From an optimization exercise on the open Yosys and OpenROAD flow, aimed at small area; shortcuts taken in it are not production practice.
The RTL was checked by simulation tests, not by an equivalence proof against the original design.
Not every run is shown, and edits may drop behaviour that the tests do not exercise.
Power figures rest on the tool's default switching activity, not on a simulated workload.

<file path="design/flow/DAC_filter_coeffs.mem">
0000a
00014
00026
00041
00068
000a0
000ed
00155
001de
00290
00372
00490
005f3
007a6
009b6
00c31
00f23
0129c
016aa
01b5c
020bf
026e1
02dce
03593
03e37
047c2
05237
05d98
069e2
0770e
08511
093da
0a355
0b368
0c3f4
0d4d3
0e5de
0f6e4
107b5
11819
127d7
136b2
1446c
150c8
15b86
1646c
16b3d
16fc6
171d6
17143
16deb
167b4
15e90
15279
14377
1319b
11d06
105e2
0ec66
0d0d8
0b384
094c4
074f8
0548b
033ec
0138c
3f3e4
3d565
3b883
39dac
38549
36fb6
35d48
34e44
342e3
33b4c
33795
337c3
33bc8
34383
34ec2
35d40
36eaa
3829c
398a7
3b051
3c916
3e26f
3fbd2
014b3
02c8d
042e0
05733
0691c
0783d
0844a
08d09
09254
09417
09255
08d27
084b8
07947
06b25
05ab3
0485e
034a0
01ff9
00aee
3f607
3e1c5
3cea9
3bd29
3adb0
3a09c
39639
38ec1
38a5b
38919
38af8
38fe1
397a9
3a210
3aec8
3bd71
3cda3
3dee8
3f0c7
002c2
0145e
02521
0349b
04263
04e1e
05782
05e53
0626c
063b6
06233
05df7
05729
04e02
042cc
035de
0279b
0186f
008ca
3f922
3e9e7
3db88
3ce6b
3c2ee
3b95f
3b1fe
3acfd
3aa78
3aa7a
3acfc
3b1e3
3b903
3c21f
3ccee
3d918
3e63d
3f3f8
001dd
00f85
01c87
02883
03320
03c11
04317
04801
04ab0
04b17
04938
04529
03f10
03722
02da1
022dc
0172b
00aeb
3fe7f
3f245
3e69f
3dbe5
3d269
3ca71
3c439
3bfed
3bda8
3bd76
3bf55
3c32e
3c8de
3d032
3d8ec
3e2c2
3ed63
3f879
003a7
00e97
018f1
02264
02aa6
03178
036a8
03a10
03b9a
03b3f
03906
03507
02f66
02856
02015
016e7
00d1a
002ff
3f8ea
3ef2c
3e613
3dde8
3d6ec
3d153
3cd48
3cae8
3ca42
3cb56
3ce18
3d26b
3d828
3df1d
3e70d
3efb4
3f8c8
001fe
00b09
013a0
01b7d
02260
02812
02c69
02f43
0308e
03041
02e64
02b0b
02655
0206d
01988
011e1
009ba
00158
3f904
3f100
3e98f
3e2ef
3dd55
3d8ed
3d5d8
3d42d
3d3f6
3d532
3d7d2
3dbbc
3e0cd
3e6d6
3eda2
3f4f7
3fc94
00438
00ba5
0129b
018e1
01e44
02298
025bb
02797
0281e
02751
02538
021ea
01d85
01831
0121f
00b83
00498
3fd99
3f6c1
3f04b
3ea6b
3e554
3e12e
3de19
3dc2f
3db7b
3dc00
3ddb8
3e08f
3e46b
3e929
3ee9d
3f497
3fae2
00146
0078f
00d86
012f9
017ba
01ba3
01e94
02076
0213c
020e3
01f70
01cf3
01984
01543
01057
00aeb
00531
3ff5b
3f999
3f41f
3ef1a
3eab5
3e714
3e453
3e28a
3e1c4
3e205
3e348
3e580
3e897
3ec70
3f0e7
3f5d5
3fb0c
0005f
005a1
00aa3
00f3b
01342
01697
0191e
01ac4
01b7d
01b46
01a22
0181f
01550
011d0
00dbe
00941
00481
3ffa7
3fade
3f64f
3f221
3ee78
3eb73
3e929
3e7ad
3e709
3e740
3e84f
3ea2a
3ecbd
3eff1
3f3a8
3f7c0
3fc14
0007d
004d5
008f6
00cbd
0100a
012c0
014cb
01619
016a3
01664
01563
013a9
01148
00e57
00af1
00735
00345
3ff46
3fb57
3f79e
3f439
3f146
3eedd
3ed12
3ebf2
3eb86
3ebcf
3ecc9
3ee68
3f09d
3f352
3f66f
3f9d6
3fd69
00106
00491
007e8
00aef
00d8d
00fab
01138
01229
01278
01222
0112e
00fa5
00d97
00b18
0083f
00527
001ea
3fea9
3fb7c
3f881
3f5d2
3f386
3f1af
3f05d
3ef99
3ef68
3efca
3f0bb
3f22f
3f419
3f666
3f900
3fbcf
3febb
001a7
0047b
0071f
0097b
00b7b
00d0f
00e2a
00ec4
00ed9
00e6a
00d7d
00c1c
00a54
00836
005d7
0034c
000ad
3fe11
3fb8f
3f93c
3f72e
3f575
3f41f
3f338
3f2c5
3f2c9
3f342
3f42b
3f57a
3f721
3f912
3fb3a
3fd84
3ffdc
0022d
00462
00669
00830
009a8
00ac4
00b7d
00bcd
00bb2
00b30
00a4d
00910
00788
005c2
003cf
001c2
3ffad
3fda2
3fbb3
3f9f2
3f86e
3f732
3f649
3f5bb
3f58a
3f5b7
3f63f
3f71c
3f846
3f9af
3fb4c
3fd0d
3fee1
000b8
00282
0042f
005b0
006f8
007fd
008b7
00921
00937
008fa
0086f
0079a
00684
00538
003c3
00231
00093
3fef6
3fd69
3fbf8
3fab1
3f99f
3f8cb
3f83a
3f7f1
3f7f1
3f83a
3f8c7
3f992
3fa94
3fbc2
3fd11
3fe76
3ffe2
00149
0029f
003d9
004eb
005cc
00676
006e3
00710
006fd
006ac
00621
00561
00473
00362
00237
000fc
3ffc0
3fe89
3fd66
3fc5e
3fb7b
3fac5
3fa41
3f9f3
3f9dc
3f9fd
3fa54
3fadc
3fb90
3fc68
3fd5e
3fe66
3ff79
0008b
00194
0028a
00365
0041e
004ae
00512
00546
0054a
0051e
004c5
00443
0039c
002d8
001fe
00116
00028
3ff3e
3fe5e
3fd91
3fcdd
3fc49
3fbda
3fb91
3fb72
3fb7d
3fbb0
3fc09
3fc84
3fd1d
3fdcc
3fe8d
3ff56
00021
000e8
001a3
0024c
002dd
00351
003a5
003d7
003e5
003cf
00397
00340
002ce
00244
001a8
00100
00053
3ffa7
3ff00
3fe66
3fddd
3fd6b
3fd12
3fcd5
3fcb6
3fcb5
3fcd3
3fd0c
3fd5f
3fdc9
3fe44
3fecc
3ff5d
3fff0
00080
0010a
00187
001f4
0024d
00290
002b9
002c9
002c0
0029e
00264
00217
001b7
0014b
000d4
00059
3ffde
3ff66
3fef6
3fe92
3fe3d
3fdfa
3fdca
3fdb0
3fdab
3fdbc
3fde0
3fe18
3fe5f
3feb4
3ff13
3ff78
3ffe0
00045
000a7
00101
00150
00191
001c2
001e2
001f1
001ed
001d8
001b2
0017e
0013e
000f3
000a2
0004c
3fff7
3ffa4
3ff55
3ff0e
3fed2
3fea1
3fe7f
3fe6b
3fe65
3fe6f
3fe87
3feab
3fedb
3ff14
3ff55
3ff9a
3ffe1
00026
00069
000a7
000de
0010b
0012e
00145
00150
0014e
00141
00128
00106
000db
000a9
00072
00039
00000
3ffc7
3ff92
3ff62
3ff39
3ff18
3ff00
3fef2
3feee
3fef4
3ff04
3ff1c
3ff3b
3ff61
3ff8c
3ffba
3ffe9
00017
00043
0006c
00091
000af
000c6
000d5
000dc
000db
000d2
000c2
000ac
0008f
0006f
0004b
00025
00000
3ffdb
3ffb9
3ff9a
3ff7f
3ff6a
3ff5b
3ff52
3ff50
3ff54
3ff5e
3ff6e
3ff83
3ff9b
3ffb7
3ffd4
3fff3
00010
0002c
00046
0005d
00070
0007e
00087
0008b
0008a
00084
0007a
0006b
00059
00044
0002d
00015
3fffe
3ffe7
3ffd1
3ffbe
3ffae
3ffa1
3ff98
3ff93
3ff93
3ff96
3ff9d
3ffa7
3ffb4
3ffc4
3ffd6
3ffe8
3fffb
0000c
0001e
0002d
0003b
00046
0004e
00053
00055
00054
0004f
00048
0003f
00033
00026
00018
00009
3fffc
3ffee
3ffe2
3ffd6
3ffcd
3ffc6
3ffc1
3ffbf
3ffbf
3ffc2
3ffc6
3ffcd
3ffd6
3ffdf
3ffea
3fff5
00000
0000a
00014
0001d
00025
0002b
0002f
00031
00032
00030
0002d
00028
00022
0001b
00013
0000b
00002
3fffb
3fff3
3ffec
3ffe6
3ffe1
3ffde
3ffdc
3ffdb
3ffdc
3ffde
3ffe1
3ffe5
3ffea
3fff0
3fff6
3fffd
00002
00008
0000d
00012
00016
00019
0001b
0001b
0001b
0001a
00018
00014
00011
0000d
00008
00003
00000
3fffb
3fff7
3fff3
3fff0
3ffee
3ffed
3ffec
3ffec
3ffed
3ffef
3fff1
3fff3
3fff6
3fffa
3fffd
00000
00003
00006
00009
0000b
0000d
0000e
0000e
0000e
0000e
0000d
0000b
00009
00007
00005
00002
00000
3fffe
3fffc
3fffa
3fff8
3fff7
3fff6
3fff6
3fff6
3fff6
3fff7
3fff8
3fffa
3fffb
3fffd
3ffff
00000
00001
00003
00004
00005
00006
00007
00007
00007
00007
00006
00005
00004
00003
00002
00001
00000
3ffff
3fffe
3fffd
3fffc
3fffc
3fffb
3fffb
3fffb
3fffc
3fffc
3fffd
3fffd
3fffe
3ffff
00000
00000
00001
00001
00002
00002
00003
00003
00003
00003
00003
00002
00002
00001
00001
00000
00000
00000
00000
3ffff
3ffff
3fffe
3fffe
3fffe
3fffe
3fffe
3fffe
3ffff
3ffff
3ffff
00000
00000
00000
00000
00000
00001
00001
00001
00001
00001
00001
00001
00001
00001
00000
00000
00000
00000
00000
00000
00000
00000
00000
3ffff
3ffff
3ffff
00000
</file>
<file path="design/flow/run.sh">
#!/bin/bash
# synth_recipe.tcl (not shown) runs the flow's synth.tcl, then flattens the netlist and writes it again
# the make line also repeats each setting of config.mk as NAME=value (left out here)
make -C /OpenROAD-flow-scripts/flow DESIGN_CONFIG=/design/flow/config.mk WORK_HOME=/design/flow/orfs CLKGATE_MAP_FILE= SYNTH_SCRIPT=/design/flow/synth_recipe.tcl finish
</file>
<file path="design/flow/config.mk">
export PLATFORM = sky130hd
export DESIGN_NAME = top_level
export DESIGN_NICKNAME = top_level
export VERILOG_FILES = /design/flow/design.v
export SDC_FILE = /design/flow/constraint.sdc
export NUM_CORES = 4
export LEC_CHECK = 0
export CAP_MARGIN = 20
export CORE_MARGIN = 2
export CORE_UTILIZATION = 40
export SLEW_MARGIN = 20
export SYNTH_MEMORY_MAX_BITS = 32768
</file>
<file path="design/flow/constraint.sdc">
create_clock -name core_clock -period 14.0 [get_ports {clk_100mhz}]
set_input_delay 2.8000 -clock core_clock [delete_from_list [all_inputs] [get_ports {clk_100mhz}]]
set_output_delay 2.8000 -clock core_clock [all_outputs]
set_load 0.01 [all_outputs]
</file>
<file path="design/flow/design.v">
`timescale 1ns / 1ps
`default_nettype none
module divider #(
    parameter WIDTH = 32
) (
    input wire clk,
    input wire rst,
    input wire [WIDTH-1:0] dividend,
    input wire [WIDTH-1:0] divisor,
    input wire data_in_valid,
    output logic [WIDTH-1:0] quotient,
    output logic [WIDTH-1:0] remainder,
    output logic data_out_valid,
    output logic busy
);
  logic [$clog2(WIDTH)-1:0] i;
  logic                     divisor_fits;
  logic [      WIDTH*2-1:0] running_divisor;
  assign divisor_fits = running_divisor[WIDTH-1:0] <= remainder
                      && running_divisor[2*WIDTH-1:WIDTH] == 0;
  always_ff @(posedge clk) begin
    if (rst) begin
      quotient <= 0;
      remainder <= 0;
      data_out_valid <= 1'b0;
      busy <= 1'b0;
      i <= 0;
    end else if (busy) begin
      i <= i + 1;
      busy <= i != WIDTH - 1;
      data_out_valid <= i == WIDTH - 1;
      remainder <= divisor_fits ? remainder - running_divisor[WIDTH-1:0] : remainder;
      quotient <= {quotient[WIDTH-2:0], divisor_fits};
      running_divisor <= running_divisor >> 1;
    end else if (data_in_valid) begin
      i <= 0;
      busy <= 1'b1;
      data_out_valid <= 1'b0;
      remainder <= dividend;
      quotient <= 0;
      running_divisor <= divisor << WIDTH - 1;
    end else begin
      data_out_valid <= 1'b0;
      busy <= 1'b0;
    end
  end
endmodule   
`default_nettype wire
`timescale 1ns / 1ps
`default_nettype none
module counter (
    input wire clk,
    input wire rst,
    input wire [31:0] period,
    output logic [31:0] count
);
  always_ff @(posedge clk) begin
    if ((count >= period - 1) || rst) begin
      count <= 0;
    end else begin
      count <= count + 1;
    end
  end
endmodule
`default_nettype wire
`timescale 1ns / 1ps  
`default_nettype none
module uart_receive #(
    parameter INPUT_CLOCK_FREQ = 100_000_000,
    parameter BAUD_RATE = 9600
) (
    input  wire        clk,
    input  wire        rst,
    input  wire        din,
    output logic       dout_valid,
    output logic [7:0] dout
);
  localparam BAUD_BIT_PERIOD = INPUT_CLOCK_FREQ / BAUD_RATE;
  logic [$clog2(BAUD_BIT_PERIOD)-1:0] baud_count;
  logic [$clog2(BAUD_BIT_PERIOD)-1:0] next_baud_count;
  typedef enum {
    IDLE = 0,
    START = 1,
    DATA = 2,
    STOP = 3,
    TRANSMIT = 4
  } uart_state_t;
  logic              baud_trigger;
  uart_state_t       state;
  uart_state_t       next_state;
  logic        [7:0] data_recieved;
  logic        [7:0] next_data_recieved;
  logic        [2:0] bit_count;
  logic        [2:0] next_bit_count;
  assign dout_valid = state == TRANSMIT;
  assign dout = data_recieved;
  always_comb begin
    if (!rst && state != IDLE) begin
      if (baud_count == (BAUD_BIT_PERIOD - 1)) begin
        baud_trigger = 1'b1;
        next_baud_count = 0;
      end else begin
        baud_trigger = 1'b0;
        next_baud_count = baud_count + 1;
      end
    end else begin
      baud_trigger = 1'b0;
      next_baud_count = BAUD_BIT_PERIOD >> 1;
    end
  end
  always_comb begin
    if (rst) begin
      next_state = IDLE;
      next_bit_count = 3'b000;
      next_data_recieved = 8'h00;
    end else if (state == IDLE && ~din) begin
      next_state = START;
      next_bit_count = 3'b000;
      next_data_recieved = 8'h00;
    end else if (state == START && baud_trigger) begin
      if (din) begin
        next_state = IDLE;
        next_bit_count = 3'b000;
      end else begin
        next_state = DATA;
        next_bit_count = 3'b000;
      end
      next_data_recieved = 8'h00;
    end else if (state == DATA && baud_trigger) begin
      if (bit_count == 3'b111) begin
        next_state = STOP;
        next_bit_count = 3'b000;
      end else begin
        next_state = DATA;
        next_bit_count = bit_count + 1;
      end
      next_data_recieved = {din, data_recieved[7:1]};
    end else if (state == STOP && baud_trigger) begin
      if (din) begin
        next_state = TRANSMIT;
        next_data_recieved = data_recieved;
      end else begin
        next_state = IDLE;
        next_data_recieved = 8'h00;
      end
      next_bit_count = 3'b000;
    end else if (state == TRANSMIT) begin
      next_state = IDLE;
      next_bit_count = 3'b000;
      next_data_recieved = 8'h00;
    end else begin
      next_state = state;
      next_bit_count = bit_count;
      next_data_recieved = data_recieved;
    end
  end
  always_ff @(posedge clk) begin
    baud_count <= next_baud_count;
    state <= next_state;
    data_recieved <= next_data_recieved;
    bit_count <= next_bit_count;
  end
endmodule   
`default_nettype wire
`timescale 1ns / 1ps
`default_nettype none
module midi_receive (
    input wire clk,
    input wire rst,
    input wire din,
    output logic dout_valid,
    output logic [6:0] status,
    output logic [6:0] data1,
    output logic [6:0] data2
);
  logic uart_dout_valid;
  logic [7:0] uart_dout;
  logic is_reading_data;
  logic has_recieved_data_byte;
  logic is_single_data;   
  always_ff @(posedge clk) begin
    if (rst) begin
      dout_valid <= 0;
      is_reading_data <= 0;
      is_single_data <= 1'b0;
      has_recieved_data_byte <= 1'b0;
    end else begin
      if (uart_dout_valid) begin
        if (uart_dout[7]) begin
          status <= uart_dout[6:0];
          is_single_data <= uart_dout[6:5] == 2'b10;
          has_recieved_data_byte <= 0;
          is_reading_data <= 1'b1;
        end else if (is_reading_data) begin
          has_recieved_data_byte <= 1'b1;
          if (has_recieved_data_byte) begin
            data2 <= uart_dout[6:0];
          end else begin
            data1 <= uart_dout[6:0];
          end
          if (has_recieved_data_byte == 1 || is_single_data) begin
            dout_valid <= 1;
            is_reading_data <= 0;
          end
        end
      end else if (dout_valid) begin
        dout_valid <= 0;
      end
    end
  end
  uart_receive #(
      .BAUD_RATE(31250)
  ) uart_midi (
      .clk(clk),
      .rst(rst),
      .din(din),
      .dout_valid(uart_dout_valid),
      .dout(uart_dout)
  );
endmodule
`default_nettype wire
`timescale 1ns / 1ps
`default_nettype none
module sin_gen (
    input wire clk,
    input wire rst,
    input wire [29:0] delta_angle,   
    input wire get_next_sample,
    output logic [15:0] current_sample
);
  logic        is_negative;
  logic        last_is_negative;
  logic [30:0] current_angle;
  logic [31:0] next_angle;
  logic        next_angle_overflow;
  logic        next_angle_ready;
  logic [31:0] pi;
  logic [15:0] next_sample;
  logic [15:0] cordic_out;
  logic        cordic_busy;
  logic        cordic_out_valid;
  CORDIC_sin cordic (
      .clk(clk),
      .rst(rst),
      .angle_in(current_angle[30:7]),
      .input_valid(get_next_sample && !cordic_busy),
      .out(cordic_out),
      .out_valid(cordic_out_valid),
      .busy(cordic_busy)
  );
  assign next_angle_overflow = ((next_angle > {1'b0, pi[31:1]}) && next_angle[31] == 0);
  always_ff @(posedge clk) begin
    if (rst) begin
      current_angle <= 32'b0;
      next_angle <= 32'b0;
      next_angle_ready <= 1'b0;
      current_sample <= 16'b0;
      next_sample <= 16'b0;
      is_negative <= 1'b0;
      last_is_negative <= 1'b0;
      pi <= 32'h6487ED51;
    end else begin
      if (get_next_sample) begin
        next_angle <= {current_angle[30], current_angle} + {2'b0, delta_angle};
        next_angle_ready <= 1'b1;
        current_sample <= last_is_negative ? -next_sample : next_sample;
      end else begin
        next_angle_ready <= 1'b0;
      end
      if (next_angle_ready) begin
        current_angle <= next_angle_overflow ? next_angle - pi : next_angle;
        is_negative <= next_angle_overflow ? !is_negative : is_negative;
        last_is_negative <= is_negative;
      end
      if (cordic_out_valid) begin
        next_sample <= cordic_out;
      end
    end
  end
endmodule   
module CORDIC_sin (
    input  wire         clk,
    input  wire         rst,
    input  wire  [23:0] angle_in,
    input  wire         input_valid,
    output logic [15:0] out,
    output logic        out_valid,
    output logic        busy
);
  logic        [23:0] arc_tan_table  [7:0];
  logic        [23:0] arc_tan_approx;
  logic signed [23:0] x;
  logic signed [23:0] y;
  logic        [23:0] angle_error;
  logic        [ 4:0] i;
  logic        [23:0] arc_tan;
  logic               clk_wise;
  assign out = (y[22:6] + 17'h00001) >> 1;
  assign arc_tan = i < 8 ? arc_tan_table[i[2:0]] : arc_tan_approx;
  assign clk_wise = angle_error[23];   
  always_ff @(posedge clk) begin
    if (rst) begin
      i <= 5'b0;
      x <= 24'h26DD12;
      y <= 24'b0;
      angle_error <= 24'b0;
      busy <= 1'b0;
      out_valid <= 1'b0;
      arc_tan_approx <= 24'h400000;
      arc_tan_table[0] <= 24'h3243F7;
      arc_tan_table[1] <= 24'h1DAC67;
      arc_tan_table[2] <= 24'h0FADBB;
      arc_tan_table[3] <= 24'h07F56F;
      arc_tan_table[4] <= 24'h03FEAB;
      arc_tan_table[5] <= 24'h01FFD5;
      arc_tan_table[6] <= 24'h00FFFB;
      arc_tan_table[7] <= 24'h007FFF;
    end else if (busy) begin
      i <= i + 1;
      x <= clk_wise ? x + (y >>> i) : x - (y >>> i);
      y <= clk_wise ? y - (x >>> i) : y + (x >>> i);
      angle_error <= angle_error + (clk_wise ? arc_tan : -arc_tan);
      busy <= i < 19;
      out_valid <= i == 19;
      arc_tan_approx <= {1'b0, arc_tan_approx[23:1]};
    end else if (input_valid) begin
      i <= 5'b0;
      x <= 24'h26DD12;
      y <= 24'b0;
      angle_error <= angle_in;
      busy <= 1'b1;
      out_valid <= 1'b0;
      arc_tan_approx <= 24'h400000;
    end else begin   
      busy <= 1'b0;
      out_valid <= 1'b0;
    end
  end
endmodule   
`default_nettype wire
`timescale 1ns / 1ps
`default_nettype none
module dist_ram #(
    parameter WIDTH = 16,
    parameter DEPTH = 64
) (
    input  wire                      clk,
    input  wire  [$clog2(DEPTH)-1:0] addr,
    input  wire                      we,
    input  wire  [        WIDTH-1:0] din,
    output logic [        WIDTH-1:0] dout
);
  logic [WIDTH-1:0] data[DEPTH-1:0];
  assign dout = data[addr];
  always_ff @(posedge clk) begin
    if (we) begin
      data[addr] <= din;
    end
  end
endmodule
`default_nettype wire
`timescale 1ns / 1ps
`default_nettype none
module filter_coeff_rom (
    input  wire         clk,
    input  wire         rst,
    input  wire  [ 9:0] addr,
    output logic [17:0] dout
);
  logic [17:0] rom[0:1023];
  logic [17:0] ram_data;
  initial $readmemh("DAC_filter_coeffs.mem", rom);
  always_ff @(posedge clk) begin
    ram_data <= rom[addr];
  end
  always_ff @(posedge clk) begin
    if (rst) dout <= 18'd0;
    else dout <= ram_data;
  end
endmodule
`default_nettype wire
`timescale 1ns / 1ps
`default_nettype none
module upsampler (
    input wire clk,
    input wire rst,
    input wire [15:0] sample_in,
    input wire sample_in_valid,   
    output logic [15:0] sample_out   
);
  logic [15:0] sample_buffer_out;
  logic [15:0] sample_buffer_in;
  logic sample_buffer_we;
  logic [5:0] sample_buffer_addr;
  dist_ram sample_buffer_lutram (
      .clk (clk),
      .addr(sample_buffer_addr),
      .we  (sample_buffer_we),
      .din (sample_buffer_in),
      .dout(sample_buffer_out)
  );
  logic [5:0] buffer_start;
  logic [5:0] sample_index;
  logic [3:0] upsample_index;
  logic [9:0] filter_index;
  logic [7:0] sample_timer;
  assign sample_index = sample_timer[5:0];
  assign filter_index = {sample_index, upsample_index};
  logic signed [17:0] filter_data;
  logic signed [47:0] accum;
  logic signed [47:0] accumulator_next;
  always_comb begin
    if (sample_in_valid) begin
      sample_buffer_we   = 1'b1;
      sample_buffer_addr = buffer_start - 6'h1;
      sample_buffer_in   = sample_in;
    end else begin
      sample_buffer_we   = 1'b0;
      sample_buffer_addr = buffer_start + sample_index - 6'd2;
      sample_buffer_in   = 16'h0000;
    end
  end
  assign accumulator_next = accum + (filter_data * $signed(sample_buffer_out));
  logic next_upsample;
  assign next_upsample = sample_timer == 141;
  filter_coeff_rom image_BROM (
      .clk (clk),
      .rst (rst),
      .addr(filter_index),
      .dout(filter_data)
  );
  logic [15:0] next_sample_out;
  always_comb begin
    if ($signed(accum[47:32]) < -15'sd1) begin
      next_sample_out = 16'h8000;
    end else if ($signed(accum[47:32]) > 15'sd0) begin
      next_sample_out = 16'h7FFF;
    end else begin
      next_sample_out = accum[32:17];
    end
  end
  always_ff @(posedge clk) begin
    if (rst) begin
      sample_out <= 0;
    end else if (sample_timer == 66) begin
      sample_out <= next_sample_out;
    end
  end
  always_ff @(posedge clk) begin
    if (rst || sample_in_valid || next_upsample) begin
      accum <= 0;
      sample_timer <= 0;
    end else begin
      accum <= sample_timer < 8'd2 ? accum : accumulator_next;
      sample_timer <= sample_timer + 8'h1;
    end
  end
  always_ff @(posedge clk) begin
    if (rst) begin
      buffer_start   <= 0;
      upsample_index <= 0;
    end else begin
      if (sample_in_valid) begin
        upsample_index <= 0;
        buffer_start   <= buffer_start - 6'h1;
      end else if (next_upsample) begin
        upsample_index <= upsample_index + 4'h1;
      end
    end
  end
endmodule
`default_nettype wire
`timescale 1ns / 1ps
`default_nettype none
module dlt_sig_dac_1st_order (
    input wire clk,
    input wire rst,
    input wire [15:0] current_sample,
    output logic audio_out
);
  logic [23:0] noise_source;   
  logic [19:0] error_sum;
  logic [19:0] current_error;
  assign audio_out = error_sum[19] ? 0 : error_sum[18:0] >= 20'h20000 + noise_source[23:8];
  assign current_error = {3'b0 - {2'b0, audio_out}, 1'b0, ~current_sample[15], current_sample[14:0]} + 20'h02000;
  always_ff @(posedge clk) begin
    if (rst) begin
      noise_source <= 24'hFFFFFF;
      error_sum <= 0;
    end else begin
      noise_source <= {
        noise_source[22] ^ noise_source[23],
        noise_source[21] ^ noise_source[23],
        noise_source[20:17],
        noise_source[16] ^ noise_source[23],
        noise_source[15:0],
        noise_source[23]
      };
      error_sum <= error_sum + current_error;
    end
  end
endmodule   
module dlt_sig_dac_2nd_order (
    input wire clk,
    input wire rst,
    input wire [15:0] current_sample,
    output logic audio_out
);
  logic [23:0] noise_source;   
  logic [23:0] noise;
  logic [23:0] last_noise;
  logic [23:0] dither;
  logic [17:0] scaled_input;
  logic [23:0] a_sum;
  logic [23:0] a_error;
  logic [23:0] b_sum;
  logic [23:0] b_error;
  logic [23:0] next_a_sum;
  logic [23:0] next_b_sum;
  logic last_out;
  assign scaled_input = $signed(current_sample) + ($signed(current_sample) <<< 1);
  assign noise = $signed(
      {
        noise_source[19],
        noise_source[16],
        noise_source[22],
        noise_source[18],
        noise_source[15],
        noise_source[0],
        noise_source[8],
        noise_source[11],
        noise_source[4],
        noise_source[9],
        noise_source[12],
        noise_source[7],
        noise_source[2],
        noise_source[13],
        noise_source[5],
        noise_source[14],
        noise_source[3],
        noise_source[1],
        noise_source[6],
        noise_source[10]
      }
  );
  assign dither = noise - last_noise;
  assign audio_out = !last_out && ($signed(b_sum) >= 0);
  assign a_error = {~scaled_input[17], scaled_input[16:0]} - (audio_out << 19);
  assign b_error = a_sum + a_error - (audio_out << 19) + dither;
  always_comb begin
    next_a_sum = a_sum + a_error;
    next_b_sum = b_sum + b_error;
    if (next_a_sum[23] && ~next_a_sum[22]) begin   
      next_a_sum = 24'hC00000;   
    end else if (~next_a_sum[23] && next_a_sum[22]) begin   
      next_a_sum = 24'h400000;   
    end
    if (next_b_sum[23] && ~next_b_sum[22]) begin   
      next_b_sum = 24'hC00000;   
    end else if (~next_b_sum[23] && next_b_sum[22]) begin   
      next_b_sum = 24'h400000;   
    end
  end
  always_ff @(posedge clk) begin
    if (rst) begin
      noise_source <= 24'hFFFFFF;
      a_sum <= 0;
      b_sum <= 0;
      last_out <= 0;
      last_noise <= 0;
    end else begin
      last_out <= audio_out;
      noise_source <= {
        noise_source[22] ^ noise_source[23],
        noise_source[21] ^ noise_source[23],
        noise_source[20:17],
        noise_source[16] ^ noise_source[23],
        noise_source[15:0],
        noise_source[23]
      };
      last_noise <= noise;
      a_sum <= next_a_sum;
      b_sum <= next_b_sum;
    end
  end
endmodule
`default_nettype wire
`timescale 1ns / 1ps
`default_nettype none
module top_level (
    input  wire         clk_100mhz,
    output logic [15:0] led,
    input  wire  [15:0] sw,
    input  wire  [ 4:0] btn,
    output logic        spk,
    output logic        aud_sd_n,
    input wire JA1
);
  logic clk;
  assign clk = clk_100mhz;
  assign aud_sd_n = 1'b1;   
  assign led[7:0] = sw[7:0];
  assign led[15] = 1'b0;
  logic sys_rst;
  assign sys_rst = btn[0];
  logic        spk_out;
  logic        sin_wave;
  logic        square_wave;
  logic        impulse_approx;   
  logic [ 3:0] wave_shift;
  logic [31:0] wave_period;
  logic [31:0] wave_frequency;
  logic [31:0] square_count;
  logic        square_state;
  logic        divider_busy;
  logic [31:0] divider_out;
  logic        divider_out_valid;
  divider my_divide (
      .clk(clk_100mhz),
      .rst(sys_rst),
      .dividend(32'd50_000_000),
      .divisor(wave_frequency),
      .data_in_valid(!divider_busy),
      .quotient(divider_out),
      .remainder(),
      .data_out_valid(divider_out_valid),
      .busy(divider_busy)
  );
  always_ff @(posedge clk_100mhz) begin
    wave_frequency <= {27'b0, 1'b1, sw[15:12]} << sw[11:8];
    wave_shift <= 4'hF - sw[7:4];
    wave_period <= divider_out_valid ? divider_out : wave_period;
  end
  counter wave_count (
      .clk(clk_100mhz),
      .rst(sys_rst),
      .period(wave_period),
      .count(square_count)
  );
  logic midi_valid;
  logic [6:0] midi_status;
  logic [6:0] midi_data1;
  logic [6:0] midi_data2;
  midi_receive my_midi_receiver (
      .clk(clk_100mhz),
      .rst(sys_rst),
      .din(JA1),
      .dout_valid(midi_valid),
      .status(midi_status),
      .data1(midi_data1),
      .data2(midi_data2)
  );
  always_ff @(posedge clk) begin
    if (midi_valid) begin
      led[14:8] <= midi_status;
    end
  end
  logic signed [19:0] additive_sample;
  logic additive_sample_valid;
  assign additive_sample = 20'sd0;
  assign additive_sample_valid = 1'b0;
  logic [31:0] sample_cycle_count;
  counter sampled_counter (
      .clk(clk_100mhz),
      .rst(sys_rst),
      .period(2272),
      .count(sample_cycle_count)
  );
  logic [15:0] sin_sample;
  logic [15:0] sin_upsample;
  logic [15:0] sample_out;
  always_ff @(posedge clk_100mhz) begin
    sample_out <= sw[2] ? $signed(sin_upsample) >>> wave_shift : 0;
  end
  sin_gen my_sin_gen (
      .clk(clk_100mhz),
      .rst(sys_rst),
      .delta_angle(wave_frequency << 16),
      .get_next_sample(sample_cycle_count == 0),
      .current_sample(sin_sample)
  );
  logic [15:0] upsample_in;
  logic        upsample_in_valid;
  assign upsample_in = sw[0] ? sin_sample : additive_sample[17:2];
  assign upsample_in_valid = sw[0] ? sample_cycle_count == 2 : additive_sample_valid;
  upsampler my_upsample (
      .clk(clk_100mhz),
      .rst(sys_rst),
      .sample_in(upsample_in),
      .sample_in_valid(upsample_in_valid),
      .sample_out(sin_upsample)
  );
  dlt_sig_dac_2nd_order ds_dac (
      .clk(clk_100mhz),
      .rst(sys_rst),
      .current_sample(sample_out),
      .audio_out(sin_wave)
  );
  always_ff @(posedge clk_100mhz) begin
    if (sys_rst) begin
      square_state <= 1'b0;
    end else begin
      square_state <= (square_count == 0) ^ square_state;
    end
    impulse_approx <= square_state && (square_count < 1000);
    square_wave <= square_state;
  end
  always_ff @(posedge clk_100mhz) begin
    case (sw[1:0])
      2'b00:   spk_out <= sw[2] ? square_wave : 0;
      2'b01:   spk_out <= sw[2] ? impulse_approx : 0;
      default: spk_out <= sin_wave;
    endcase
    spk <= spk_out;
  end
endmodule
`default_nettype wire
</file>
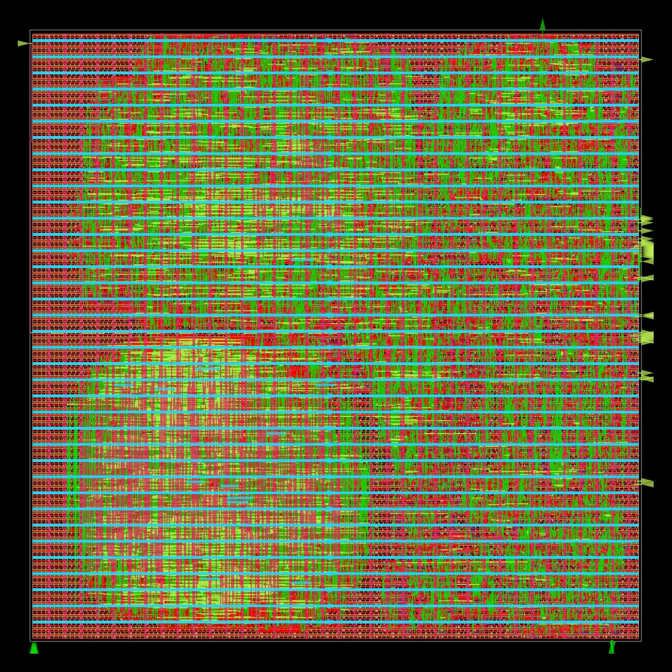
Fig. 1. Top view of the die (run 1).
Ports: 41
row count: 187
x dimension of the die: 515 µm
share of the core filled with cells: 46.4%

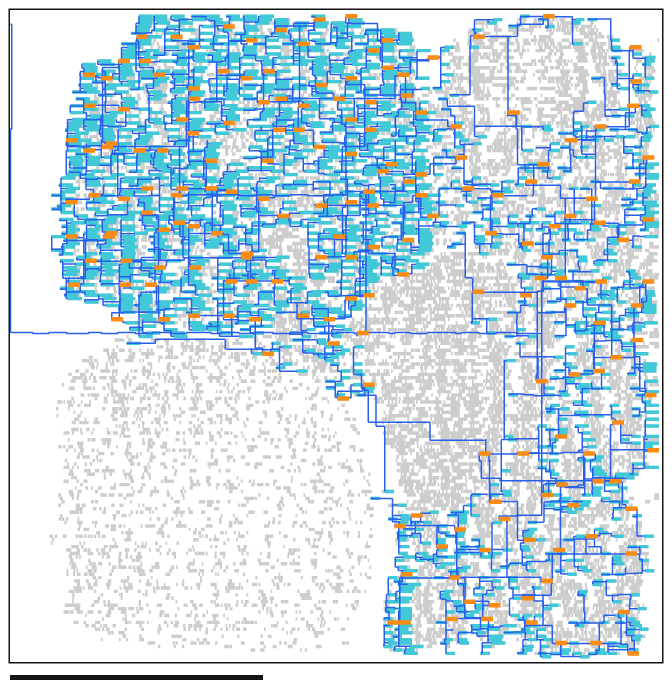
Fig. 2. Routed clock nets over the placement (run 1).
Bar = 200 µm.
[blue] clock wires | length: 22.4 mm
[orange] cells driving clock nets | count: 191
[cyan] flip-flops | count: 1742
flops lie: all over the die
power drawn by the clock network: 4.96 mW
clock latency (worst-skew pair): 900 ps
worst-case clock skew: 129 ps
share of total power in the clock network: 21.7%

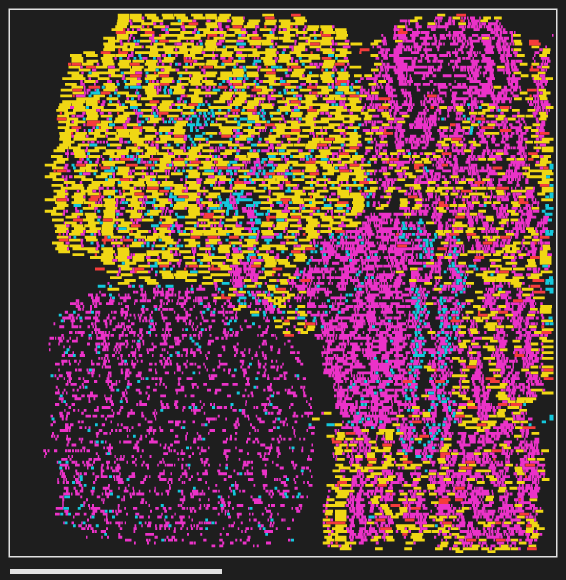
Fig. 3. Placed cells, one colour a class (run 1).
Bar = 200 µm.
[red] clock drivers and dummy loads | cells: 343
[cyan] other buffers and delay cells | cells: 949
[yellow] flip-flops | cells: 1742
[magenta] all other logic | cells: 8290
final design area excluding fillers: 0.120 mm²
Core Box Area: 0.259 mm²
fraction of area in registers: 38.3%

==> tab_implementation.tex, run 1 <==
\begin{tabular}{lr}
\hline
Metric & Value \\
\hline
\multicolumn{2}{l}{\textbf{CTS}} \\
Clock root buffer master & clkbuf\_16 \\
Count of cells resized by post-cts repair & 14 \\
Hold bufs inserted after CTS & 0 \\
Sink Count & 1742 \\
Clock buffer depth & 4 \\
Total number of H-tree levels & 4 \\
\multicolumn{2}{l}{\textbf{STA}} \\
WHS & 331 ps \\
Highest clock frequency the design can meet & 73.1 MHz \\
Transition at the pin with the smallest max-transition slack & 1360 ps \\
Final sum of negative setup slack & 0 ps \\
\multicolumn{2}{l}{\textbf{Floorplanning}} \\
Starting density of the core & 40.2\% \\
Die Area & 0.265 mm² \\
Number of well taps & 3402 \\
\multicolumn{2}{l}{\textbf{Cells and area}} \\
Largest registers & my\_upsample.sample\_buffer\_lutram.data (1024), my\_divide.running\_divisor (51), my\_upsample.accum (48) \\
Cell group occupying the most layout area & multi-input gates \\
Total number of sequential cells & $\sim$1700 \\
Count of clock-net buffers in the final layout & 257 \\
Number of antenna cells inserted & 16 \\
Layout inverter count without the clock tree & 655 \\
Multi-In Gates & 7635 \\
Register with the most flip-flops & my\_upsample.sample\_buffer\_lutram.data \\
Commonest cells after routing, fill and taps aside & edfxtp\_1 (1121), nor2\_1 (1005), nand2\_1 (949) \\
Area taken by multi-input logic gates & 0.0536 mm² \\
Filler Cells Inserted & about 24000 \\
Final standard cell count with taps included and fillers excluded & $\sim$15000 \\
\multicolumn{2}{l}{\textbf{Synthesis}} \\
Seq/Total Area, Yosys & 44.2\% \\
Synth Area in Adders & 11.6\% \\
Yosys reg bits & 1742 \\
Cells after Synth & 10700 \\
Count of distinct cell types in the synthesized netlist & 101 \\
Fraction of synthesis flops using an asynchronous set or reset pin & 0\% \\
\multicolumn{2}{l}{\textbf{Detailed routing}} \\
Metal-1 WL & between 150 and 200 mm \\
Detailed-router iteration count before antenna repair & 9 \\
Total length of routed wires & 422 mm \\
\multicolumn{2}{l}{\textbf{Power}} \\
Peak supply drop & 0.000333 V \\
Fraction of power consumed by sequential logic & roughly a quarter \\
\multicolumn{2}{l}{\textbf{Placed design}} \\
Placed insts & 14300 \\
\multicolumn{2}{l}{\textbf{GRT}} \\
Number of global-route vias before repair & 87100 \\
\multicolumn{2}{l}{\textbf{Critical path}} \\
Worst path depth & 52 \\
WP buf/inv & 14 \\
Endpoint of the worst setup timing path & my\_upsample.accum[42] \\
Most frequent CP cell & buf\_4 \\
Slowest stage cell, crit path & fa\_1 \\
Worst setup path startpoint & sw[0] \\
WS Path Type & input pin to flop \\
Reg2Reg Capture Point & my\_upsample.accum[42] \\
Family with the most delay on the worst path & adder cells \\
\multicolumn{2}{l}{\textbf{Run status}} \\
Result of the run & no timing/DRC/antenna violations \\
\hline
\end{tabular}
==> run 2: a larger rewrite; changed files in full <==
==> design/flow/design.v <==
`timescale 1ns / 1ps
`default_nettype none
module divider (
    input  wire         clk,
    input  wire         rst,
    input  wire  [ 3:0] freq_m,
    input  wire  [ 3:0] freq_s,
    output logic [21:0] period
);
  logic [5:0] phase;   
  logic       out_valid;
  logic [7:0] loaded;   
  logic [7:0] result;   
  always_ff @(posedge clk) begin
    if (rst) begin
      phase <= 6'd0;
      out_valid <= 1'b0;
    end else begin
      phase <= phase[5] ? 6'd0 : phase + 6'd1;
      out_valid <= phase[5];
    end
    if (!rst && phase == 6'd0) loaded <= {freq_m, freq_s};
    if (out_valid) result <= loaded;
  end
  logic [21:0] base;
  always_comb begin
    case (result[7:4])
      4'd0: base = 22'd3125000;
      4'd1: base = 22'd2941176;
      4'd2: base = 22'd2777777;
      4'd3: base = 22'd2631578;
      4'd4: base = 22'd2500000;
      4'd5: base = 22'd2380952;
      4'd6: base = 22'd2272727;
      4'd7: base = 22'd2173913;
      4'd8: base = 22'd2083333;
      4'd9: base = 22'd2000000;
      4'd10: base = 22'd1923076;
      4'd11: base = 22'd1851851;
      4'd12: base = 22'd1785714;
      4'd13: base = 22'd1724137;
      4'd14: base = 22'd1666666;
      default: base = 22'd1612903;
    endcase
  end
  assign period = base >> result[3:0];
endmodule   
`default_nettype wire
`timescale 1ns / 1ps
`default_nettype none
module counter #(
    parameter W = 32
) (
    input  wire          clk,
    input  wire          rst,
    input  wire  [W-1:0] last,
    output logic [W-1:0] count
);
  always_ff @(posedge clk) begin
    if ((count >= last) || rst) begin
      count <= 0;
    end else begin
      count <= count + 1;
    end
  end
endmodule
`default_nettype wire
`timescale 1ns / 1ps  
`default_nettype none
module uart_receive #(
    parameter INPUT_CLOCK_FREQ = 100_000_000,
    parameter BAUD_RATE = 9600
) (
    input  wire        clk,
    input  wire        rst,
    input  wire        din,
    output logic       dout_valid,
    output logic [7:0] dout
);
  localparam BAUD_BIT_PERIOD = INPUT_CLOCK_FREQ / BAUD_RATE;
  logic [$clog2(BAUD_BIT_PERIOD)-1:0] baud_count;
  logic [$clog2(BAUD_BIT_PERIOD)-1:0] next_baud_count;
  typedef enum {
    IDLE = 0,
    START = 1,
    DATA = 2,
    STOP = 3,
    TRANSMIT = 4
  } uart_state_t;
  logic              baud_trigger;
  uart_state_t       state;
  uart_state_t       next_state;
  logic        [7:0] data_recieved;
  logic        [7:0] next_data_recieved;
  logic        [2:0] bit_count;
  logic        [2:0] next_bit_count;
  assign dout_valid = state == TRANSMIT;
  assign dout = data_recieved;
  always_comb begin
    if (!rst && state != IDLE) begin
      if (baud_count == (BAUD_BIT_PERIOD - 1)) begin
        baud_trigger = 1'b1;
        next_baud_count = 0;
      end else begin
        baud_trigger = 1'b0;
        next_baud_count = baud_count + 1;
      end
    end else begin
      baud_trigger = 1'b0;
      next_baud_count = BAUD_BIT_PERIOD >> 1;
    end
  end
  always_comb begin
    if (rst) begin
      next_state = IDLE;
      next_bit_count = 3'b000;
      next_data_recieved = 8'h00;
    end else if (state == IDLE && ~din) begin
      next_state = START;
      next_bit_count = 3'b000;
      next_data_recieved = 8'h00;
    end else if (state == START && baud_trigger) begin
      if (din) begin
        next_state = IDLE;
        next_bit_count = 3'b000;
      end else begin
        next_state = DATA;
        next_bit_count = 3'b000;
      end
      next_data_recieved = 8'h00;
    end else if (state == DATA && baud_trigger) begin
      if (bit_count == 3'b111) begin
        next_state = STOP;
        next_bit_count = 3'b000;
      end else begin
        next_state = DATA;
        next_bit_count = bit_count + 1;
      end
      next_data_recieved = {din, data_recieved[7:1]};
    end else if (state == STOP && baud_trigger) begin
      if (din) begin
        next_state = TRANSMIT;
        next_data_recieved = data_recieved;
      end else begin
        next_state = IDLE;
        next_data_recieved = 8'h00;
      end
      next_bit_count = 3'b000;
    end else if (state == TRANSMIT) begin
      next_state = IDLE;
      next_bit_count = 3'b000;
      next_data_recieved = 8'h00;
    end else begin
      next_state = state;
      next_bit_count = bit_count;
      next_data_recieved = data_recieved;
    end
  end
  always_ff @(posedge clk) begin
    baud_count <= next_baud_count;
    state <= next_state;
    data_recieved <= next_data_recieved;
    bit_count <= next_bit_count;
  end
endmodule   
`default_nettype wire
`timescale 1ns / 1ps
`default_nettype none
module midi_receive (
    input wire clk,
    input wire rst,
    input wire din,
    output logic dout_valid,
    output logic [6:0] status
);
  logic uart_dout_valid;
  logic [7:0] uart_dout;
  logic is_reading_data;
  logic has_recieved_data_byte;
  logic is_single_data;   
  always_ff @(posedge clk) begin
    if (rst) begin
      dout_valid <= 0;
      is_reading_data <= 0;
      is_single_data <= 1'b0;
      has_recieved_data_byte <= 1'b0;
    end else begin
      if (uart_dout_valid) begin
        if (uart_dout[7]) begin
          status <= uart_dout[6:0];
          is_single_data <= uart_dout[6:5] == 2'b10;
          has_recieved_data_byte <= 0;
          is_reading_data <= 1'b1;
        end else if (is_reading_data) begin
          has_recieved_data_byte <= 1'b1;
          if (has_recieved_data_byte == 1 || is_single_data) begin
            dout_valid <= 1;
            is_reading_data <= 0;
          end
        end
      end else if (dout_valid) begin
        dout_valid <= 0;
      end
    end
  end
  uart_receive #(
      .BAUD_RATE(31250)
  ) uart_midi (
      .clk(clk),
      .rst(rst),
      .din(din),
      .dout_valid(uart_dout_valid),
      .dout(uart_dout)
  );
endmodule
`default_nettype wire
`timescale 1ns / 1ps
`default_nettype none
module sin_gen (
    input  wire         clk,
    input  wire         rst,
    input  wire  [ 3:0] freq_m,
    input  wire  [ 3:0] freq_s,
    input  wire         get_next_sample,
    output logic [15:0] sample,
    output logic        sample_zero
);
  localparam logic [31:0] PI = 32'h6487ED51;
  logic        is_negative;
  logic        last_is_negative;
  logic [30:0] current_angle;
  logic        cordic_zero;   
  logic [29:0] delta_angle;
  assign delta_angle = {({9'd0, 1'b1, freq_m} << freq_s), 16'd0};
  logic [31:0] next_angle;
  logic        next_angle_overflow;
  assign next_angle = {current_angle[30], current_angle} + {2'b0, delta_angle};
  assign next_angle_overflow = (next_angle > {1'b0, PI[31:1]}) && next_angle[31] == 0;
  logic [15:0] cordic_out;
  logic        start;
  assign start = get_next_sample && !rst;
  CORDIC_sin cordic (
      .clk(clk),
      .rst(rst),
      .angle_in(current_angle[30:7]),
      .input_valid(start),
      .out(cordic_out)
  );
  always_ff @(posedge clk) begin
    if (rst) begin
      current_angle <= 31'b0;
      is_negative <= 1'b0;
      last_is_negative <= 1'b0;
      cordic_zero <= 1'b1;
      sample_zero <= 1'b1;
    end else if (start) begin
      current_angle <= next_angle_overflow ? 31'(next_angle - PI) : next_angle[30:0];
      is_negative <= next_angle_overflow ? !is_negative : is_negative;
      last_is_negative <= is_negative;
      cordic_zero <= 1'b0;
      sample_zero <= cordic_zero;
    end
    if (start && !cordic_zero) begin
      sample <= last_is_negative ? -cordic_out : cordic_out;
    end
  end
endmodule   
module CORDIC_sin (
    input  wire         clk,
    input  wire         rst,
    input  wire  [23:0] angle_in,
    input  wire         input_valid,
    output logic [15:0] out
);
  logic signed [23:0] x;
  logic signed [23:0] y;
  logic        [23:0] angle_error;
  logic        [ 4:0] i;
  logic               busy;
  logic        [23:0] arc_tan;
  logic               clk_wise;
  assign out = 16'((y[22:6] + 17'h00001) >> 1);
  always_comb begin
    case (i)
      5'd0: arc_tan = 24'h3243F7;
      5'd1: arc_tan = 24'h1DAC67;
      5'd2: arc_tan = 24'h0FADBB;
      5'd3: arc_tan = 24'h07F56F;
      5'd4: arc_tan = 24'h03FEAB;
      5'd5: arc_tan = 24'h01FFD5;
      5'd6: arc_tan = 24'h00FFFB;
      5'd7: arc_tan = 24'h007FFF;
      default: arc_tan = 24'h400000 >> i;
    endcase
  end
  assign clk_wise = angle_error[23];   
  always_ff @(posedge clk) begin
    if (rst) begin
      i <= 5'b0;
      x <= 24'h26DD12;
      y <= 24'b0;
      angle_error <= 24'b0;
      busy <= 1'b0;
    end else if (busy) begin
      i <= i + 1;
      x <= clk_wise ? x + (y >>> i) : x - (y >>> i);
      y <= clk_wise ? y - (x >>> i) : y + (x >>> i);
      angle_error <= angle_error + (clk_wise ? arc_tan : -arc_tan);
      busy <= i < 19;
    end else if (input_valid) begin
      i <= 5'b0;
      x <= 24'h26DD12;
      y <= 24'b0;
      angle_error <= angle_in;
      busy <= 1'b1;
    end
  end
endmodule   
`default_nettype wire
`timescale 1ns / 1ps
`default_nettype none
module dist_ram #(
    parameter WIDTH = 16,
    parameter DEPTH = 64
) (
    input  wire              clk,
    input  wire              replace,
    input  wire  [WIDTH-1:0] din,
    output logic [WIDTH-1:0] tap,
    output logic [WIDTH-1:0] dout
);
  logic [WIDTH-1:0] data[DEPTH-1:0];
  assign tap  = data[DEPTH-1];
  assign dout = replace ? din : tap;
  always_ff @(posedge clk) begin
    data[0] <= dout;
    for (int k = 1; k < DEPTH; k++) data[k] <= data[k-1];
  end
endmodule
`default_nettype wire
`timescale 1ns / 1ps
`default_nettype none
module filter_coeff_rom (
    input  wire  [ 9:0] addr,
    output logic [17:0] dout
);
  logic [17:0] rom[0:1023];
  initial $readmemh("DAC_filter_coeffs.mem", rom);
  assign dout = rom[addr];
endmodule
`default_nettype wire
`timescale 1ns / 1ps
`default_nettype none
module upsampler (
    input wire clk,
    input wire rst,
    input wire [15:0] sample_in,
    input wire sample_in_zero,   
    input wire sample_in_valid,   
    output logic [15:0] sample_out   
);
  logic [5:0] buffer_start;
  logic [3:0] upsample_index;
  logic [7:0] sample_timer;
  logic [5:0] tap_addr;   
  logic pend_valid;
  logic [5:0] pend_addr;
  logic pend_zero;
  logic hit_sample;
  logic hit_zero;
  assign hit_sample = pend_valid && tap_addr == pend_addr;
  assign hit_zero = pend_zero && tap_addr == 6'd63;
  logic [15:0] x;
  logic [15:0] tap_unused;
  dist_ram sample_buffer_lutram (
      .clk(clk),
      .replace(hit_sample || hit_zero),
      .din(hit_zero ? 16'd0 : sample_in),
      .tap(tap_unused),
      .dout(x)
  );
  always_ff @(posedge clk) begin
    tap_addr <= tap_addr + 6'd1;
    pend_valid <= pend_valid && !hit_sample;
    pend_zero  <= pend_zero && !hit_zero;
    if (sample_in_valid) begin
      if (sample_in_zero) begin
        pend_zero <= 1'b1;
        if (pend_addr == 6'd63) pend_valid <= 1'b0;
      end else begin
        pend_valid <= 1'b1;
        pend_addr  <= buffer_start - 6'd1;
        if (buffer_start == 6'd0) pend_zero <= 1'b0;
      end
    end
  end
  logic [5:0] coeff_index;
  assign coeff_index = tap_addr + 6'd1 - buffer_start;
  logic [17:0] rom_out;
  filter_coeff_rom image_BROM (
      .addr({coeff_index, upsample_index}),
      .dout(rom_out)
  );
  logic signed [17:0] filter_data;
  always_ff @(posedge clk) filter_data <= rom_out;
  logic signed [33:0] product;
  logic signed [34:0] accum;
  assign product = filter_data * $signed(x);
  always_ff @(posedge clk) begin
    accum <= (sample_timer == 8'd2) ? 35'(product) : accum + 35'(product);
  end
  logic [15:0] next_sample_out;
  always_comb begin
    if (accum[34] && !(accum[33] && accum[32])) begin
      next_sample_out = 16'h8000;
    end else if (!accum[34] && (accum[33] || accum[32])) begin
      next_sample_out = 16'h7FFF;
    end else begin
      next_sample_out = accum[32:17];
    end
  end
  always_ff @(posedge clk) begin
    if (rst) begin
      sample_out <= 0;
    end else if (sample_timer == 66) begin
      sample_out <= next_sample_out;
    end
  end
  always_ff @(posedge clk) begin
    if (rst || sample_in_valid || sample_timer == 141) begin
      sample_timer <= 0;
    end else begin
      sample_timer <= sample_timer + 8'h1;
    end
  end
  always_ff @(posedge clk) begin
    if (rst) begin
      buffer_start   <= 0;
      upsample_index <= 0;
    end else begin
      if (sample_in_valid) begin
        upsample_index <= 0;
        buffer_start   <= buffer_start - 6'h1;
      end else if (sample_timer == 141) begin
        upsample_index <= upsample_index + 4'h1;
      end
    end
  end
endmodule
`default_nettype wire
`timescale 1ns / 1ps
`default_nettype none
module dlt_sig_dac_2nd_order (
    input wire clk,
    input wire rst,
    input wire [15:0] current_sample,
    output logic audio_out
);
  logic [23:0] noise_source;   
  logic [23:0] noise;
  logic [19:0] last_noise;   
  logic [23:0] dither;
  logic [17:0] scaled_input;
  logic [23:0] a_sum;
  logic [23:0] a_error;
  logic [23:0] b_sum;
  logic [23:0] b_error;
  logic [23:0] next_a_sum;
  logic [23:0] next_b_sum;
  logic last_out;
  assign scaled_input = $signed(current_sample) + ($signed(current_sample) <<< 1);
  assign noise = $signed(
      {
        noise_source[19],
        noise_source[16],
        noise_source[22],
        noise_source[18],
        noise_source[15],
        noise_source[0],
        noise_source[8],
        noise_source[11],
        noise_source[4],
        noise_source[9],
        noise_source[12],
        noise_source[7],
        noise_source[2],
        noise_source[13],
        noise_source[5],
        noise_source[14],
        noise_source[3],
        noise_source[1],
        noise_source[6],
        noise_source[10]
      }
  );
  assign dither = noise - {{4{last_noise[19]}}, last_noise};
  assign audio_out = !last_out && ($signed(b_sum) >= 0);
  assign a_error = {~scaled_input[17], scaled_input[16:0]} - (audio_out << 19);
  assign b_error = a_sum + a_error - (audio_out << 19) + dither;
  always_comb begin
    next_a_sum = a_sum + a_error;
    next_b_sum = b_sum + b_error;
    if (next_a_sum[23] && ~next_a_sum[22]) begin   
      next_a_sum = 24'hC00000;   
    end else if (~next_a_sum[23] && next_a_sum[22]) begin   
      next_a_sum = 24'h400000;   
    end
    if (next_b_sum[23] && ~next_b_sum[22]) begin   
      next_b_sum = 24'hC00000;   
    end else if (~next_b_sum[23] && next_b_sum[22]) begin   
      next_b_sum = 24'h400000;   
    end
  end
  always_ff @(posedge clk) begin
    if (rst) begin
      noise_source <= 24'hFFFFFF;
      a_sum <= 0;
      b_sum <= 0;
      last_out <= 0;
      last_noise <= 0;
    end else begin
      last_out <= audio_out;
      noise_source <= {
        noise_source[22] ^ noise_source[23],
        noise_source[21] ^ noise_source[23],
        noise_source[20:17],
        noise_source[16] ^ noise_source[23],
        noise_source[15:0],
        noise_source[23]
      };
      last_noise <= noise[19:0];
      a_sum <= next_a_sum;
      b_sum <= next_b_sum;
    end
  end
endmodule
`default_nettype wire
`timescale 1ns / 1ps
`default_nettype none
module top_level (
    input  wire         clk_100mhz,
    output logic [15:0] led,
    input  wire  [15:0] sw,
    input  wire  [ 4:0] btn,
    output logic        spk,
    output logic        aud_sd_n,
    input wire JA1
);
  assign aud_sd_n = 1'b1;   
  assign led[7:0] = sw[7:0];
  assign led[15] = 1'b0;
  logic sys_rst;
  assign sys_rst = btn[0];
  logic [3:0] freq_m;
  logic [3:0] freq_s;
  logic [3:0] shift_sw;   
  always_ff @(posedge clk_100mhz) begin
    freq_m   <= sw[15:12];
    freq_s   <= sw[11:8];
    shift_sw <= sw[7:4];
  end
  logic [21:0] wave_period;
  divider my_divide (
      .clk(clk_100mhz),
      .rst(sys_rst),
      .freq_m(freq_m),
      .freq_s(freq_s),
      .period(wave_period)
  );
  logic [21:0] square_count;
  counter #(
      .W(22)
  ) wave_count (
      .clk(clk_100mhz),
      .rst(sys_rst),
      .last(wave_period - 22'd1),
      .count(square_count)
  );
  logic square_state;
  logic impulse_approx;
  logic square_wave;
  always_ff @(posedge clk_100mhz) begin
    if (sys_rst) begin
      square_state <= 1'b0;
    end else begin
      square_state <= (square_count == 0) ^ square_state;
    end
    impulse_approx <= square_state && (square_count < 1000);
    square_wave <= square_state;
  end
  logic midi_valid;
  logic [6:0] midi_status;
  midi_receive my_midi_receiver (
      .clk(clk_100mhz),
      .rst(sys_rst),
      .din(JA1),
      .dout_valid(midi_valid),
      .status(midi_status)
  );
  always_ff @(posedge clk_100mhz) begin
    if (midi_valid) begin
      led[14:8] <= midi_status;
    end
  end
  logic [11:0] sample_cycle_count;
  counter #(
      .W(12)
  ) sampled_counter (
      .clk(clk_100mhz),
      .rst(sys_rst),
      .last(12'd2271),
      .count(sample_cycle_count)
  );
  logic [15:0] sin_sample;
  logic        sin_zero;
  sin_gen my_sin_gen (
      .clk(clk_100mhz),
      .rst(sys_rst),
      .freq_m(freq_m),
      .freq_s(freq_s),
      .get_next_sample(sample_cycle_count == 0),
      .sample(sin_sample),
      .sample_zero(sin_zero)
  );
  logic [15:0] sin_upsample;
  upsampler my_upsample (
      .clk(clk_100mhz),
      .rst(sys_rst),
      .sample_in(sin_sample),
      .sample_in_zero(sin_zero),
      .sample_in_valid(sw[0] && sample_cycle_count == 2),
      .sample_out(sin_upsample)
  );
  logic [15:0] sample_out;
  always_ff @(posedge clk_100mhz) begin
    sample_out <= sw[2] ? $signed(sin_upsample) >>> ~shift_sw : 16'sd0;
  end
  logic sin_wave;
  dlt_sig_dac_2nd_order ds_dac (
      .clk(clk_100mhz),
      .rst(sys_rst),
      .current_sample(sample_out),
      .audio_out(sin_wave)
  );
  logic spk_out;
  always_ff @(posedge clk_100mhz) begin
    case (sw[1:0])
      2'b00:   spk_out <= sw[2] ? square_wave : 1'b0;
      2'b01:   spk_out <= sw[2] ? impulse_approx : 1'b0;
      default: spk_out <= sin_wave;
    endcase
    spk <= spk_out;
  end
endmodule
`default_nettype wire
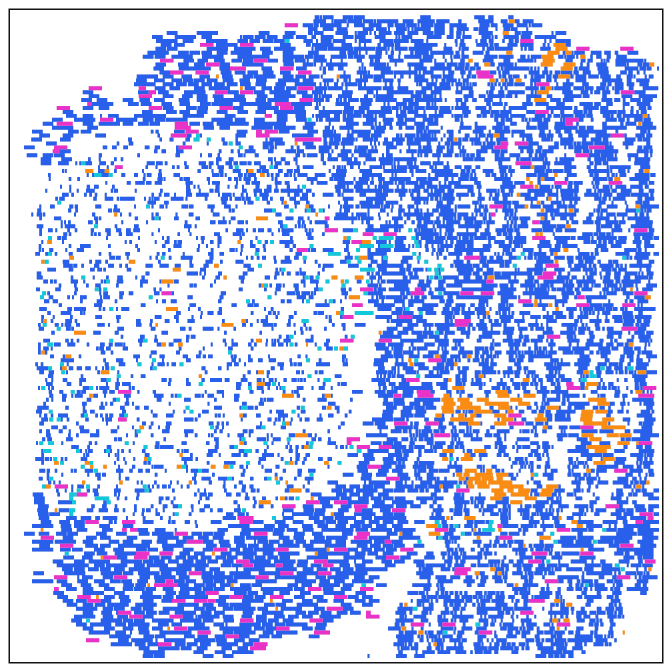
Fig. 4. Cells by drive strength (run 2).
[magenta] drive 6 and up | cells: 220 | share: 2.5% | most used: clkbuf_16
[cyan] drive 3 to 4 | cells: 228 | share: 2.6% | most used: buf_4
[blue] drive 1 or less | cells: 7928 | share: 91% | most used: dfxtp_1
[orange] drive 2 | cells: 295 | share: 3.4% | most used: mux4_2

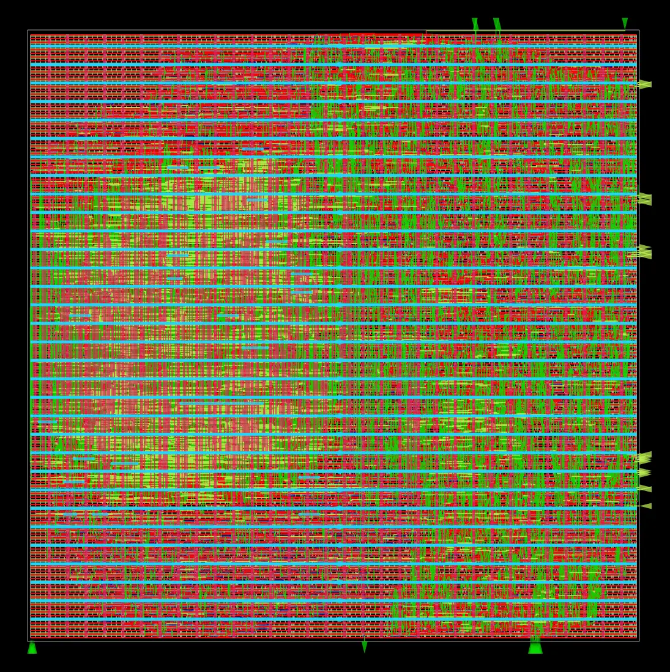
Fig. 5. Top view of the die (run 2).
x dimension of the die: 450 µm
share of the core filled with cells: 44.8%
row count: 163
final design area excluding fillers: 0.0884 mm²

==> tab_implementation.tex, run 2 <==
\begin{tabular}{lr}
\hline
Metric & Value \\
\hline
\multicolumn{2}{l}{\textbf{STA}} \\
WHS & 265 ps (was 331 ps) \\
Transition at the pin with the smallest max-transition slack & 1350 ps (was 1360 ps) \\
Highest clock frequency the design can meet & 97.5 MHz (was 73.1 MHz) \\
Worst-case clock skew & 81.1 ps (was 129 ps) \\
\multicolumn{2}{l}{\textbf{Synthesis}} \\
Cells after Synth & 8725 (was 10700) \\
Seq/Total Area, Yosys & 38.5\% (was 44.2\%) \\
Synth Area in Adders & 14.4\% (was 11.6\%) \\
Yosys reg bits & 1503 (was 1742) \\
Count of distinct cell types in the synthesized netlist & 103 (was 101) \\
\multicolumn{2}{l}{\textbf{Cells and area}} \\
Multi-In Gates & 6099 (was 7635) \\
Final standard cell count with taps included and fillers excluded & 11400 (was 14700) \\
Largest registers & my\_upsample.sample\_buffer\_lutram.data (1024), my\_upsample.accum (35), my\_sin\_gen.current\_angle (31) (was my\_upsample.sample\_buffer\_lutram.data (1024), my\_divide.running\_divisor (51), my\_upsample.accum (48)) \\
Cell group occupying the most layout area & multi-input gates (unchanged) \\
Commonest cells after routing, fill and taps aside & dfxtp\_1 (1444), nand2\_1 (782), nor2\_1 (695) (was edfxtp\_1 (1121), nor2\_1 (1005), nand2\_1 (949)) \\
Filler Cells Inserted & 19100 (was 24100) \\
\multicolumn{2}{l}{\textbf{CTS}} \\
Clk\_lat worst skew & 870 ps (was 900 ps) \\
Clock root buffer master & clkbuf\_16 (unchanged) \\
Clock buffer depth & 3 (was 4) \\
Sink Count & 1503 (was 1742) \\
\multicolumn{2}{l}{\textbf{GRT}} \\
Number of global-route vias before repair & 65700 (was 87100) \\
\multicolumn{2}{l}{\textbf{Power}} \\
Share of total power in the clock network & 29.9\% (was 21.7\%) \\
Peak supply drop & 0.000307 V (was 0.000333 V) \\
Power drawn by the clock network & 4.21 mW (was 4.96 mW) \\
Fraction of power consumed by sequential logic & 34.7\% (was 24.9\%) \\
\multicolumn{2}{l}{\textbf{Critical path}} \\
Endpoint of the worst setup timing path & my\_upsample.accum[34] (was my\_upsample.accum[42]) \\
Most frequent CP cell & fa\_1 (was buf\_4) \\
\multicolumn{2}{l}{\textbf{Run status}} \\
Result of the run & no timing/DRC/antenna violations (unchanged) \\
\hline
\end{tabular}
--- run 3: outline of the changes from run 2 ---
design/flow/design.v: 655 -> 1319 lines; modules unchanged: 7
  sin_gen: edited, 49 -> 174 lines
  upsampler: edited, 96 -> 108 lines
  mac_core: new, 578 lines
  top_level: edited, 115 -> 115 lines
  removed: CORDIC_sin
==> module upsampler as of run 3 <==
module upsampler (
    input wire clk,
    input wire rst,
    input wire [15:0] sample_in,
    input wire sample_in_zero,   
    input wire sample_in_valid,   
    output logic [15:0] sample_out   
);
  logic [5:0] buffer_start;
  logic [3:0] upsample_index;
  logic [7:0] sample_timer;
  logic [5:0] tap_addr;   
  logic pend_valid;
  logic [5:0] pend_addr;
  logic pend_zero;
  logic hit_sample;
  logic hit_zero;
  assign hit_sample = pend_valid && tap_addr == pend_addr;
  assign hit_zero = pend_zero && tap_addr == 6'd63;
  logic [15:0] x;
  logic [15:0] tap_unused;
  dist_ram sample_buffer_lutram (
      .clk(clk),
      .replace(hit_sample || hit_zero),
      .din(hit_zero ? 16'd0 : sample_in),
      .tap(tap_unused),
      .dout(x)
  );
  always_ff @(posedge clk) begin
    tap_addr <= tap_addr + 6'd1;
    pend_valid <= pend_valid && !hit_sample;
    pend_zero  <= pend_zero && !hit_zero;
    if (sample_in_valid) begin
      if (sample_in_zero) begin
        pend_zero <= 1'b1;
        if (pend_addr == 6'd63) pend_valid <= 1'b0;
      end else begin
        pend_valid <= 1'b1;
        pend_addr  <= buffer_start - 6'd1;
        if (buffer_start == 6'd0) pend_zero <= 1'b0;
      end
    end
  end
  logic [5:0] coeff_index;
  assign coeff_index = tap_addr + 6'd1 - buffer_start;
  logic [17:0] rom_out;
  filter_coeff_rom image_BROM (
      .addr({coeff_index, upsample_index}),
      .dout(rom_out)
  );
  logic [17:0] filter_data;
  always_ff @(posedge clk) filter_data <= rom_out;
  logic        clear;
  assign clear = sample_timer == 8'd1;
  logic [34:0] accum;
  logic        accum_carry;   
  logic [34:0] mac_sum;
  logic        mac_carry;
  mac_core mac (
      .c(filter_data),
      .x(sample_timer == 8'd65 ? 16'd0 : x),
      .accin(clear ? 35'd0 : accum),
      .cin_hi(!clear && accum_carry),
      .sum(mac_sum),
      .cout_lo(mac_carry)
  );
  always_ff @(posedge clk) begin
    accum <= mac_sum;
    accum_carry <= mac_carry;
  end
  logic [15:0] next_sample_out;
  always_comb begin
    if (accum[34] && !(accum[33] && accum[32])) begin
      next_sample_out = 16'h8000;
    end else if (!accum[34] && (accum[33] || accum[32])) begin
      next_sample_out = 16'h7FFF;
    end else begin
      next_sample_out = accum[32:17];
    end
  end
  always_ff @(posedge clk) begin
    if (rst) begin
      sample_out <= 0;
    end else if (sample_timer == 66) begin
      sample_out <= next_sample_out;
    end
  end
  always_ff @(posedge clk) begin
    if (rst || sample_in_valid || sample_timer == 141) begin
      sample_timer <= 0;
    end else begin
      sample_timer <= sample_timer + 8'h1;
    end
  end
  always_ff @(posedge clk) begin
    if (rst) begin
      buffer_start   <= 0;
      upsample_index <= 0;
    end else begin
      if (sample_in_valid) begin
        upsample_index <= 0;
        buffer_start   <= buffer_start - 6'h1;
      end else if (sample_timer == 141) begin
        upsample_index <= upsample_index + 4'h1;
      end
    end
  end
endmodule
==> module sin_gen as of run 3 <==
module sin_gen (
    input  wire         clk,
    input  wire         rst,
    input  wire  [ 3:0] freq_m,
    input  wire  [ 3:0] freq_s,
    input  wire  [11:0] cnt,
    output logic [15:0] sample,
    output logic        sample_zero
);
  localparam logic [31:0] PI = 32'h6487ED51;
  localparam logic [31:0] HALF_PI = {1'b0, PI[31:1]};
  localparam logic [23:0] X0 = 24'h26DD12;
  logic start;
  assign start = (cnt == 12'd0) && !rst;
  logic [4:0] b;
  assign b = cnt[4:0];
  logic pass1;   
  logic pass2;   
  assign pass1 = cnt[11:5] == 7'd0;
  assign pass2 = cnt[11:5] == 7'd1;
  logic [31:0] ang;
  logic        ang_zero;   
  logic [ 7:0] delta_code;   
  logic        carry;
  logic        gt;   
  logic        wlast;   
  logic        is_negative;
  logic        last_is_negative;
  logic        cordic_zero;
  logic        a_bit;
  assign a_bit = ang[0] && !ang_zero;
  logic       dbit;
  logic [4:0] u;
  assign u = {1'b0, b[3:0]} - {1'b0, delta_code[3:0]};
  always_comb begin
    dbit = 1'b0;
    if (b[4] && b[3:0] <= 4'd13 && !u[4] && u <= 5'd4) dbit = (u == 5'd4) ? 1'b1 : delta_code[4+u[1:0]];
  end
  logic cin;
  assign cin = (b == 5'd0) ? 1'b0 : carry;
  logic sum1;   
  assign sum1 = a_bit ^ dbit ^ cin;
  logic dif2;   
  assign dif2 = ang[0] ^ PI[b] ^ cin;
  logic ang_in;
  always_comb begin
    if (pass1) ang_in = sum1;
    else if (pass2) ang_in = (b == 5'd31) ? wlast : (gt ? dif2 : ang[0]);
    else ang_in = ang[0];
  end
  always_ff @(posedge clk) begin
    ang <= {ang_in, ang[31:1]};
    wlast <= ang_in;
    if (start) delta_code <= {freq_m, freq_s};
    if (pass1) begin
      carry <= (a_bit & dbit) | (a_bit & cin) | (dbit & cin);
      if (b == 5'd31) gt <= !sum1 && gt;
      else if (sum1 != HALF_PI[b]) gt <= sum1;
      else if (b == 5'd0) gt <= 1'b0;
    end else begin
      carry <= (!ang[0] & PI[b]) | (!(ang[0] ^ PI[b]) & cin);
    end
    if (rst) begin
      ang_zero <= 1'b1;
      is_negative <= 1'b0;
      last_is_negative <= 1'b0;
      cordic_zero <= 1'b1;
      sample_zero <= 1'b1;
    end else begin
      if (pass1 && b == 5'd31) begin
        ang_zero <= 1'b0;
        is_negative <= is_negative ^ (!sum1 && gt);
      end
      if (start) begin
        last_is_negative <= is_negative;
        cordic_zero <= 1'b0;
        sample_zero <= cordic_zero;
      end
    end
  end
  logic [23:0] x;
  logic [23:0] y;
  logic [23:0] z;
  logic [ 4:0] bb;   
  logic [ 4:0] it;   
  logic        run;
  logic        cw;   
  logic        xsign;
  logic        ysign;
  logic cx, cy, cz;
  logic load;   
  assign load = pass1 && b >= 5'd7 && b <= 5'd30;
  logic [23:0] atan;
  always_comb begin
    case (it)
      5'd0: atan = 24'h3243F7;
      5'd1: atan = 24'h1DAC67;
      5'd2: atan = 24'h0FADBB;
      5'd3: atan = 24'h07F56F;
      5'd4: atan = 24'h03FEAB;
      5'd5: atan = 24'h01FFD5;
      5'd6: atan = 24'h00FFFB;
      5'd7: atan = 24'h007FFF;
      default: atan = 24'h400000 >> it;
    endcase
  end
  logic beyond;   
  assign beyond = ({1'b0, bb} + {1'b0, it}) > 6'd23;
  logic xs, ys;   
  assign xs = beyond ? xsign : x[it];
  assign ys = beyond ? ysign : y[it];
  logic first;
  assign first = bb == 5'd0;
  logic ox, oy, oz;
  assign ox = ys ^ !cw;
  assign oy = xs ^ cw;
  assign oz = atan[bb] ^ !cw;
  logic kx, ky, kz;
  assign kx = first ? !cw : cx;
  assign ky = first ? cw : cy;
  assign kz = first ? !cw : cz;
  logic sx, sy, sz;
  assign sx = x[0] ^ ox ^ kx;
  assign sy = y[0] ^ oy ^ ky;
  assign sz = z[0] ^ oz ^ kz;
  logic xin, yin, zin;
  assign xin = load ? X0[b-5'd7] : sx;
  assign yin = load ? 1'b0 : sy;
  assign zin = load ? a_bit : sz;
  logic inc_c;
  logic seen;
  logic v;
  assign v = sy ^ inc_c;
  logic last_step;
  assign last_step = run && it == 5'd19;
  always_ff @(posedge clk) begin
    x <= {xin, x[23:1]};
    y <= {yin, y[23:1]};
    z <= {zin, z[23:1]};
    cx <= (x[0] & ox) | (x[0] & kx) | (ox & kx);
    cy <= (y[0] & oy) | (y[0] & ky) | (oy & ky);
    cz <= (z[0] & oz) | (z[0] & kz) | (oz & kz);
    if (first) begin
      xsign <= x[23];
      ysign <= y[23];
    end
    if ((pass1 && b == 5'd30) || (run && bb == 5'd23)) cw <= zin;
    if (rst) begin
      run <= 1'b0;
    end else if (pass1 && b == 5'd30) begin
      run <= 1'b1;
      bb  <= 5'd0;
      it  <= 5'd0;
    end else if (run) begin
      if (bb == 5'd23) begin
        bb <= 5'd0;
        it <= it + 5'd1;
        if (it == 5'd19) run <= 1'b0;
      end else begin
        bb <= bb + 5'd1;
      end
    end
    if (last_step) begin
      if (bb == 5'd6) begin
        inc_c <= sy;
        seen  <= 1'b0;
      end else begin
        inc_c <= sy & inc_c;
        seen  <= seen | v;
      end
      if (bb >= 5'd7 && bb <= 5'd22) sample <= {v ^ (last_is_negative & seen), sample[15:1]};
    end
  end
endmodule   
==> module top_level as of run 3 <==
module top_level (
    input  wire         clk_100mhz,
    output logic [15:0] led,
    input  wire  [15:0] sw,
    input  wire  [ 4:0] btn,
    output logic        spk,
    output logic        aud_sd_n,
    input wire JA1
);
  assign aud_sd_n = 1'b1;   
  assign led[7:0] = sw[7:0];
  assign led[15] = 1'b0;
  logic sys_rst;
  assign sys_rst = btn[0];
  logic [3:0] freq_m;
  logic [3:0] freq_s;
  logic [3:0] shift_sw;   
  always_ff @(posedge clk_100mhz) begin
    freq_m   <= sw[15:12];
    freq_s   <= sw[11:8];
    shift_sw <= sw[7:4];
  end
  logic [21:0] wave_period;
  divider my_divide (
      .clk(clk_100mhz),
      .rst(sys_rst),
      .freq_m(freq_m),
      .freq_s(freq_s),
      .period(wave_period)
  );
  logic [21:0] square_count;
  counter #(
      .W(22)
  ) wave_count (
      .clk(clk_100mhz),
      .rst(sys_rst),
      .last(wave_period - 22'd1),
      .count(square_count)
  );
  logic square_state;
  logic impulse_approx;
  logic square_wave;
  always_ff @(posedge clk_100mhz) begin
    if (sys_rst) begin
      square_state <= 1'b0;
    end else begin
      square_state <= (square_count == 0) ^ square_state;
    end
    impulse_approx <= square_state && (square_count < 1000);
    square_wave <= square_state;
  end
  logic midi_valid;
  logic [6:0] midi_status;
  midi_receive my_midi_receiver (
      .clk(clk_100mhz),
      .rst(sys_rst),
      .din(JA1),
      .dout_valid(midi_valid),
      .status(midi_status)
  );
  always_ff @(posedge clk_100mhz) begin
    if (midi_valid) begin
      led[14:8] <= midi_status;
    end
  end
  logic [11:0] sample_cycle_count;
  counter #(
      .W(12)
  ) sampled_counter (
      .clk(clk_100mhz),
      .rst(sys_rst),
      .last(12'd2271),
      .count(sample_cycle_count)
  );
  logic [15:0] sin_sample;
  logic        sin_zero;
  sin_gen my_sin_gen (
      .clk(clk_100mhz),
      .rst(sys_rst),
      .freq_m(freq_m),
      .freq_s(freq_s),
      .cnt(sample_cycle_count),
      .sample(sin_sample),
      .sample_zero(sin_zero)
  );
  logic [15:0] sin_upsample;
  upsampler my_upsample (
      .clk(clk_100mhz),
      .rst(sys_rst),
      .sample_in(sin_sample),
      .sample_in_zero(sin_zero),
      .sample_in_valid(sw[0] && sample_cycle_count == 2),
      .sample_out(sin_upsample)
  );
  logic [15:0] sample_out;
  always_ff @(posedge clk_100mhz) begin
    sample_out <= sw[2] ? $signed(sin_upsample) >>> ~shift_sw : 16'sd0;
  end
  logic sin_wave;
  dlt_sig_dac_2nd_order ds_dac (
      .clk(clk_100mhz),
      .rst(sys_rst),
      .current_sample(sample_out),
      .audio_out(sin_wave)
  );
  logic spk_out;
  always_ff @(posedge clk_100mhz) begin
    case (sw[1:0])
      2'b00:   spk_out <= sw[2] ? square_wave : 1'b0;
      2'b01:   spk_out <= sw[2] ? impulse_approx : 1'b0;
      default: spk_out <= sin_wave;
    endcase
    spk <= spk_out;
  end
endmodule
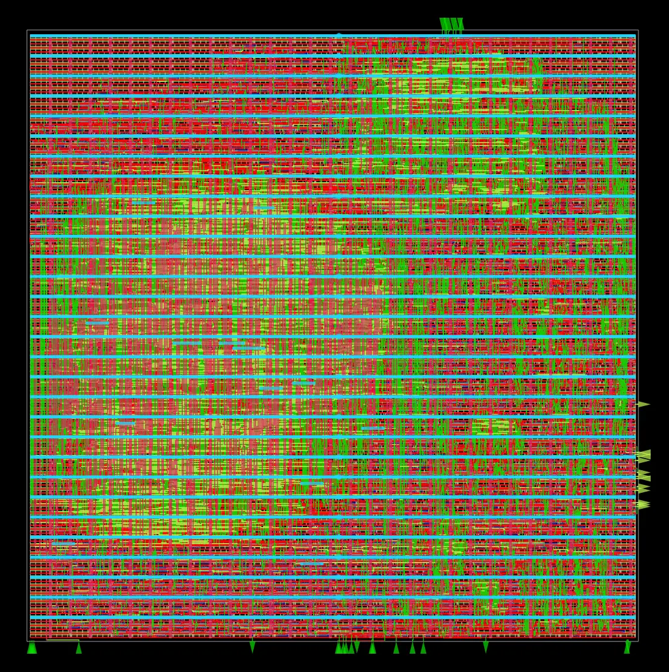
Fig. 6. Top view of the die (run 3).
Die Area: 0.172 mm²
row count: 150
final standard cell count with taps included and fillers excluded: 9475
Vert. Die Dim: 415 µm

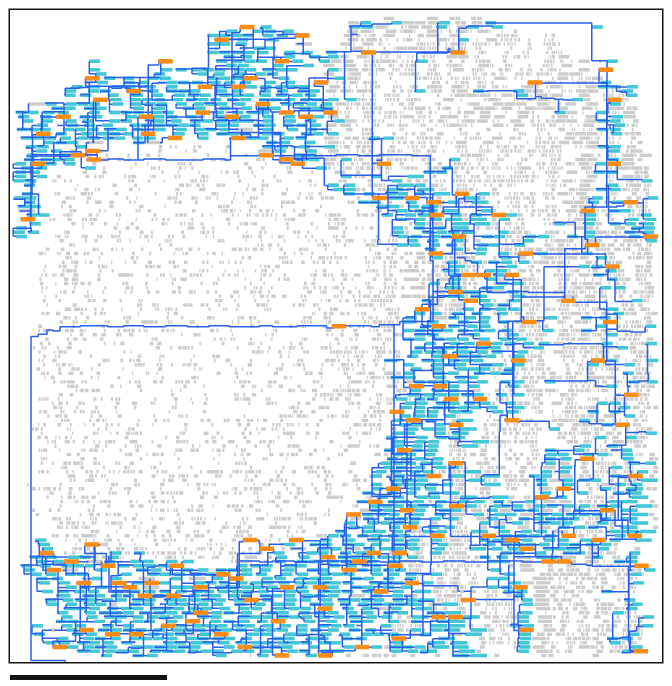
Fig. 7. Routed clock nets over the placement (run 3).
Bar = 100 µm.
[blue] clock wires | length: 16800 µm
[orange] cells driving clock nets | count: 152
[cyan] flip-flops | count: 1529
flops lie: all over the die

==> tab_implementation.tex, run 3 <==
\begin{tabular}{lr}
\hline
Metric & Value \\
\hline
\multicolumn{2}{l}{\textbf{Run status}} \\
Result of the run & no timing/DRC/antenna violations (unchanged) \\
\multicolumn{2}{l}{\textbf{Critical path}} \\
Worst path depth & 38 (was 35) \\
WP buf/inv & 6 (was 3) \\
Worst setup path startpoint & my\_upsample.pend\_addr[1] (was my\_upsample.pend\_addr[0]) \\
\multicolumn{2}{l}{\textbf{Floorplanning}} \\
Ports & 41 (unchanged) \\
Number of well taps & 2204 (was 2640) \\
Starting density of the core & 40.3\% (about the same) \\
Core Box Area & 0.167 mm² (was 0.197 mm²) \\
\multicolumn{2}{l}{\textbf{Cells and area}} \\
Area taken by multi-input logic gates & 0.0329 mm² (was 0.0449 mm²) \\
Fraction of area in registers & 41.2\% (was 34.7\%) \\
Largest registers & my\_upsample.sample\_buffer\_lutram.data (1024), my\_upsample.accum (35), my\_sin\_gen.ang (32) (was my\_upsample.sample\_buffer\_lutram.data (1024), my\_upsample.accum (35), my\_sin\_gen.current\_angle (31)) \\
Filler Cells Inserted & 16000 (was 19100) \\
Register with the most flip-flops & my\_upsample.sample\_buffer\_lutram.data (unchanged) \\
Total number of sequential cells & 1529 (was 1503) \\
Cell group occupying the most layout area & multi-input gates (unchanged) \\
\multicolumn{2}{l}{\textbf{Synthesis}} \\
Cells after Synth & 7222 (was 8725) \\
Fraction of synthesis flops using an asynchronous set or reset pin & 0\% (unchanged) \\
Synth Area in Adders & 10.1\% (was 14.4\%) \\
\multicolumn{2}{l}{\textbf{Power}} \\
Share of total power in the clock network & 32.9\% (was 29.9\%) \\
Peak supply drop & 0.000505 V (was 0.000307 V) \\
Fraction of power consumed by sequential logic & 35.4\% (was 34.7\%) \\
Power drawn by the clock network & 4.29 mW (was 4.21 mW) \\
\multicolumn{2}{l}{\textbf{Detailed routing}} \\
Metal-1 WL & 115 mm (was 128 mm) \\
Total length of routed wires & 288 mm (was 321 mm) \\
\multicolumn{2}{l}{\textbf{CTS}} \\
Sink Count & 1529 (was 1503) \\
Clock root buffer master & clkbuf\_16 (unchanged) \\
Clk\_lat worst skew & 820 ps (was 870 ps) \\
\multicolumn{2}{l}{\textbf{STA}} \\
WHS & 278 ps (was 265 ps) \\
Worst-case clock skew & 64.1 ps (was 81.1 ps) \\
Highest clock frequency the design can meet & 80.9 MHz (was 97.5 MHz) \\
Transition at the pin with the smallest max-transition slack & 1380 ps (was 1350 ps) \\
\multicolumn{2}{l}{\textbf{Placed design}} \\
Placed insts & 9127 (was 11000) \\
\hline
\end{tabular}
## Run 4: what changed since run 3
--- a/design/flow/design.v
+++ b/design/flow/design.v
@@ -22,27 +22,9 @@
     if (!rst && phase == 6'd0) loaded <= {freq_m, freq_s};
     if (out_valid) result <= loaded;
   end
+  localparam logic [16*22-1:0] BASE = {22'd1612903, 22'd1666666, 22'd1724137, 22'd1785714, 22'd1851851, 22'd1923076, 22'd2000000, 22'd2083333, 22'd2173913, 22'd2272727, 22'd2380952, 22'd2500000, 22'd2631578, 22'd2777777, 22'd2941176, 22'd3125000};
   logic [21:0] base;
-  always_comb begin
-    case (result[7:4])
-      4'd0: base = 22'd3125000;
-      4'd1: base = 22'd2941176;
-      4'd2: base = 22'd2777777;
-      4'd3: base = 22'd2631578;
-      4'd4: base = 22'd2500000;
-      4'd5: base = 22'd2380952;
-      4'd6: base = 22'd2272727;
-      4'd7: base = 22'd2173913;
-      4'd8: base = 22'd2083333;
-      4'd9: base = 22'd2000000;
-      4'd10: base = 22'd1923076;
-      4'd11: base = 22'd1851851;
-      4'd12: base = 22'd1785714;
-      4'd13: base = 22'd1724137;
-      4'd14: base = 22'd1666666;
-      default: base = 22'd1612903;
-    endcase
-  end
+  assign base = BASE[22*result[7:4] +: 22];
   assign period = base >> result[3:0];
 endmodule   
 `default_nettype wire
@@ -53,14 +35,16 @@
 ) (
     input  wire          clk,
     input  wire          rst,
-    input  wire  [W-1:0] last,
+    input  wire  [W-1:0] period,
     output logic [W-1:0] count
 );
+  logic [W-1:0] next;
+  assign next = count + 1'b1;
   always_ff @(posedge clk) begin
-    if ((count >= last) || rst) begin
+    if ((next >= period) || rst) begin
       count <= 0;
     end else begin
-      count <= count + 1;
+      count <= next;
     end
   end
 endmodule
@@ -1237,7 +1221,7 @@
   ) wave_count (
       .clk(clk_100mhz),
       .rst(sys_rst),
-      .last(wave_period - 22'd1),
+      .period(wave_period),
       .count(square_count)
   );
   logic square_state;
@@ -1272,7 +1256,7 @@
   ) sampled_counter (
       .clk(clk_100mhz),
       .rst(sys_rst),
-      .last(12'd2271),
+      .period(12'd2272),
       .count(sample_cycle_count)
   );
   logic [15:0] sin_sample;
==> design/flow/flow/run.sh (new file) <==
#!/bin/bash
# Layout flow: the standard ORFS flow (standard.sh) with one change in
# synthesis: combinational logic is mapped with an area-oriented ABC script
# (flow/abc_area_map.script) instead of ORFS's delay-oriented one, and Yosys's
# early "abc -fast" inside synth is skipped (-noabc) so that the hand-built
# full-adder trees reach extract_fa as written.  Registers, their names and
# cell types are exactly those of the standard synthesis; floorplan,
# placement, routing and finishing are the standard ones.  Clock tree
# synthesis runs with the standard options plus -dont_use_dummy_load (no
# dummy load cells added to balance the tree).
set -euo pipefail
WORK=$(pwd)

# private copy of ORFS's scripts with the ABC script replaced
rm -rf "$WORK/scripts_area"
cp -r "$FLOW_HOME/scripts" "$WORK/scripts_area"
cp "$WORK/flow/abc_area_map.script" "$WORK/scripts_area/abc_speed.script"
cp "$WORK/flow/abc_area_map.script" "$WORK/scripts_area/abc_area.script"
export SCRIPTS_DIR="$WORK/scripts_area"
export SYNTH_OPERATIONS_ARGS="-noabc"
export CTS_ARGS="-sink_clustering_enable -repair_clock_nets -buf_list sky130_fd_sc_hd__clkbuf_4 -dont_use_dummy_load"

bash standard.sh synth > "$WORK/synth.log" 2>&1
bash standard.sh > "$WORK/layout.log" 2>&1
==> design/flow/flow/abc_area_map.script (new file) <==
strash
dc2
&get -n
&dch -f
&nf -R 1000
&put
strash
dc2
&get -n
&dch -f
&nf -R 1000
&put
topo
==> design/flow/standard.sh (new file) <==
#!/bin/bash
# synth_recipe.tcl (not shown) runs the flow's synth.tcl, then flattens the netlist and writes it again
# the make line also repeats each setting of config.mk as NAME=value (left out here)
make -C /OpenROAD-flow-scripts/flow DESIGN_CONFIG=/design/flow/config.mk WORK_HOME=/design/flow/orfs CLKGATE_MAP_FILE= SYNTH_SCRIPT=/design/flow/synth_recipe.tcl "${@:-finish}"
==> design/flow/config.mk (replaced) <==
export PLATFORM = sky130hd
export DESIGN_NAME = top_level
export DESIGN_NICKNAME = top_level
export VERILOG_FILES = /design/flow/design.v
export SDC_FILE = /design/flow/constraint.sdc
export NUM_CORES = 4
export LEC_CHECK = 0
export CAP_MARGIN = 0
export CORE_MARGIN = 2
export CORE_UTILIZATION = 45
export SLEW_MARGIN = 0
export SYNTH_MEMORY_MAX_BITS = 32768
removed: design/flow/run.sh
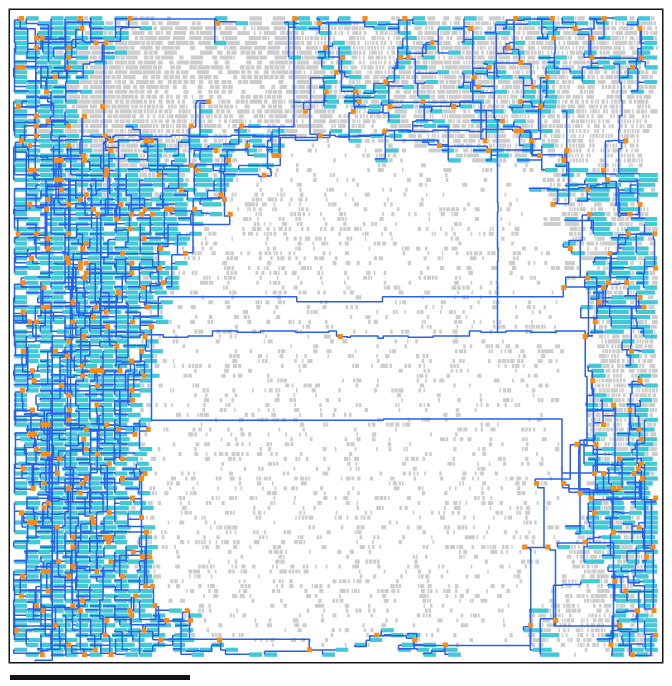
Fig. 8. Routed clock nets over the placement (run 4).
Bar = 100 µm.
[blue] clock wires | length: 18500 µm
[cyan] flip-flops | count: 1507
[orange] cells driving clock nets | count: 354
routed clock nets: 355
flops lie: all over the die

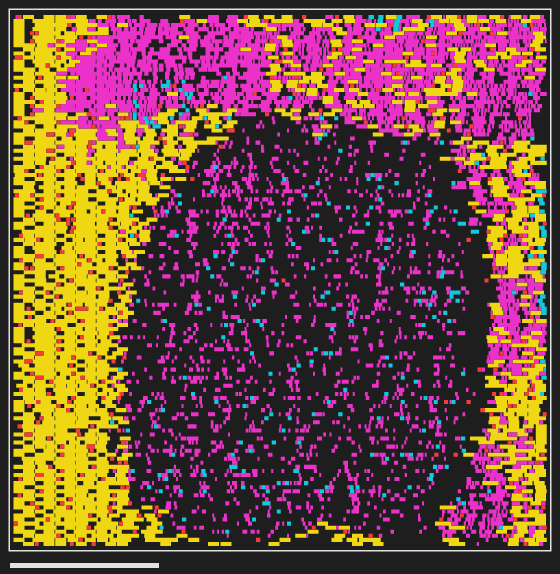
Fig. 9. Placed cells, one colour a class (run 4).
Bar = 100 µm.
[yellow] flip-flops | cells: 1507
[cyan] other buffers and delay cells | cells: 262
[magenta] all other logic | cells: 3941
[red] cells driving clock nets | cells: 354

==> tab_implementation.tex, run 4 <==
\begin{tabular}{lr}
\hline
Metric & Value \\
\hline
\multicolumn{2}{l}{\textbf{CTS}} \\
Sink Count & 1507 (was 1529) \\
Total number of H-tree levels & 5 (was 4) \\
Hold bufs inserted after CTS & 0 (unchanged) \\
\multicolumn{2}{l}{\textbf{Cells and area}} \\
Total number of sequential cells & 1507 (was 1529) \\
Register with the most flip-flops & my\_upsample.sample\_buffer\_lutram.data (unchanged) \\
Fraction of area in registers & 47.7\% (was 41.2\%) \\
Share of the core filled with cells & 50.9\% (was 45.5\%) \\
Layout inverter count without the clock tree & 240 (was 340) \\
Filler Cells Inserted & 11000 (was 16000) \\
Final design area excluding fillers & 0.0649 mm² (was 0.0761 mm²) \\
Area taken by multi-input logic gates & 0.0262 mm² (was 0.0329 mm²) \\
Cell group occupying the most layout area & flip-flops and latches (was multi-input gates) \\
Count of clock-net buffers in the final layout & 354 (was 209) \\
Number of antenna cells inserted & 29 (was 59) \\
Commonest cells after routing, fill and taps aside & dfxtp\_1 (1428), nand2\_1 (477), nor2\_1 (442) (was dfxtp\_1 (1448), nor2\_1 (646), nand2\_1 (631)) \\
\multicolumn{2}{l}{\textbf{Floorplanning}} \\
Number of well taps & 1662 (was 2204) \\
Core Box Area & 0.128 mm² (was 0.167 mm²) \\
Row count & 131 (was 150) \\
Ports & 41 (unchanged) \\
X dimension of the die & 362 µm (was 415 µm) \\
\multicolumn{2}{l}{\textbf{Critical path}} \\
Worst setup path startpoint & my\_upsample.pend\_addr[2] (was my\_upsample.pend\_addr[1]) \\
WS Path Type & flop to flop (unchanged) \\
Worst path depth & 35 (was 38) \\
Endpoint of the worst setup timing path & my\_upsample.accum[33] (was my\_upsample.accum[34]) \\
Reg2Reg Capture Point & my\_upsample.accum[33] (was my\_upsample.accum[34]) \\
Slowest stage cell, crit path & o22ai\_1 (was or2\_2) \\
Family with the most delay on the worst path & adder cells (unchanged) \\
\multicolumn{2}{l}{\textbf{GRT}} \\
Number of global-route vias before repair & 50700 (was 54200) \\
\multicolumn{2}{l}{\textbf{Synthesis}} \\
Fraction of synthesis flops using an asynchronous set or reset pin & 0\% (unchanged) \\
Synth Area in Adders & 13.2\% (was 10.1\%) \\
Seq/Total Area, Yosys & 53.5\% (was 46.5\%) \\
\multicolumn{2}{l}{\textbf{STA}} \\
Highest clock frequency the design can meet & 77.9 MHz (was 80.9 MHz) \\
WHS & 159 ps (was 278 ps) \\
Transition at the pin with the smallest max-transition slack & 1520 ps (was 1380 ps) \\
Worst-case clock skew & 186 ps (was 64.1 ps) \\
\multicolumn{2}{l}{\textbf{Detailed routing}} \\
Total length of routed wires & 294 mm (was 288 mm) \\
Detailed-router iteration count before antenna repair & 9 (was 7) \\
\multicolumn{2}{l}{\textbf{Flow run}} \\
Number of maximum-capacitance constraint violations & 1 (was 0) \\
\multicolumn{2}{l}{\textbf{Run status}} \\
Result of the run & finished with violations (was no timing/DRC/antenna violations) \\
Violated Checks & capacitance limit \\
\multicolumn{2}{l}{\textbf{Power}} \\
Share of total power in the clock network & 27.2\% (was 32.9\%) \\
Fraction of power consumed by sequential logic & 47.4\% (was 35.4\%) \\
Power drawn by the clock network & 2.66 mW (was 4.29 mW) \\
Peak supply drop & 0.000385 V (was 0.000505 V) \\
\hline
\end{tabular}
## Run 5: what changed since run 4
--- a/design/flow/design.v
+++ b/design/flow/design.v
@@ -1101,87 +1101,135 @@
 module dlt_sig_dac_2nd_order (
     input wire clk,
     input wire rst,
-    input wire [15:0] current_sample,
+    input wire [17:0] offset_input,
     output logic audio_out
 );
   logic [23:0] noise_source;   
-  logic [23:0] noise;
-  logic [19:0] last_noise;   
-  logic [23:0] dither;
-  logic [17:0] scaled_input;
+  logic [20:0] dither;   
   logic [23:0] a_sum;
-  logic [23:0] a_error;
   logic [23:0] b_sum;
-  logic [23:0] b_error;
+  logic last_out;
+  logic [23:0] noise_next;
+  assign noise_next = {
+    noise_source[22] ^ noise_source[23],
+    noise_source[21] ^ noise_source[23],
+    noise_source[20:17],
+    noise_source[16] ^ noise_source[23],
+    noise_source[15:0],
+    noise_source[23]
+  };
+  logic [19:0] noise;
+  logic [19:0] noise_new;
+  assign noise = {
+    noise_source[19], noise_source[16], noise_source[22], noise_source[18], noise_source[15],
+    noise_source[0], noise_source[8], noise_source[11], noise_source[4], noise_source[9],
+    noise_source[12], noise_source[7], noise_source[2], noise_source[13], noise_source[5],
+    noise_source[14], noise_source[3], noise_source[1], noise_source[6], noise_source[10]
+  };
+  assign noise_new = {
+    noise_next[19], noise_next[16], noise_next[22], noise_next[18], noise_next[15],
+    noise_next[0], noise_next[8], noise_next[11], noise_next[4], noise_next[9],
+    noise_next[12], noise_next[7], noise_next[2], noise_next[13], noise_next[5],
+    noise_next[14], noise_next[3], noise_next[1], noise_next[6], noise_next[10]
+  };
+  logic [20:0] dither_next;
+  ripple_add #(
+      .W(21)
+  ) dither_sub (
+      .a({noise_new[19], noise_new}),
+      .b(~{noise[19], noise}),
+      .cin(1'b1),
+      .sum(dither_next)
+  );
+  assign audio_out = !last_out && !b_sum[23];
+  logic [23:0] offset;
+  assign offset = {6'd0, offset_input};
+  logic [23:0] dither_ext;
+  assign dither_ext = {{3{dither[20]}}, dither};
+  logic [23:0] sum_a;   
+  ripple_add #(
+      .W(24)
+  ) add_a (
+      .a(a_sum),
+      .b(offset),
+      .cin(1'b0),
+      .sum(sum_a)
+  );
+  logic [23:0] s1, c1, s2, c2;
+  logic [23:0] sum_b;
+  always_comb begin
+    for (int i = 0; i < 24; i++) begin
+      s1[i] = b_sum[i] ^ a_sum[i] ^ offset[i];
+      c1[i] = (b_sum[i] & a_sum[i]) | (b_sum[i] & offset[i]) | (a_sum[i] & offset[i]);
+    end
+    for (int i = 0; i < 24; i++) begin
+      logic cc;
+      cc = (i == 0) ? 1'b0 : c1[i-1];
+      s2[i] = s1[i] ^ cc ^ dither_ext[i];
+      c2[i] = (s1[i] & cc) | (s1[i] & dither_ext[i]) | (cc & dither_ext[i]);
+    end
+  end
+  ripple_add #(
+      .W(24)
+  ) add_b (
+      .a(s2),
+      .b({c2[22:0], 1'b0}),
+      .cin(1'b0),
+      .sum(sum_b)
+  );
   logic [23:0] next_a_sum;
   logic [23:0] next_b_sum;
-  logic last_out;
-  assign scaled_input = $signed(current_sample) + ($signed(current_sample) <<< 1);
-  assign noise = $signed(
-      {
-        noise_source[19],
-        noise_source[16],
-        noise_source[22],
-        noise_source[18],
-        noise_source[15],
-        noise_source[0],
-        noise_source[8],
-        noise_source[11],
-        noise_source[4],
-        noise_source[9],
-        noise_source[12],
-        noise_source[7],
-        noise_source[2],
-        noise_source[13],
-        noise_source[5],
-        noise_source[14],
-        noise_source[3],
-        noise_source[1],
-        noise_source[6],
-        noise_source[10]
-      }
-  );
-  assign dither = noise - {{4{last_noise[19]}}, last_noise};
-  assign audio_out = !last_out && ($signed(b_sum) >= 0);
-  assign a_error = {~scaled_input[17], scaled_input[16:0]} - (audio_out << 19);
-  assign b_error = a_sum + a_error - (audio_out << 19) + dither;
+  logic [23:0] raw_a;
+  logic [23:0] raw_b;
   always_comb begin
-    next_a_sum = a_sum + a_error;
-    next_b_sum = b_sum + b_error;
-    if (next_a_sum[23] && ~next_a_sum[22]) begin   
+    raw_a = {sum_a[23:19] - {4'd0, audio_out}, sum_a[18:0]};
+    raw_b = {sum_b[23:20] - {3'd0, audio_out}, sum_b[19:0]};
+    next_a_sum = raw_a;
+    next_b_sum = raw_b;
+    if (raw_a[23] && ~raw_a[22]) begin   
       next_a_sum = 24'hC00000;   
-    end else if (~next_a_sum[23] && next_a_sum[22]) begin   
+    end else if (~raw_a[23] && raw_a[22]) begin   
       next_a_sum = 24'h400000;   
     end
-    if (next_b_sum[23] && ~next_b_sum[22]) begin   
+    if (raw_b[23] && ~raw_b[22]) begin   
       next_b_sum = 24'hC00000;   
-    end else if (~next_b_sum[23] && next_b_sum[22]) begin   
+    end else if (~raw_b[23] && raw_b[22]) begin   
       next_b_sum = 24'h400000;   
     end
   end
   always_ff @(posedge clk) begin
     if (rst) begin
       noise_source <= 24'hFFFFFF;
+      dither <= 21'h1FFFFF;   
       a_sum <= 0;
       b_sum <= 0;
       last_out <= 0;
-      last_noise <= 0;
     end else begin
       last_out <= audio_out;
-      noise_source <= {
-        noise_source[22] ^ noise_source[23],
-        noise_source[21] ^ noise_source[23],
-        noise_source[20:17],
-        noise_source[16] ^ noise_source[23],
-        noise_source[15:0],
-        noise_source[23]
-      };
-      last_noise <= noise[19:0];
+      noise_source <= noise_next;
+      dither <= dither_next;
       a_sum <= next_a_sum;
       b_sum <= next_b_sum;
     end
   end
 endmodule
+module ripple_add #(
+    parameter W = 8
+) (
+    input  wire  [W-1:0] a,
+    input  wire  [W-1:0] b,
+    input  wire          cin,
+    output logic [W-1:0] sum
+);
+  logic [W:0] c;
+  always_comb begin
+    c[0] = cin;
+    for (int i = 0; i < W; i++) begin
+      sum[i] = a[i] ^ b[i] ^ c[i];
+      c[i+1] = (a[i] & b[i]) | (a[i] & c[i]) | (b[i] & c[i]);
+    end
+  end
+endmodule
 `default_nettype wire
 `timescale 1ns / 1ps
 `default_nettype none
@@ -1279,15 +1327,28 @@
       .sample_in_valid(sw[0] && sample_cycle_count == 2),
       .sample_out(sin_upsample)
   );
-  logic [15:0] sample_out;
+  logic signed [15:0] scaled_sample;
+  assign scaled_sample = sw[2] ? $signed(sin_upsample) >>> ~shift_sw : 16'sd0;
+  logic signed [17:0] scaled_wide;
+  assign scaled_wide = scaled_sample;   
+  logic [17:0] scaled3;
+  ripple_add #(
+      .W(18)
+  ) times3 (
+      .a(scaled_wide),
+      .b({scaled_wide[16:0], 1'b0}),
+      .cin(1'b0),
+      .sum(scaled3)
+  );
+  logic [17:0] offset_sample;
   always_ff @(posedge clk_100mhz) begin
-    sample_out <= sw[2] ? $signed(sin_upsample) >>> ~shift_sw : 16'sd0;
+    offset_sample <= {~scaled3[17], scaled3[16:0]};   
   end
   logic sin_wave;
   dlt_sig_dac_2nd_order ds_dac (
       .clk(clk_100mhz),
       .rst(sys_rst),
-      .current_sample(sample_out),
+      .offset_input(offset_sample),
       .audio_out(sin_wave)
   );
   logic spk_out;
--- a/design/flow/config.mk
+++ b/design/flow/config.mk
@@ -8,5 +8,6 @@
 export CAP_MARGIN = 0
 export CORE_MARGIN = 2
 export CORE_UTILIZATION = 45
+export GPL_TIMING_DRIVEN = 0
 export SLEW_MARGIN = 0
 export SYNTH_MEMORY_MAX_BITS = 32768
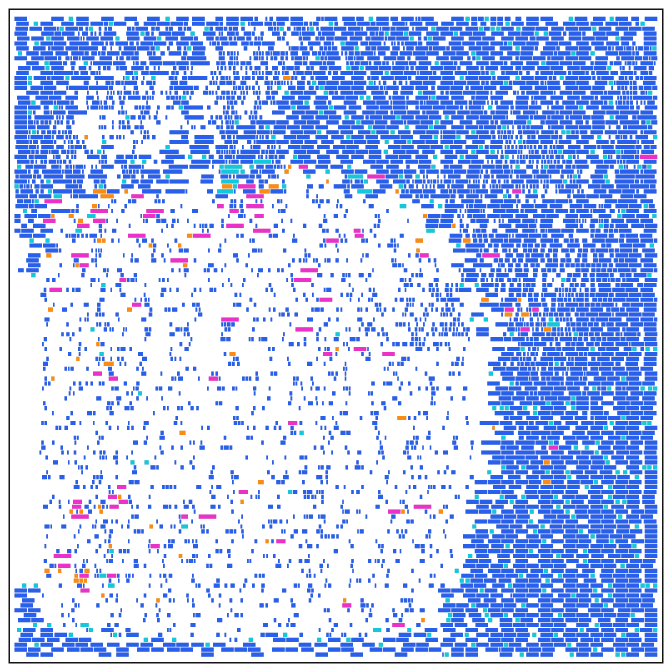
Fig. 10. Cells by drive strength (run 5).
[cyan] drive 3 to 4 | cells: 387 | share: 6.8% | most used: clkbuf_4
[magenta] drive 6 and up | cells: 70 | share: 1.2% | most used: buf_8
[orange] drive 2 | cells: 71 | share: 1.3% | most used: nor2_2
[blue] drive 1 or less | cells: 5151 | share: 91% | most used: dfxtp_1
final design area excluding fillers: 0.0639 mm²
Area growth syn-to-layout: 12.1%
non-clock buffer count in the final layout: 119
final critical-path setup slack: 684 ps

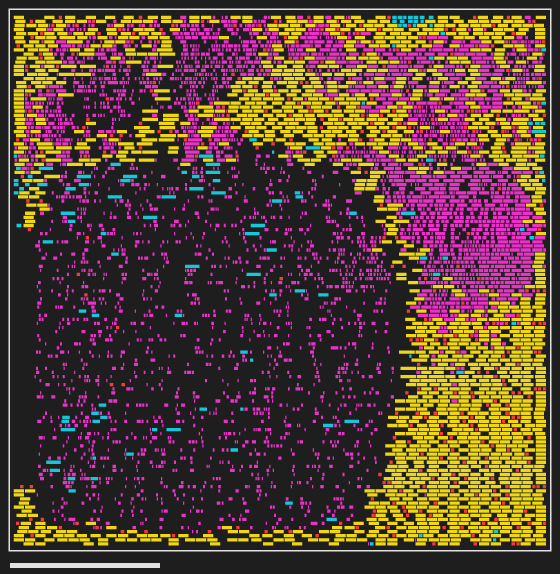
Fig. 11. Placed cells, one colour a class (run 5).
Bar = 100 µm.
[red] cells driving clock nets | cells: 354
[yellow] flip-flops | cells: 1510
[cyan] other buffers and delay cells | cells: 119
[magenta] all other logic | cells: 3696

==> tab_implementation.tex, run 5 <==
\begin{tabular}{lr}
\hline
Metric & Value \\
\hline
\multicolumn{2}{l}{\textbf{Run status}} \\
Result of the run & finished with violations (unchanged) \\
Violated Checks & capacitance limit, slew limit (was capacitance limit) \\
\multicolumn{2}{l}{\textbf{CTS}} \\
Sink Count & 1510 (was 1507) \\
Clk\_lat worst skew & 1280 ps (was 1340 ps) \\
Count of cells resized by post-cts repair & 3 (was 0) \\
\multicolumn{2}{l}{\textbf{Flow run}} \\
Number of maximum-capacitance constraint violations & 18 (was 1) \\
\multicolumn{2}{l}{\textbf{Critical path}} \\
Family with the most delay on the worst path & adder cells (unchanged) \\
Slowest stage cell, crit path & o22ai\_4 (was o22ai\_1) \\
WS Path Type & flop to flop (unchanged) \\
Most frequent CP cell & fa\_1 (unchanged) \\
Worst path depth & 34 (was 35) \\
\multicolumn{2}{l}{\textbf{STA}} \\
Highest clock frequency the design can meet & 75.1 MHz (was 77.9 MHz) \\
WHS & 213 ps (was 159 ps) \\
Count of pins over their slew limit & 91 (was 2) \\
\multicolumn{2}{l}{\textbf{Floorplanning}} \\
X dimension of the die & 360 µm (was 362 µm) \\
Core Box Area & 0.126 mm² (was 0.128 mm²) \\
Row count & 130 (was 131) \\
\multicolumn{2}{l}{\textbf{Cells and area}} \\
Number of antenna cells inserted & 29 (unchanged) \\
Cell group occupying the most layout area & flip-flops and latches (unchanged) \\
Largest registers & my\_upsample.sample\_buffer\_lutram.data (1024), my\_upsample.accum (35), my\_sin\_gen.ang (32) (unchanged) \\
Register with the most flip-flops & my\_upsample.sample\_buffer\_lutram.data (unchanged) \\
Fraction of area in registers & 48.5\% (was 47.7\%) \\
Final standard cell count with taps included and fillers excluded & 7358 (was 7755) \\
Layout inverter count without the clock tree & 133 (was 240) \\
\multicolumn{2}{l}{\textbf{Synthesis}} \\
Fraction of synthesis flops using an asynchronous set or reset pin & 0\% (unchanged) \\
Synth Area in Adders & 13.4\% (was 13.2\%) \\
\multicolumn{2}{l}{\textbf{Power}} \\
Power drawn by the clock network & 2.61 mW (was 2.66 mW) \\
Share of total power in the clock network & 29.6\% (was 27.2\%) \\
Peak supply drop & 0.000144 V (was 0.000385 V) \\
\multicolumn{2}{l}{\textbf{Placed design}} \\
Placed insts & 6973 (was 7370) \\
\multicolumn{2}{l}{\textbf{GRT}} \\
Number of global-route vias before repair & 47700 (was 50700) \\
\multicolumn{2}{l}{\textbf{Detailed routing}} \\
Detailed-router iteration count before antenna repair & 7 (was 9) \\
Metal-1 WL & 106 mm (was 110 mm) \\
\hline
\end{tabular}
## Run 6: what changed since run 5
--- a/design/flow/flow/run.sh
+++ b/design/flow/flow/run.sh
@@ -6,8 +6,8 @@
 # full-adder trees reach extract_fa as written.  Registers, their names and
 # cell types are exactly those of the standard synthesis; floorplan,
 # placement, routing and finishing are the standard ones.  Clock tree
-# synthesis runs with the standard options plus -dont_use_dummy_load (no
-# dummy load cells added to balance the tree).
+# synthesis uses clkbuf_4 buffers, clusters of at most 8 sinks within 60 um,
+# and no dummy load cells (-dont_use_dummy_load).
 set -euo pipefail
 WORK=$(pwd)
 
@@ -18,7 +18,7 @@
 cp "$WORK/flow/abc_area_map.script" "$WORK/scripts_area/abc_area.script"
 export SCRIPTS_DIR="$WORK/scripts_area"
 export SYNTH_OPERATIONS_ARGS="-noabc"
-export CTS_ARGS="-sink_clustering_enable -repair_clock_nets -buf_list sky130_fd_sc_hd__clkbuf_4 -dont_use_dummy_load"
+export CTS_ARGS="-sink_clustering_enable -repair_clock_nets -buf_list sky130_fd_sc_hd__clkbuf_4 -sink_clustering_size 8 -sink_clustering_max_diameter 60 -dont_use_dummy_load"
 
 bash standard.sh synth > "$WORK/synth.log" 2>&1
 bash standard.sh > "$WORK/layout.log" 2>&1
==> design/flow/config.mk (replaced) <==
export PLATFORM = sky130hd
export DESIGN_NAME = top_level
export DESIGN_NICKNAME = top_level
export VERILOG_FILES = /design/flow/design.v
export SDC_FILE = /design/flow/constraint.sdc
export NUM_CORES = 4
export LEC_CHECK = 0
export CAP_MARGIN = 20
export CORE_MARGIN = 2
export CORE_UTILIZATION = 45
export SLEW_MARGIN = 20
export SYNTH_MEMORY_MAX_BITS = 32768
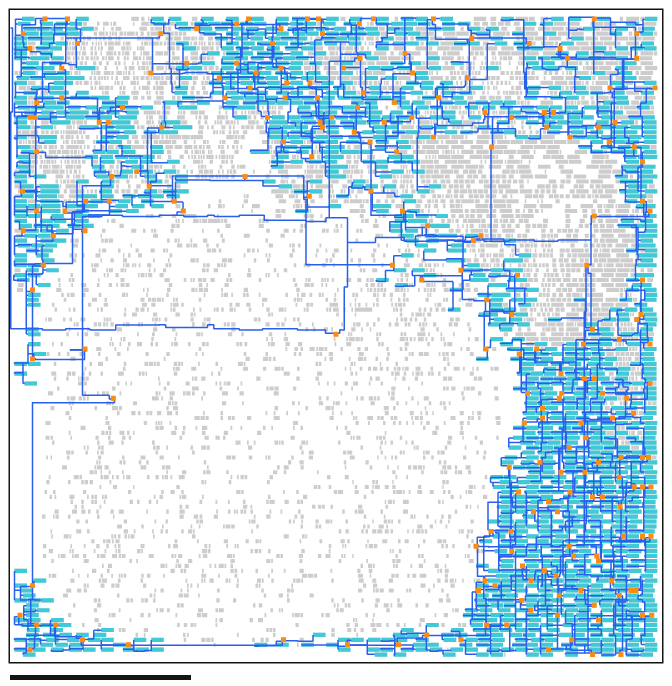
Fig. 12. Routed clock nets over the placement (run 6).
Bar = 100 µm.
[blue] clock wires | length: 15600 µm
[cyan] flip-flops | count: 1510
[orange] cells driving clock nets | count: 213
routed clock nets: 214
flops lie: all over the die
clock latency (worst-skew pair): 1190 ps
share of total power in the clock network: 24.4%
worst-case clock skew: 133 ps

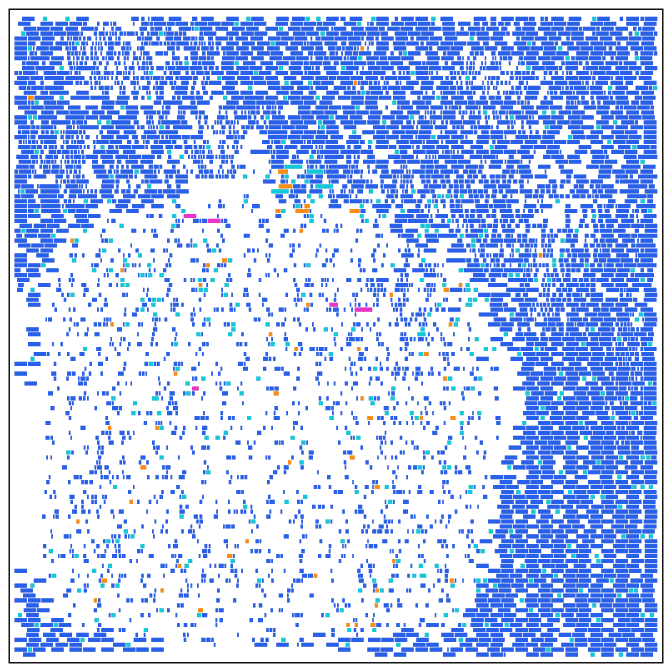
Fig. 13. Cells by drive strength (run 6).
[orange] drive 2 | cells: 56 | share: 0.99% | most used: nor2_2
[blue] drive 1 or less | cells: 5173 | share: 91% | most used: dfxtp_1
[magenta] drive 6 and up | cells: 5 | share: 0.088% | most used: buf_12
[cyan] drive 3 to 4 | cells: 446 | share: 7.9% | most used: buf_4

==> tab_implementation.tex, run 6 <==
\begin{tabular}{lr}
\hline
Metric & Value \\
\hline
\multicolumn{2}{l}{\textbf{STA}} \\
Final sum of negative setup slack & 0 ps (unchanged) \\
WHS & 236 ps (was 213 ps) \\
\multicolumn{2}{l}{\textbf{Synthesis}} \\
Fraction of synthesis flops using an asynchronous set or reset pin & 0\% (unchanged) \\
Cells after Synth & 5216 (unchanged) \\
Yosys reg bits & 1510 (unchanged) \\
\multicolumn{2}{l}{\textbf{Power}} \\
Power drawn by the clock network & 2.00 mW (was 2.61 mW) \\
Peak supply drop & 0.000106 V (was 0.000144 V) \\
Fraction of power consumed by sequential logic & 56.5\% (was 53.1\%) \\
\multicolumn{2}{l}{\textbf{Flow run}} \\
Number of maximum-capacitance constraint violations & 0 (was 18) \\
\multicolumn{2}{l}{\textbf{Cells and area}} \\
Area taken by multi-input logic gates & 0.0256 mm² (was 0.0258 mm²) \\
Number of antenna cells inserted & 24 (was 29) \\
Count of clock-net buffers in the final layout & 213 (was 354) \\
Commonest cells after routing, fill and taps aside & dfxtp\_1 (1431), nand2\_1 (419), nor2\_1 (418) (was dfxtp\_1 (1429), nand2\_1 (419), nor2\_1 (418)) \\
Largest registers & my\_upsample.sample\_buffer\_lutram.data (1024), my\_upsample.accum (35), my\_sin\_gen.ang (32) (unchanged) \\
Total number of sequential cells & 1510 (unchanged) \\
Final standard cell count with taps included and fillers excluded & 7354 (was 7358) \\
Share of the core filled with cells & 50.1\% (was 50.9\%) \\
Multi-In Gates & 3563 (unchanged) \\
Register with the most flip-flops & my\_upsample.sample\_buffer\_lutram.data (unchanged) \\
Non-clock buffer count in the final layout & 261 (was 119) \\
Final design area excluding fillers & 0.0630 mm² (was 0.0639 mm²) \\
Layout inverter count without the clock tree & 133 (unchanged) \\
\multicolumn{2}{l}{\textbf{CTS}} \\
Clock buffer depth & 3 (was 4) \\
Total number of H-tree levels & 4 (was 5) \\
Clock root buffer master & clkbuf\_4 (unchanged) \\
\multicolumn{2}{l}{\textbf{Run status}} \\
Result of the run & no timing/DRC/antenna violations (was finished with violations) \\
\multicolumn{2}{l}{\textbf{Critical path}} \\
WP buf/inv & 4 (was 2) \\
Worst path depth & 35 (was 34) \\
Slowest stage cell, crit path & o22ai\_1 (was o22ai\_4) \\
WS Path Type & flop to flop (unchanged) \\
Endpoint of the worst setup timing path & my\_upsample.accum[33] (unchanged) \\
Reg2Reg Capture Point & my\_upsample.accum[33] (unchanged) \\
Most frequent CP cell & fa\_1 (unchanged) \\
\multicolumn{2}{l}{\textbf{Detailed routing}} \\
Detailed-router iteration count before antenna repair & 9 (was 7) \\
\multicolumn{2}{l}{\textbf{Floorplanning}} \\
Row count & 130 (unchanged) \\
Starting density of the core & 45.4\% (unchanged) \\
\multicolumn{2}{l}{\textbf{GRT}} \\
Number of global-route vias before repair & 46500 (was 47700) \\
\hline
\end{tabular}
## Run 7: what changed since run 6
--- a/design/flow/config.mk
+++ b/design/flow/config.mk
@@ -8,5 +8,6 @@
 export CAP_MARGIN = 20
 export CORE_MARGIN = 2
 export CORE_UTILIZATION = 45
+export GPL_TIMING_DRIVEN = 0
 export SLEW_MARGIN = 20
 export SYNTH_MEMORY_MAX_BITS = 32768
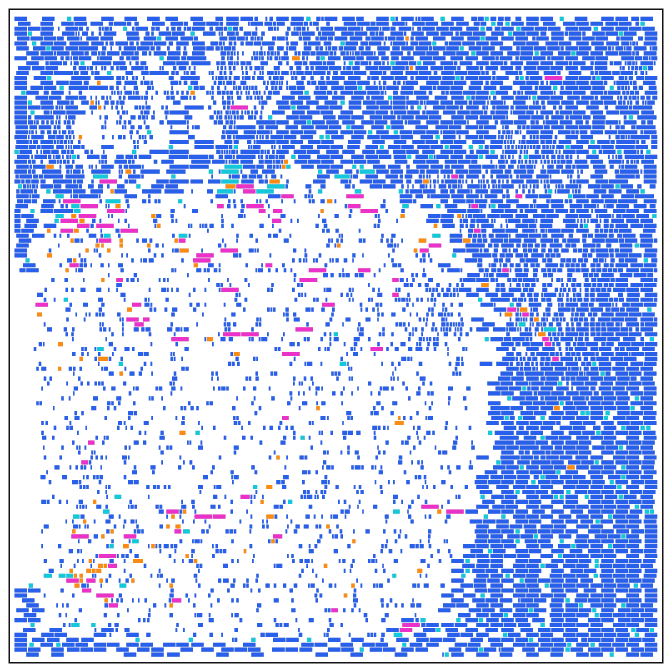
Fig. 14. Cells by drive strength (run 7).
[blue] drive 1 or less | cells: 5093 | share: 92% | most used: dfxtp_1
[magenta] drive 6 and up | cells: 85 | share: 1.5% | most used: buf_16
[orange] drive 2 | cells: 110 | share: 2.0% | most used: nor2_2
[cyan] drive 3 to 4 | cells: 263 | share: 4.7% | most used: clkbuf_4
Area growth syn-to-layout: 11.2%
final critical-path setup slack: 620 ps
final design area excluding fillers: 0.0634 mm²

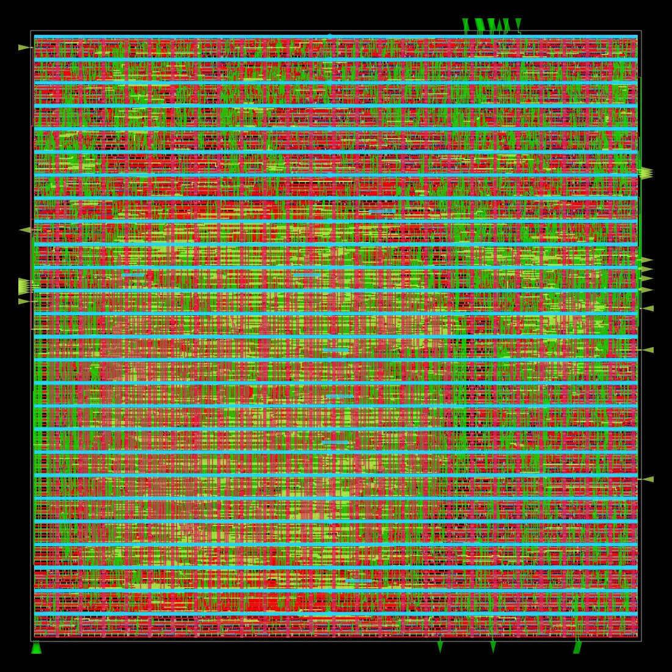
Fig. 15. Top view of the die (run 7).
x dimension of the die: 360 µm
final standard cell count with taps included and fillers excluded: 7227
total length of routed wires: 262 mm

==> tab_implementation.tex, run 7 <==
\begin{tabular}{lr}
\hline
Metric & Value \\
\hline
\multicolumn{2}{l}{\textbf{Flow run}} \\
Number of maximum-capacitance constraint violations & 0 (unchanged) \\
\multicolumn{2}{l}{\textbf{CTS}} \\
Clock buffer depth & 3 (unchanged) \\
Clk\_lat worst skew & 1230 ps (was 1190 ps) \\
Sink Count & 1510 (unchanged) \\
Count of cells resized by post-cts repair & 1 (was 0) \\
Hold bufs inserted after CTS & 0 (unchanged) \\
Clock root buffer master & clkbuf\_4 (unchanged) \\
Total number of H-tree levels & 4 (unchanged) \\
\multicolumn{2}{l}{\textbf{Cells and area}} \\
Register with the most flip-flops & my\_upsample.sample\_buffer\_lutram.data (unchanged) \\
Multi-In Gates & 3563 (unchanged) \\
Share of the core filled with cells & 50.5\% (was 50.1\%) \\
Commonest cells after routing, fill and taps aside & dfxtp\_1 (1429), nand2\_1 (410), nor2\_1 (392) (was dfxtp\_1 (1431), nand2\_1 (419), nor2\_1 (418)) \\
Non-clock buffer count in the final layout & 136 (was 261) \\
Count of clock-net buffers in the final layout & 209 (was 213) \\
Cell group occupying the most layout area & flip-flops and latches (unchanged) \\
Area taken by multi-input logic gates & 0.0260 mm² (was 0.0256 mm²) \\
Filler Cells Inserted & 10900 (was 11100) \\
Layout inverter count without the clock tree & 133 (unchanged) \\
Fraction of area in registers & 48.9\% (was 49.2\%) \\
Number of antenna cells inserted & 26 (was 24) \\
Largest registers & my\_upsample.sample\_buffer\_lutram.data (1024), my\_upsample.accum (35), my\_sin\_gen.ang (32) (unchanged) \\
Final non-clock buffer share & 3.38\% (was 3.32\%) \\
\multicolumn{2}{l}{\textbf{Power}} \\
Share of total power in the clock network & 24.3\% (was 24.4\%) \\
Fraction of power consumed by sequential logic & 57.2\% (was 56.5\%) \\
Peak supply drop & 0.000129 V (was 0.000106 V) \\
Power per cell area & 129 mW/mm² (was 130 mW/mm²) \\
\multicolumn{2}{l}{\textbf{Critical path}} \\
Worst setup path startpoint & my\_upsample.pend\_addr[3] (was my\_upsample.pend\_addr[4]) \\
Endpoint of the worst setup timing path & my\_upsample.accum[33] (unchanged) \\
Reg2Reg Capture Point & my\_upsample.accum[33] (unchanged) \\
WP buf/inv & 3 (was 4) \\
Family with the most delay on the worst path & adder cells (unchanged) \\
Worst path depth & 34 (was 35) \\
Slowest stage cell, crit path & o22ai\_4 (was o22ai\_1) \\
Most frequent CP cell & fa\_1 (unchanged) \\
WS Path Type & flop to flop (unchanged) \\
\multicolumn{2}{l}{\textbf{STA}} \\
Transition at the pin with the smallest max-transition slack & 1320 ps (was 1330 ps) \\
Final sum of negative setup slack & 0 ps (unchanged) \\
WHS & 174 ps (was 236 ps) \\
Worst-case clock skew & 182 ps (was 133 ps) \\
Count of pins over their slew limit & 0 (unchanged) \\
Highest clock frequency the design can meet & 74.7 MHz (was 78.6 MHz) \\
\multicolumn{2}{l}{\textbf{Floorplanning}} \\
Die Area & 0.129 mm² (unchanged) \\
Ports & 41 (unchanged) \\
Starting density of the core & 45.4\% (unchanged) \\
Core Box Area & 0.126 mm² (unchanged) \\
Row count & 130 (unchanged) \\
\multicolumn{2}{l}{\textbf{Detailed routing}} \\
Metal-1 WL & 105 mm (was 106 mm) \\
Detailed-router iteration count before antenna repair & 10 (was 9) \\
\multicolumn{2}{l}{\textbf{Synthesis}} \\
Seq/Total Area, Yosys & 54.4\% (unchanged) \\
Yosys reg bits & 1510 (unchanged) \\
Count of distinct cell types in the synthesized netlist & 66 (unchanged) \\
Fraction of synthesis flops using an asynchronous set or reset pin & 0\% (unchanged) \\
Synth Area in Adders & 13.4\% (unchanged) \\
\multicolumn{2}{l}{\textbf{Placed design}} \\
Placed insts & 6991 (was 7113) \\
Detailed placement HPWL & 189 mm (about the same) \\
\multicolumn{2}{l}{\textbf{GRT}} \\
Number of global-route vias before repair & 46200 (was 46500) \\
\multicolumn{2}{l}{\textbf{Run status}} \\
Result of the run & no timing/DRC/antenna violations (unchanged) \\
\hline
\end{tabular}
## Run 8: what changed since run 7
--- a/design/flow/config.mk
+++ b/design/flow/config.mk
@@ -7,7 +7,6 @@
 export LEC_CHECK = 0
 export CAP_MARGIN = 20
 export CORE_MARGIN = 2
-export CORE_UTILIZATION = 45
-export GPL_TIMING_DRIVEN = 0
+export CORE_UTILIZATION = 50
 export SLEW_MARGIN = 20
 export SYNTH_MEMORY_MAX_BITS = 32768
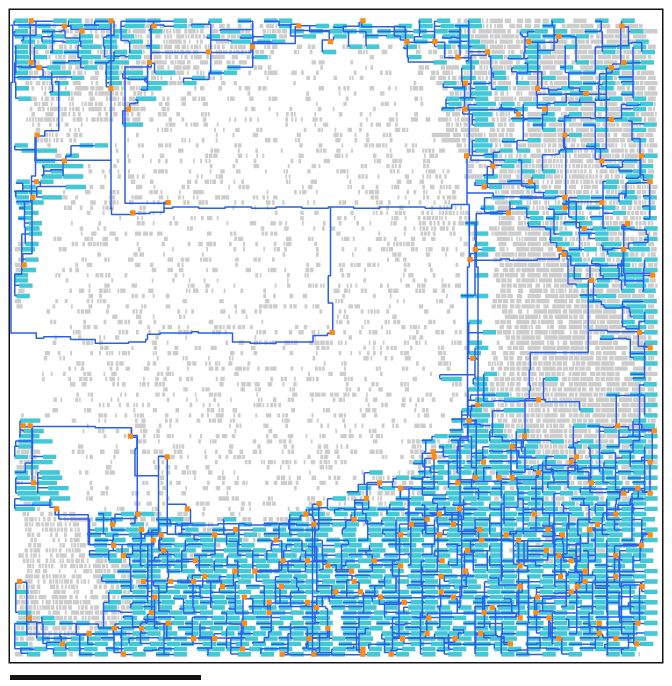
Fig. 16. Routed clock nets over the placement (run 8).
Bar = 100 µm.
[blue] clock wires | length: 15500 µm
[cyan] flip-flops | count: 1510
[orange] cells driving clock nets | count: 212
flops lie: all over the die
routed clock nets: 213

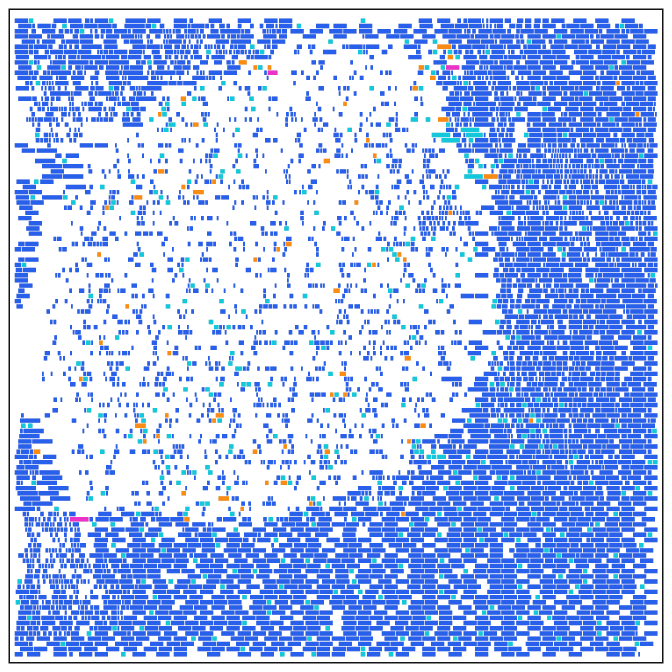
Fig. 17. Cells by drive strength (run 8).
[cyan] drive 3 to 4 | cells: 425 | share: 7.5% | most used: clkbuf_4
[orange] drive 2 | cells: 64 | share: 1.1% | most used: nor2_2
[magenta] drive 6 and up | cells: 3 | share: 0.053%
[blue] drive 1 or less | cells: 5164 | share: 91% | most used: dfxtp_1
final critical-path setup slack: 763 ps
non-clock buffer count in the final layout: 238
final design area excluding fillers: 0.0626 mm²
Area growth syn-to-layout: 9.93%

==> tab_implementation.tex, run 8 <==
\begin{tabular}{lr}
\hline
Metric & Value \\
\hline
\multicolumn{2}{l}{\textbf{Floorplanning}} \\
Core Box Area & 0.113 mm² (was 0.126 mm²) \\
Number of well taps & 1500 (was 1650) \\
Starting density of the core & 50.5\% (was 45.4\%) \\
X dimension of the die & 342 µm (was 360 µm) \\
Die Area & 0.117 mm² (was 0.129 mm²) \\
\multicolumn{2}{l}{\textbf{Placed design}} \\
Detailed placement HPWL & 193 mm (was 189 mm) \\
Placed insts & 6942 (was 6991) \\
\multicolumn{2}{l}{\textbf{Critical path}} \\
WP buf/inv & 4 (was 3) \\
Worst setup path startpoint & my\_upsample.pend\_addr[4] (was my\_upsample.pend\_addr[3]) \\
Worst path depth & 36 (was 34) \\
Family with the most delay on the worst path & adder cells (unchanged) \\
Endpoint of the worst setup timing path & my\_upsample.accum[33] (unchanged) \\
\multicolumn{2}{l}{\textbf{Cells and area}} \\
Multi-In Gates & 3563 (unchanged) \\
Final non-clock buffer share & 3.04\% (was 3.38\%) \\
Share of the core filled with cells & 55.5\% (was 50.5\%) \\
Filler Cells Inserted & 9139 (was 10900) \\
Area taken by multi-input logic gates & 0.0257 mm² (was 0.0260 mm²) \\
Number of antenna cells inserted & 25 (was 26) \\
Count of clock-net buffers in the final layout & 212 (was 209) \\
Largest registers & my\_upsample.sample\_buffer\_lutram.data (1024), my\_upsample.accum (35), my\_sin\_gen.ang (32) (unchanged) \\
Total number of sequential cells & 1510 (unchanged) \\
\multicolumn{2}{l}{\textbf{CTS}} \\
Sink Count & 1510 (unchanged) \\
Clock buffer depth & 3 (unchanged) \\
Hold bufs inserted after CTS & 0 (unchanged) \\
Count of cells resized by post-cts repair & 0 (was 1) \\
\multicolumn{2}{l}{\textbf{Detailed routing}} \\
Detailed-router iteration count before antenna repair & 23 (was 10) \\
Metal-1 WL & 98.0 mm (was 105 mm) \\
\multicolumn{2}{l}{\textbf{Synthesis}} \\
Seq/Total Area, Yosys & 54.4\% (unchanged) \\
Fraction of synthesis flops using an asynchronous set or reset pin & 0\% (unchanged) \\
\multicolumn{2}{l}{\textbf{STA}} \\
Final sum of negative setup slack & 0 ps (unchanged) \\
Transition at the pin with the smallest max-transition slack & 1370 ps (was 1320 ps) \\
\multicolumn{2}{l}{\textbf{Run status}} \\
Result of the run & no timing/DRC/antenna violations (unchanged) \\
\multicolumn{2}{l}{\textbf{Power}} \\
Fraction of power consumed by sequential logic & 56.4\% (was 57.2\%) \\
Power drawn by the clock network & 2.02 mW (was 1.98 mW) \\
Share of total power in the clock network & 24.3\% (about the same) \\
Power per cell area & 132 mW/mm² (was 129 mW/mm²) \\
\hline
\end{tabular}

## Gallery

Top view of the die.
(a)
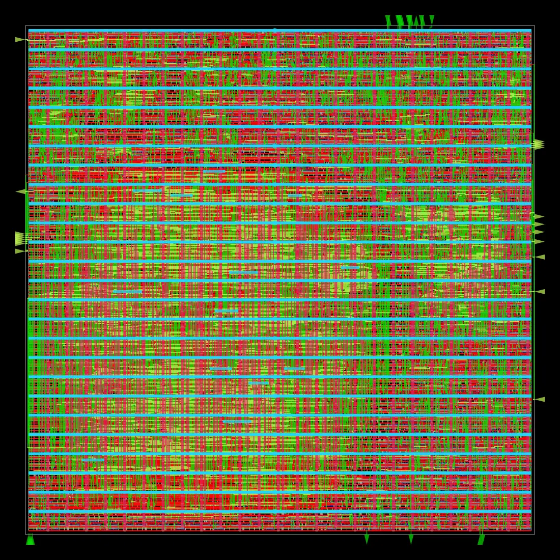
(b)
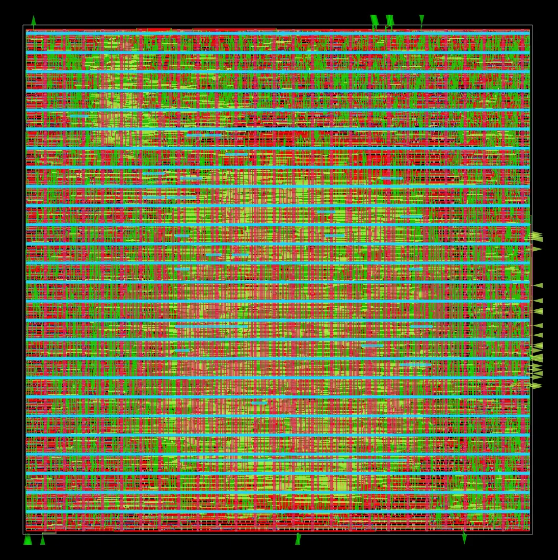
(c)
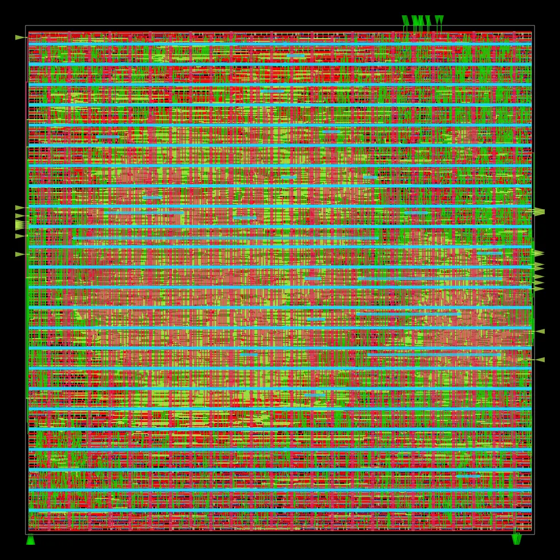
(c) is run 8.
(a) is run 5.
(b) is run 4.


==> gallery <==
Placed cells, one colour a class.
Bar = 100 µm.
image #1
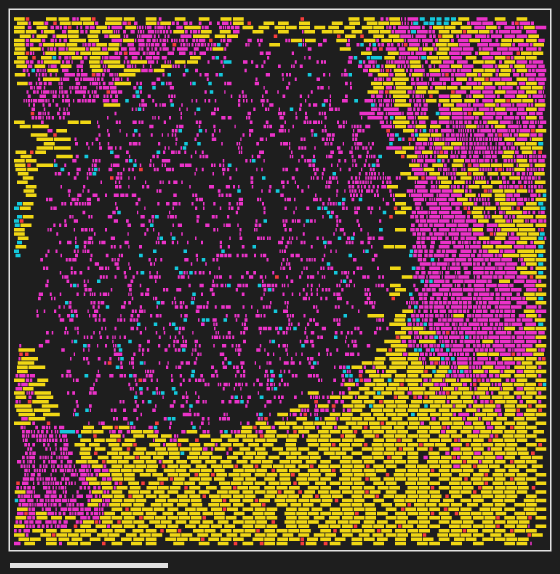
image #2
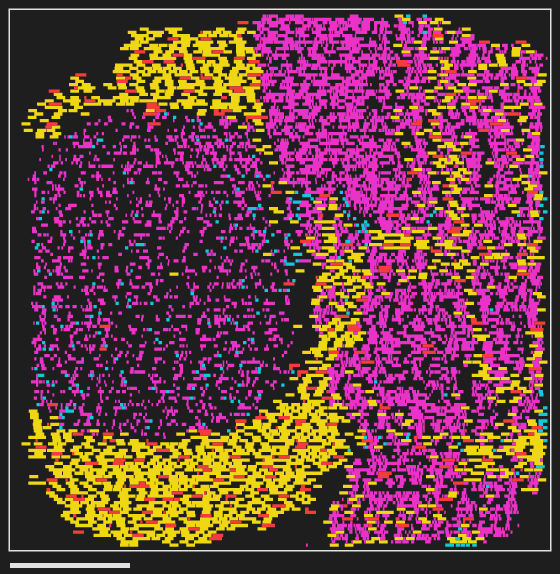
image #3
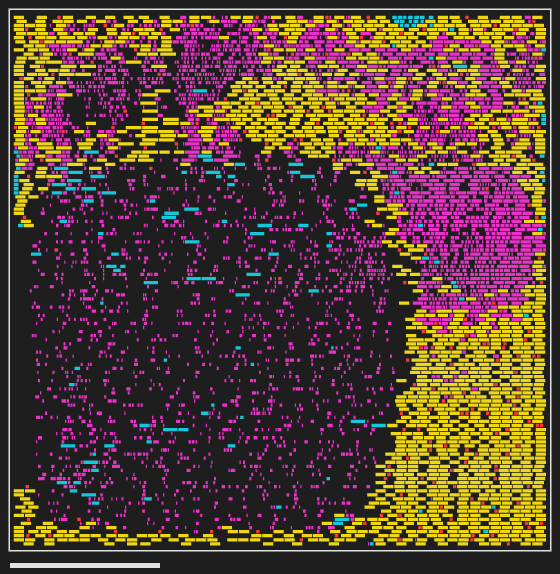
image #4
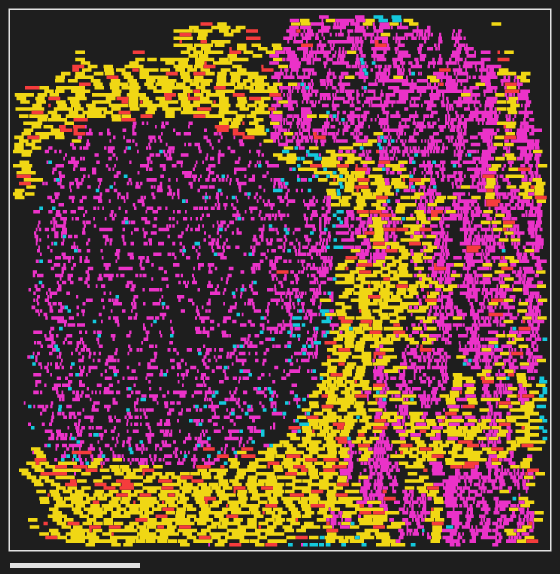
For run 8, see image #1.
For run 2, see image #2.
For run 3, see image #4.
For run 7, see image #3.

Key to image #3:
[cyan] other buffers and delay cells | cells: 136
[magenta] all other logic | cells: 3696
[yellow] flip-flops | cells: 1510
[red] cells driving clock nets | cells: 209

[static timing again, ports no longer ideal]
Ports are ideal in the flow. The routed layouts listed here were re-timed in OpenROAD. Step 1 sets driving cells, clkbuf_16 on the clock port and buf_2 on the other inputs (assumed; they add their load-dependent delay and slew). Step 2 moves the port delays by t, midway between the first and last clock arrival at a register: inputs arrive t later, outputs are due t later. That takes back most of the time a late clock gives input paths. a / b / c = no drivers / after step 1 / after step 2; a / b = the first two.
run | t, ns | slack for setup (ns) | worst register clock-pin slew, ns
run 1 | 0.925 | 0.321 / 0.387 / -0.539 | 0.08 / 0.08
run 2 | 0.907 | 3.747 / 3.747 / 3.747 | 0.09 / 0.09
run 3 | 0.885 | 1.641 / 1.641 / 1.641 | 0.07 / 0.07
run 4 | 1.329 | 1.160 / 1.160 / 1.160 | 0.09 / 0.09
run 5 | 1.305 | 0.684 / 0.684 / 0.684 | 0.08 / 0.08
run 6 | 1.216 | 1.270 / 1.270 / 1.270 | 0.10 / 0.10
run 7 | 1.220 | 0.620 / 0.620 / 0.620 | 0.10 / 0.10
run 8 | 1.236 | 0.763 / 0.763 / 0.763 | 0.10 / 0.10
Met with ideal ports but missed after step 2: setup timing in run 1. For run 1, which loses most, drivers alone change the setup slack by +0.066 ns; drivers and shift together by -0.860 ns.
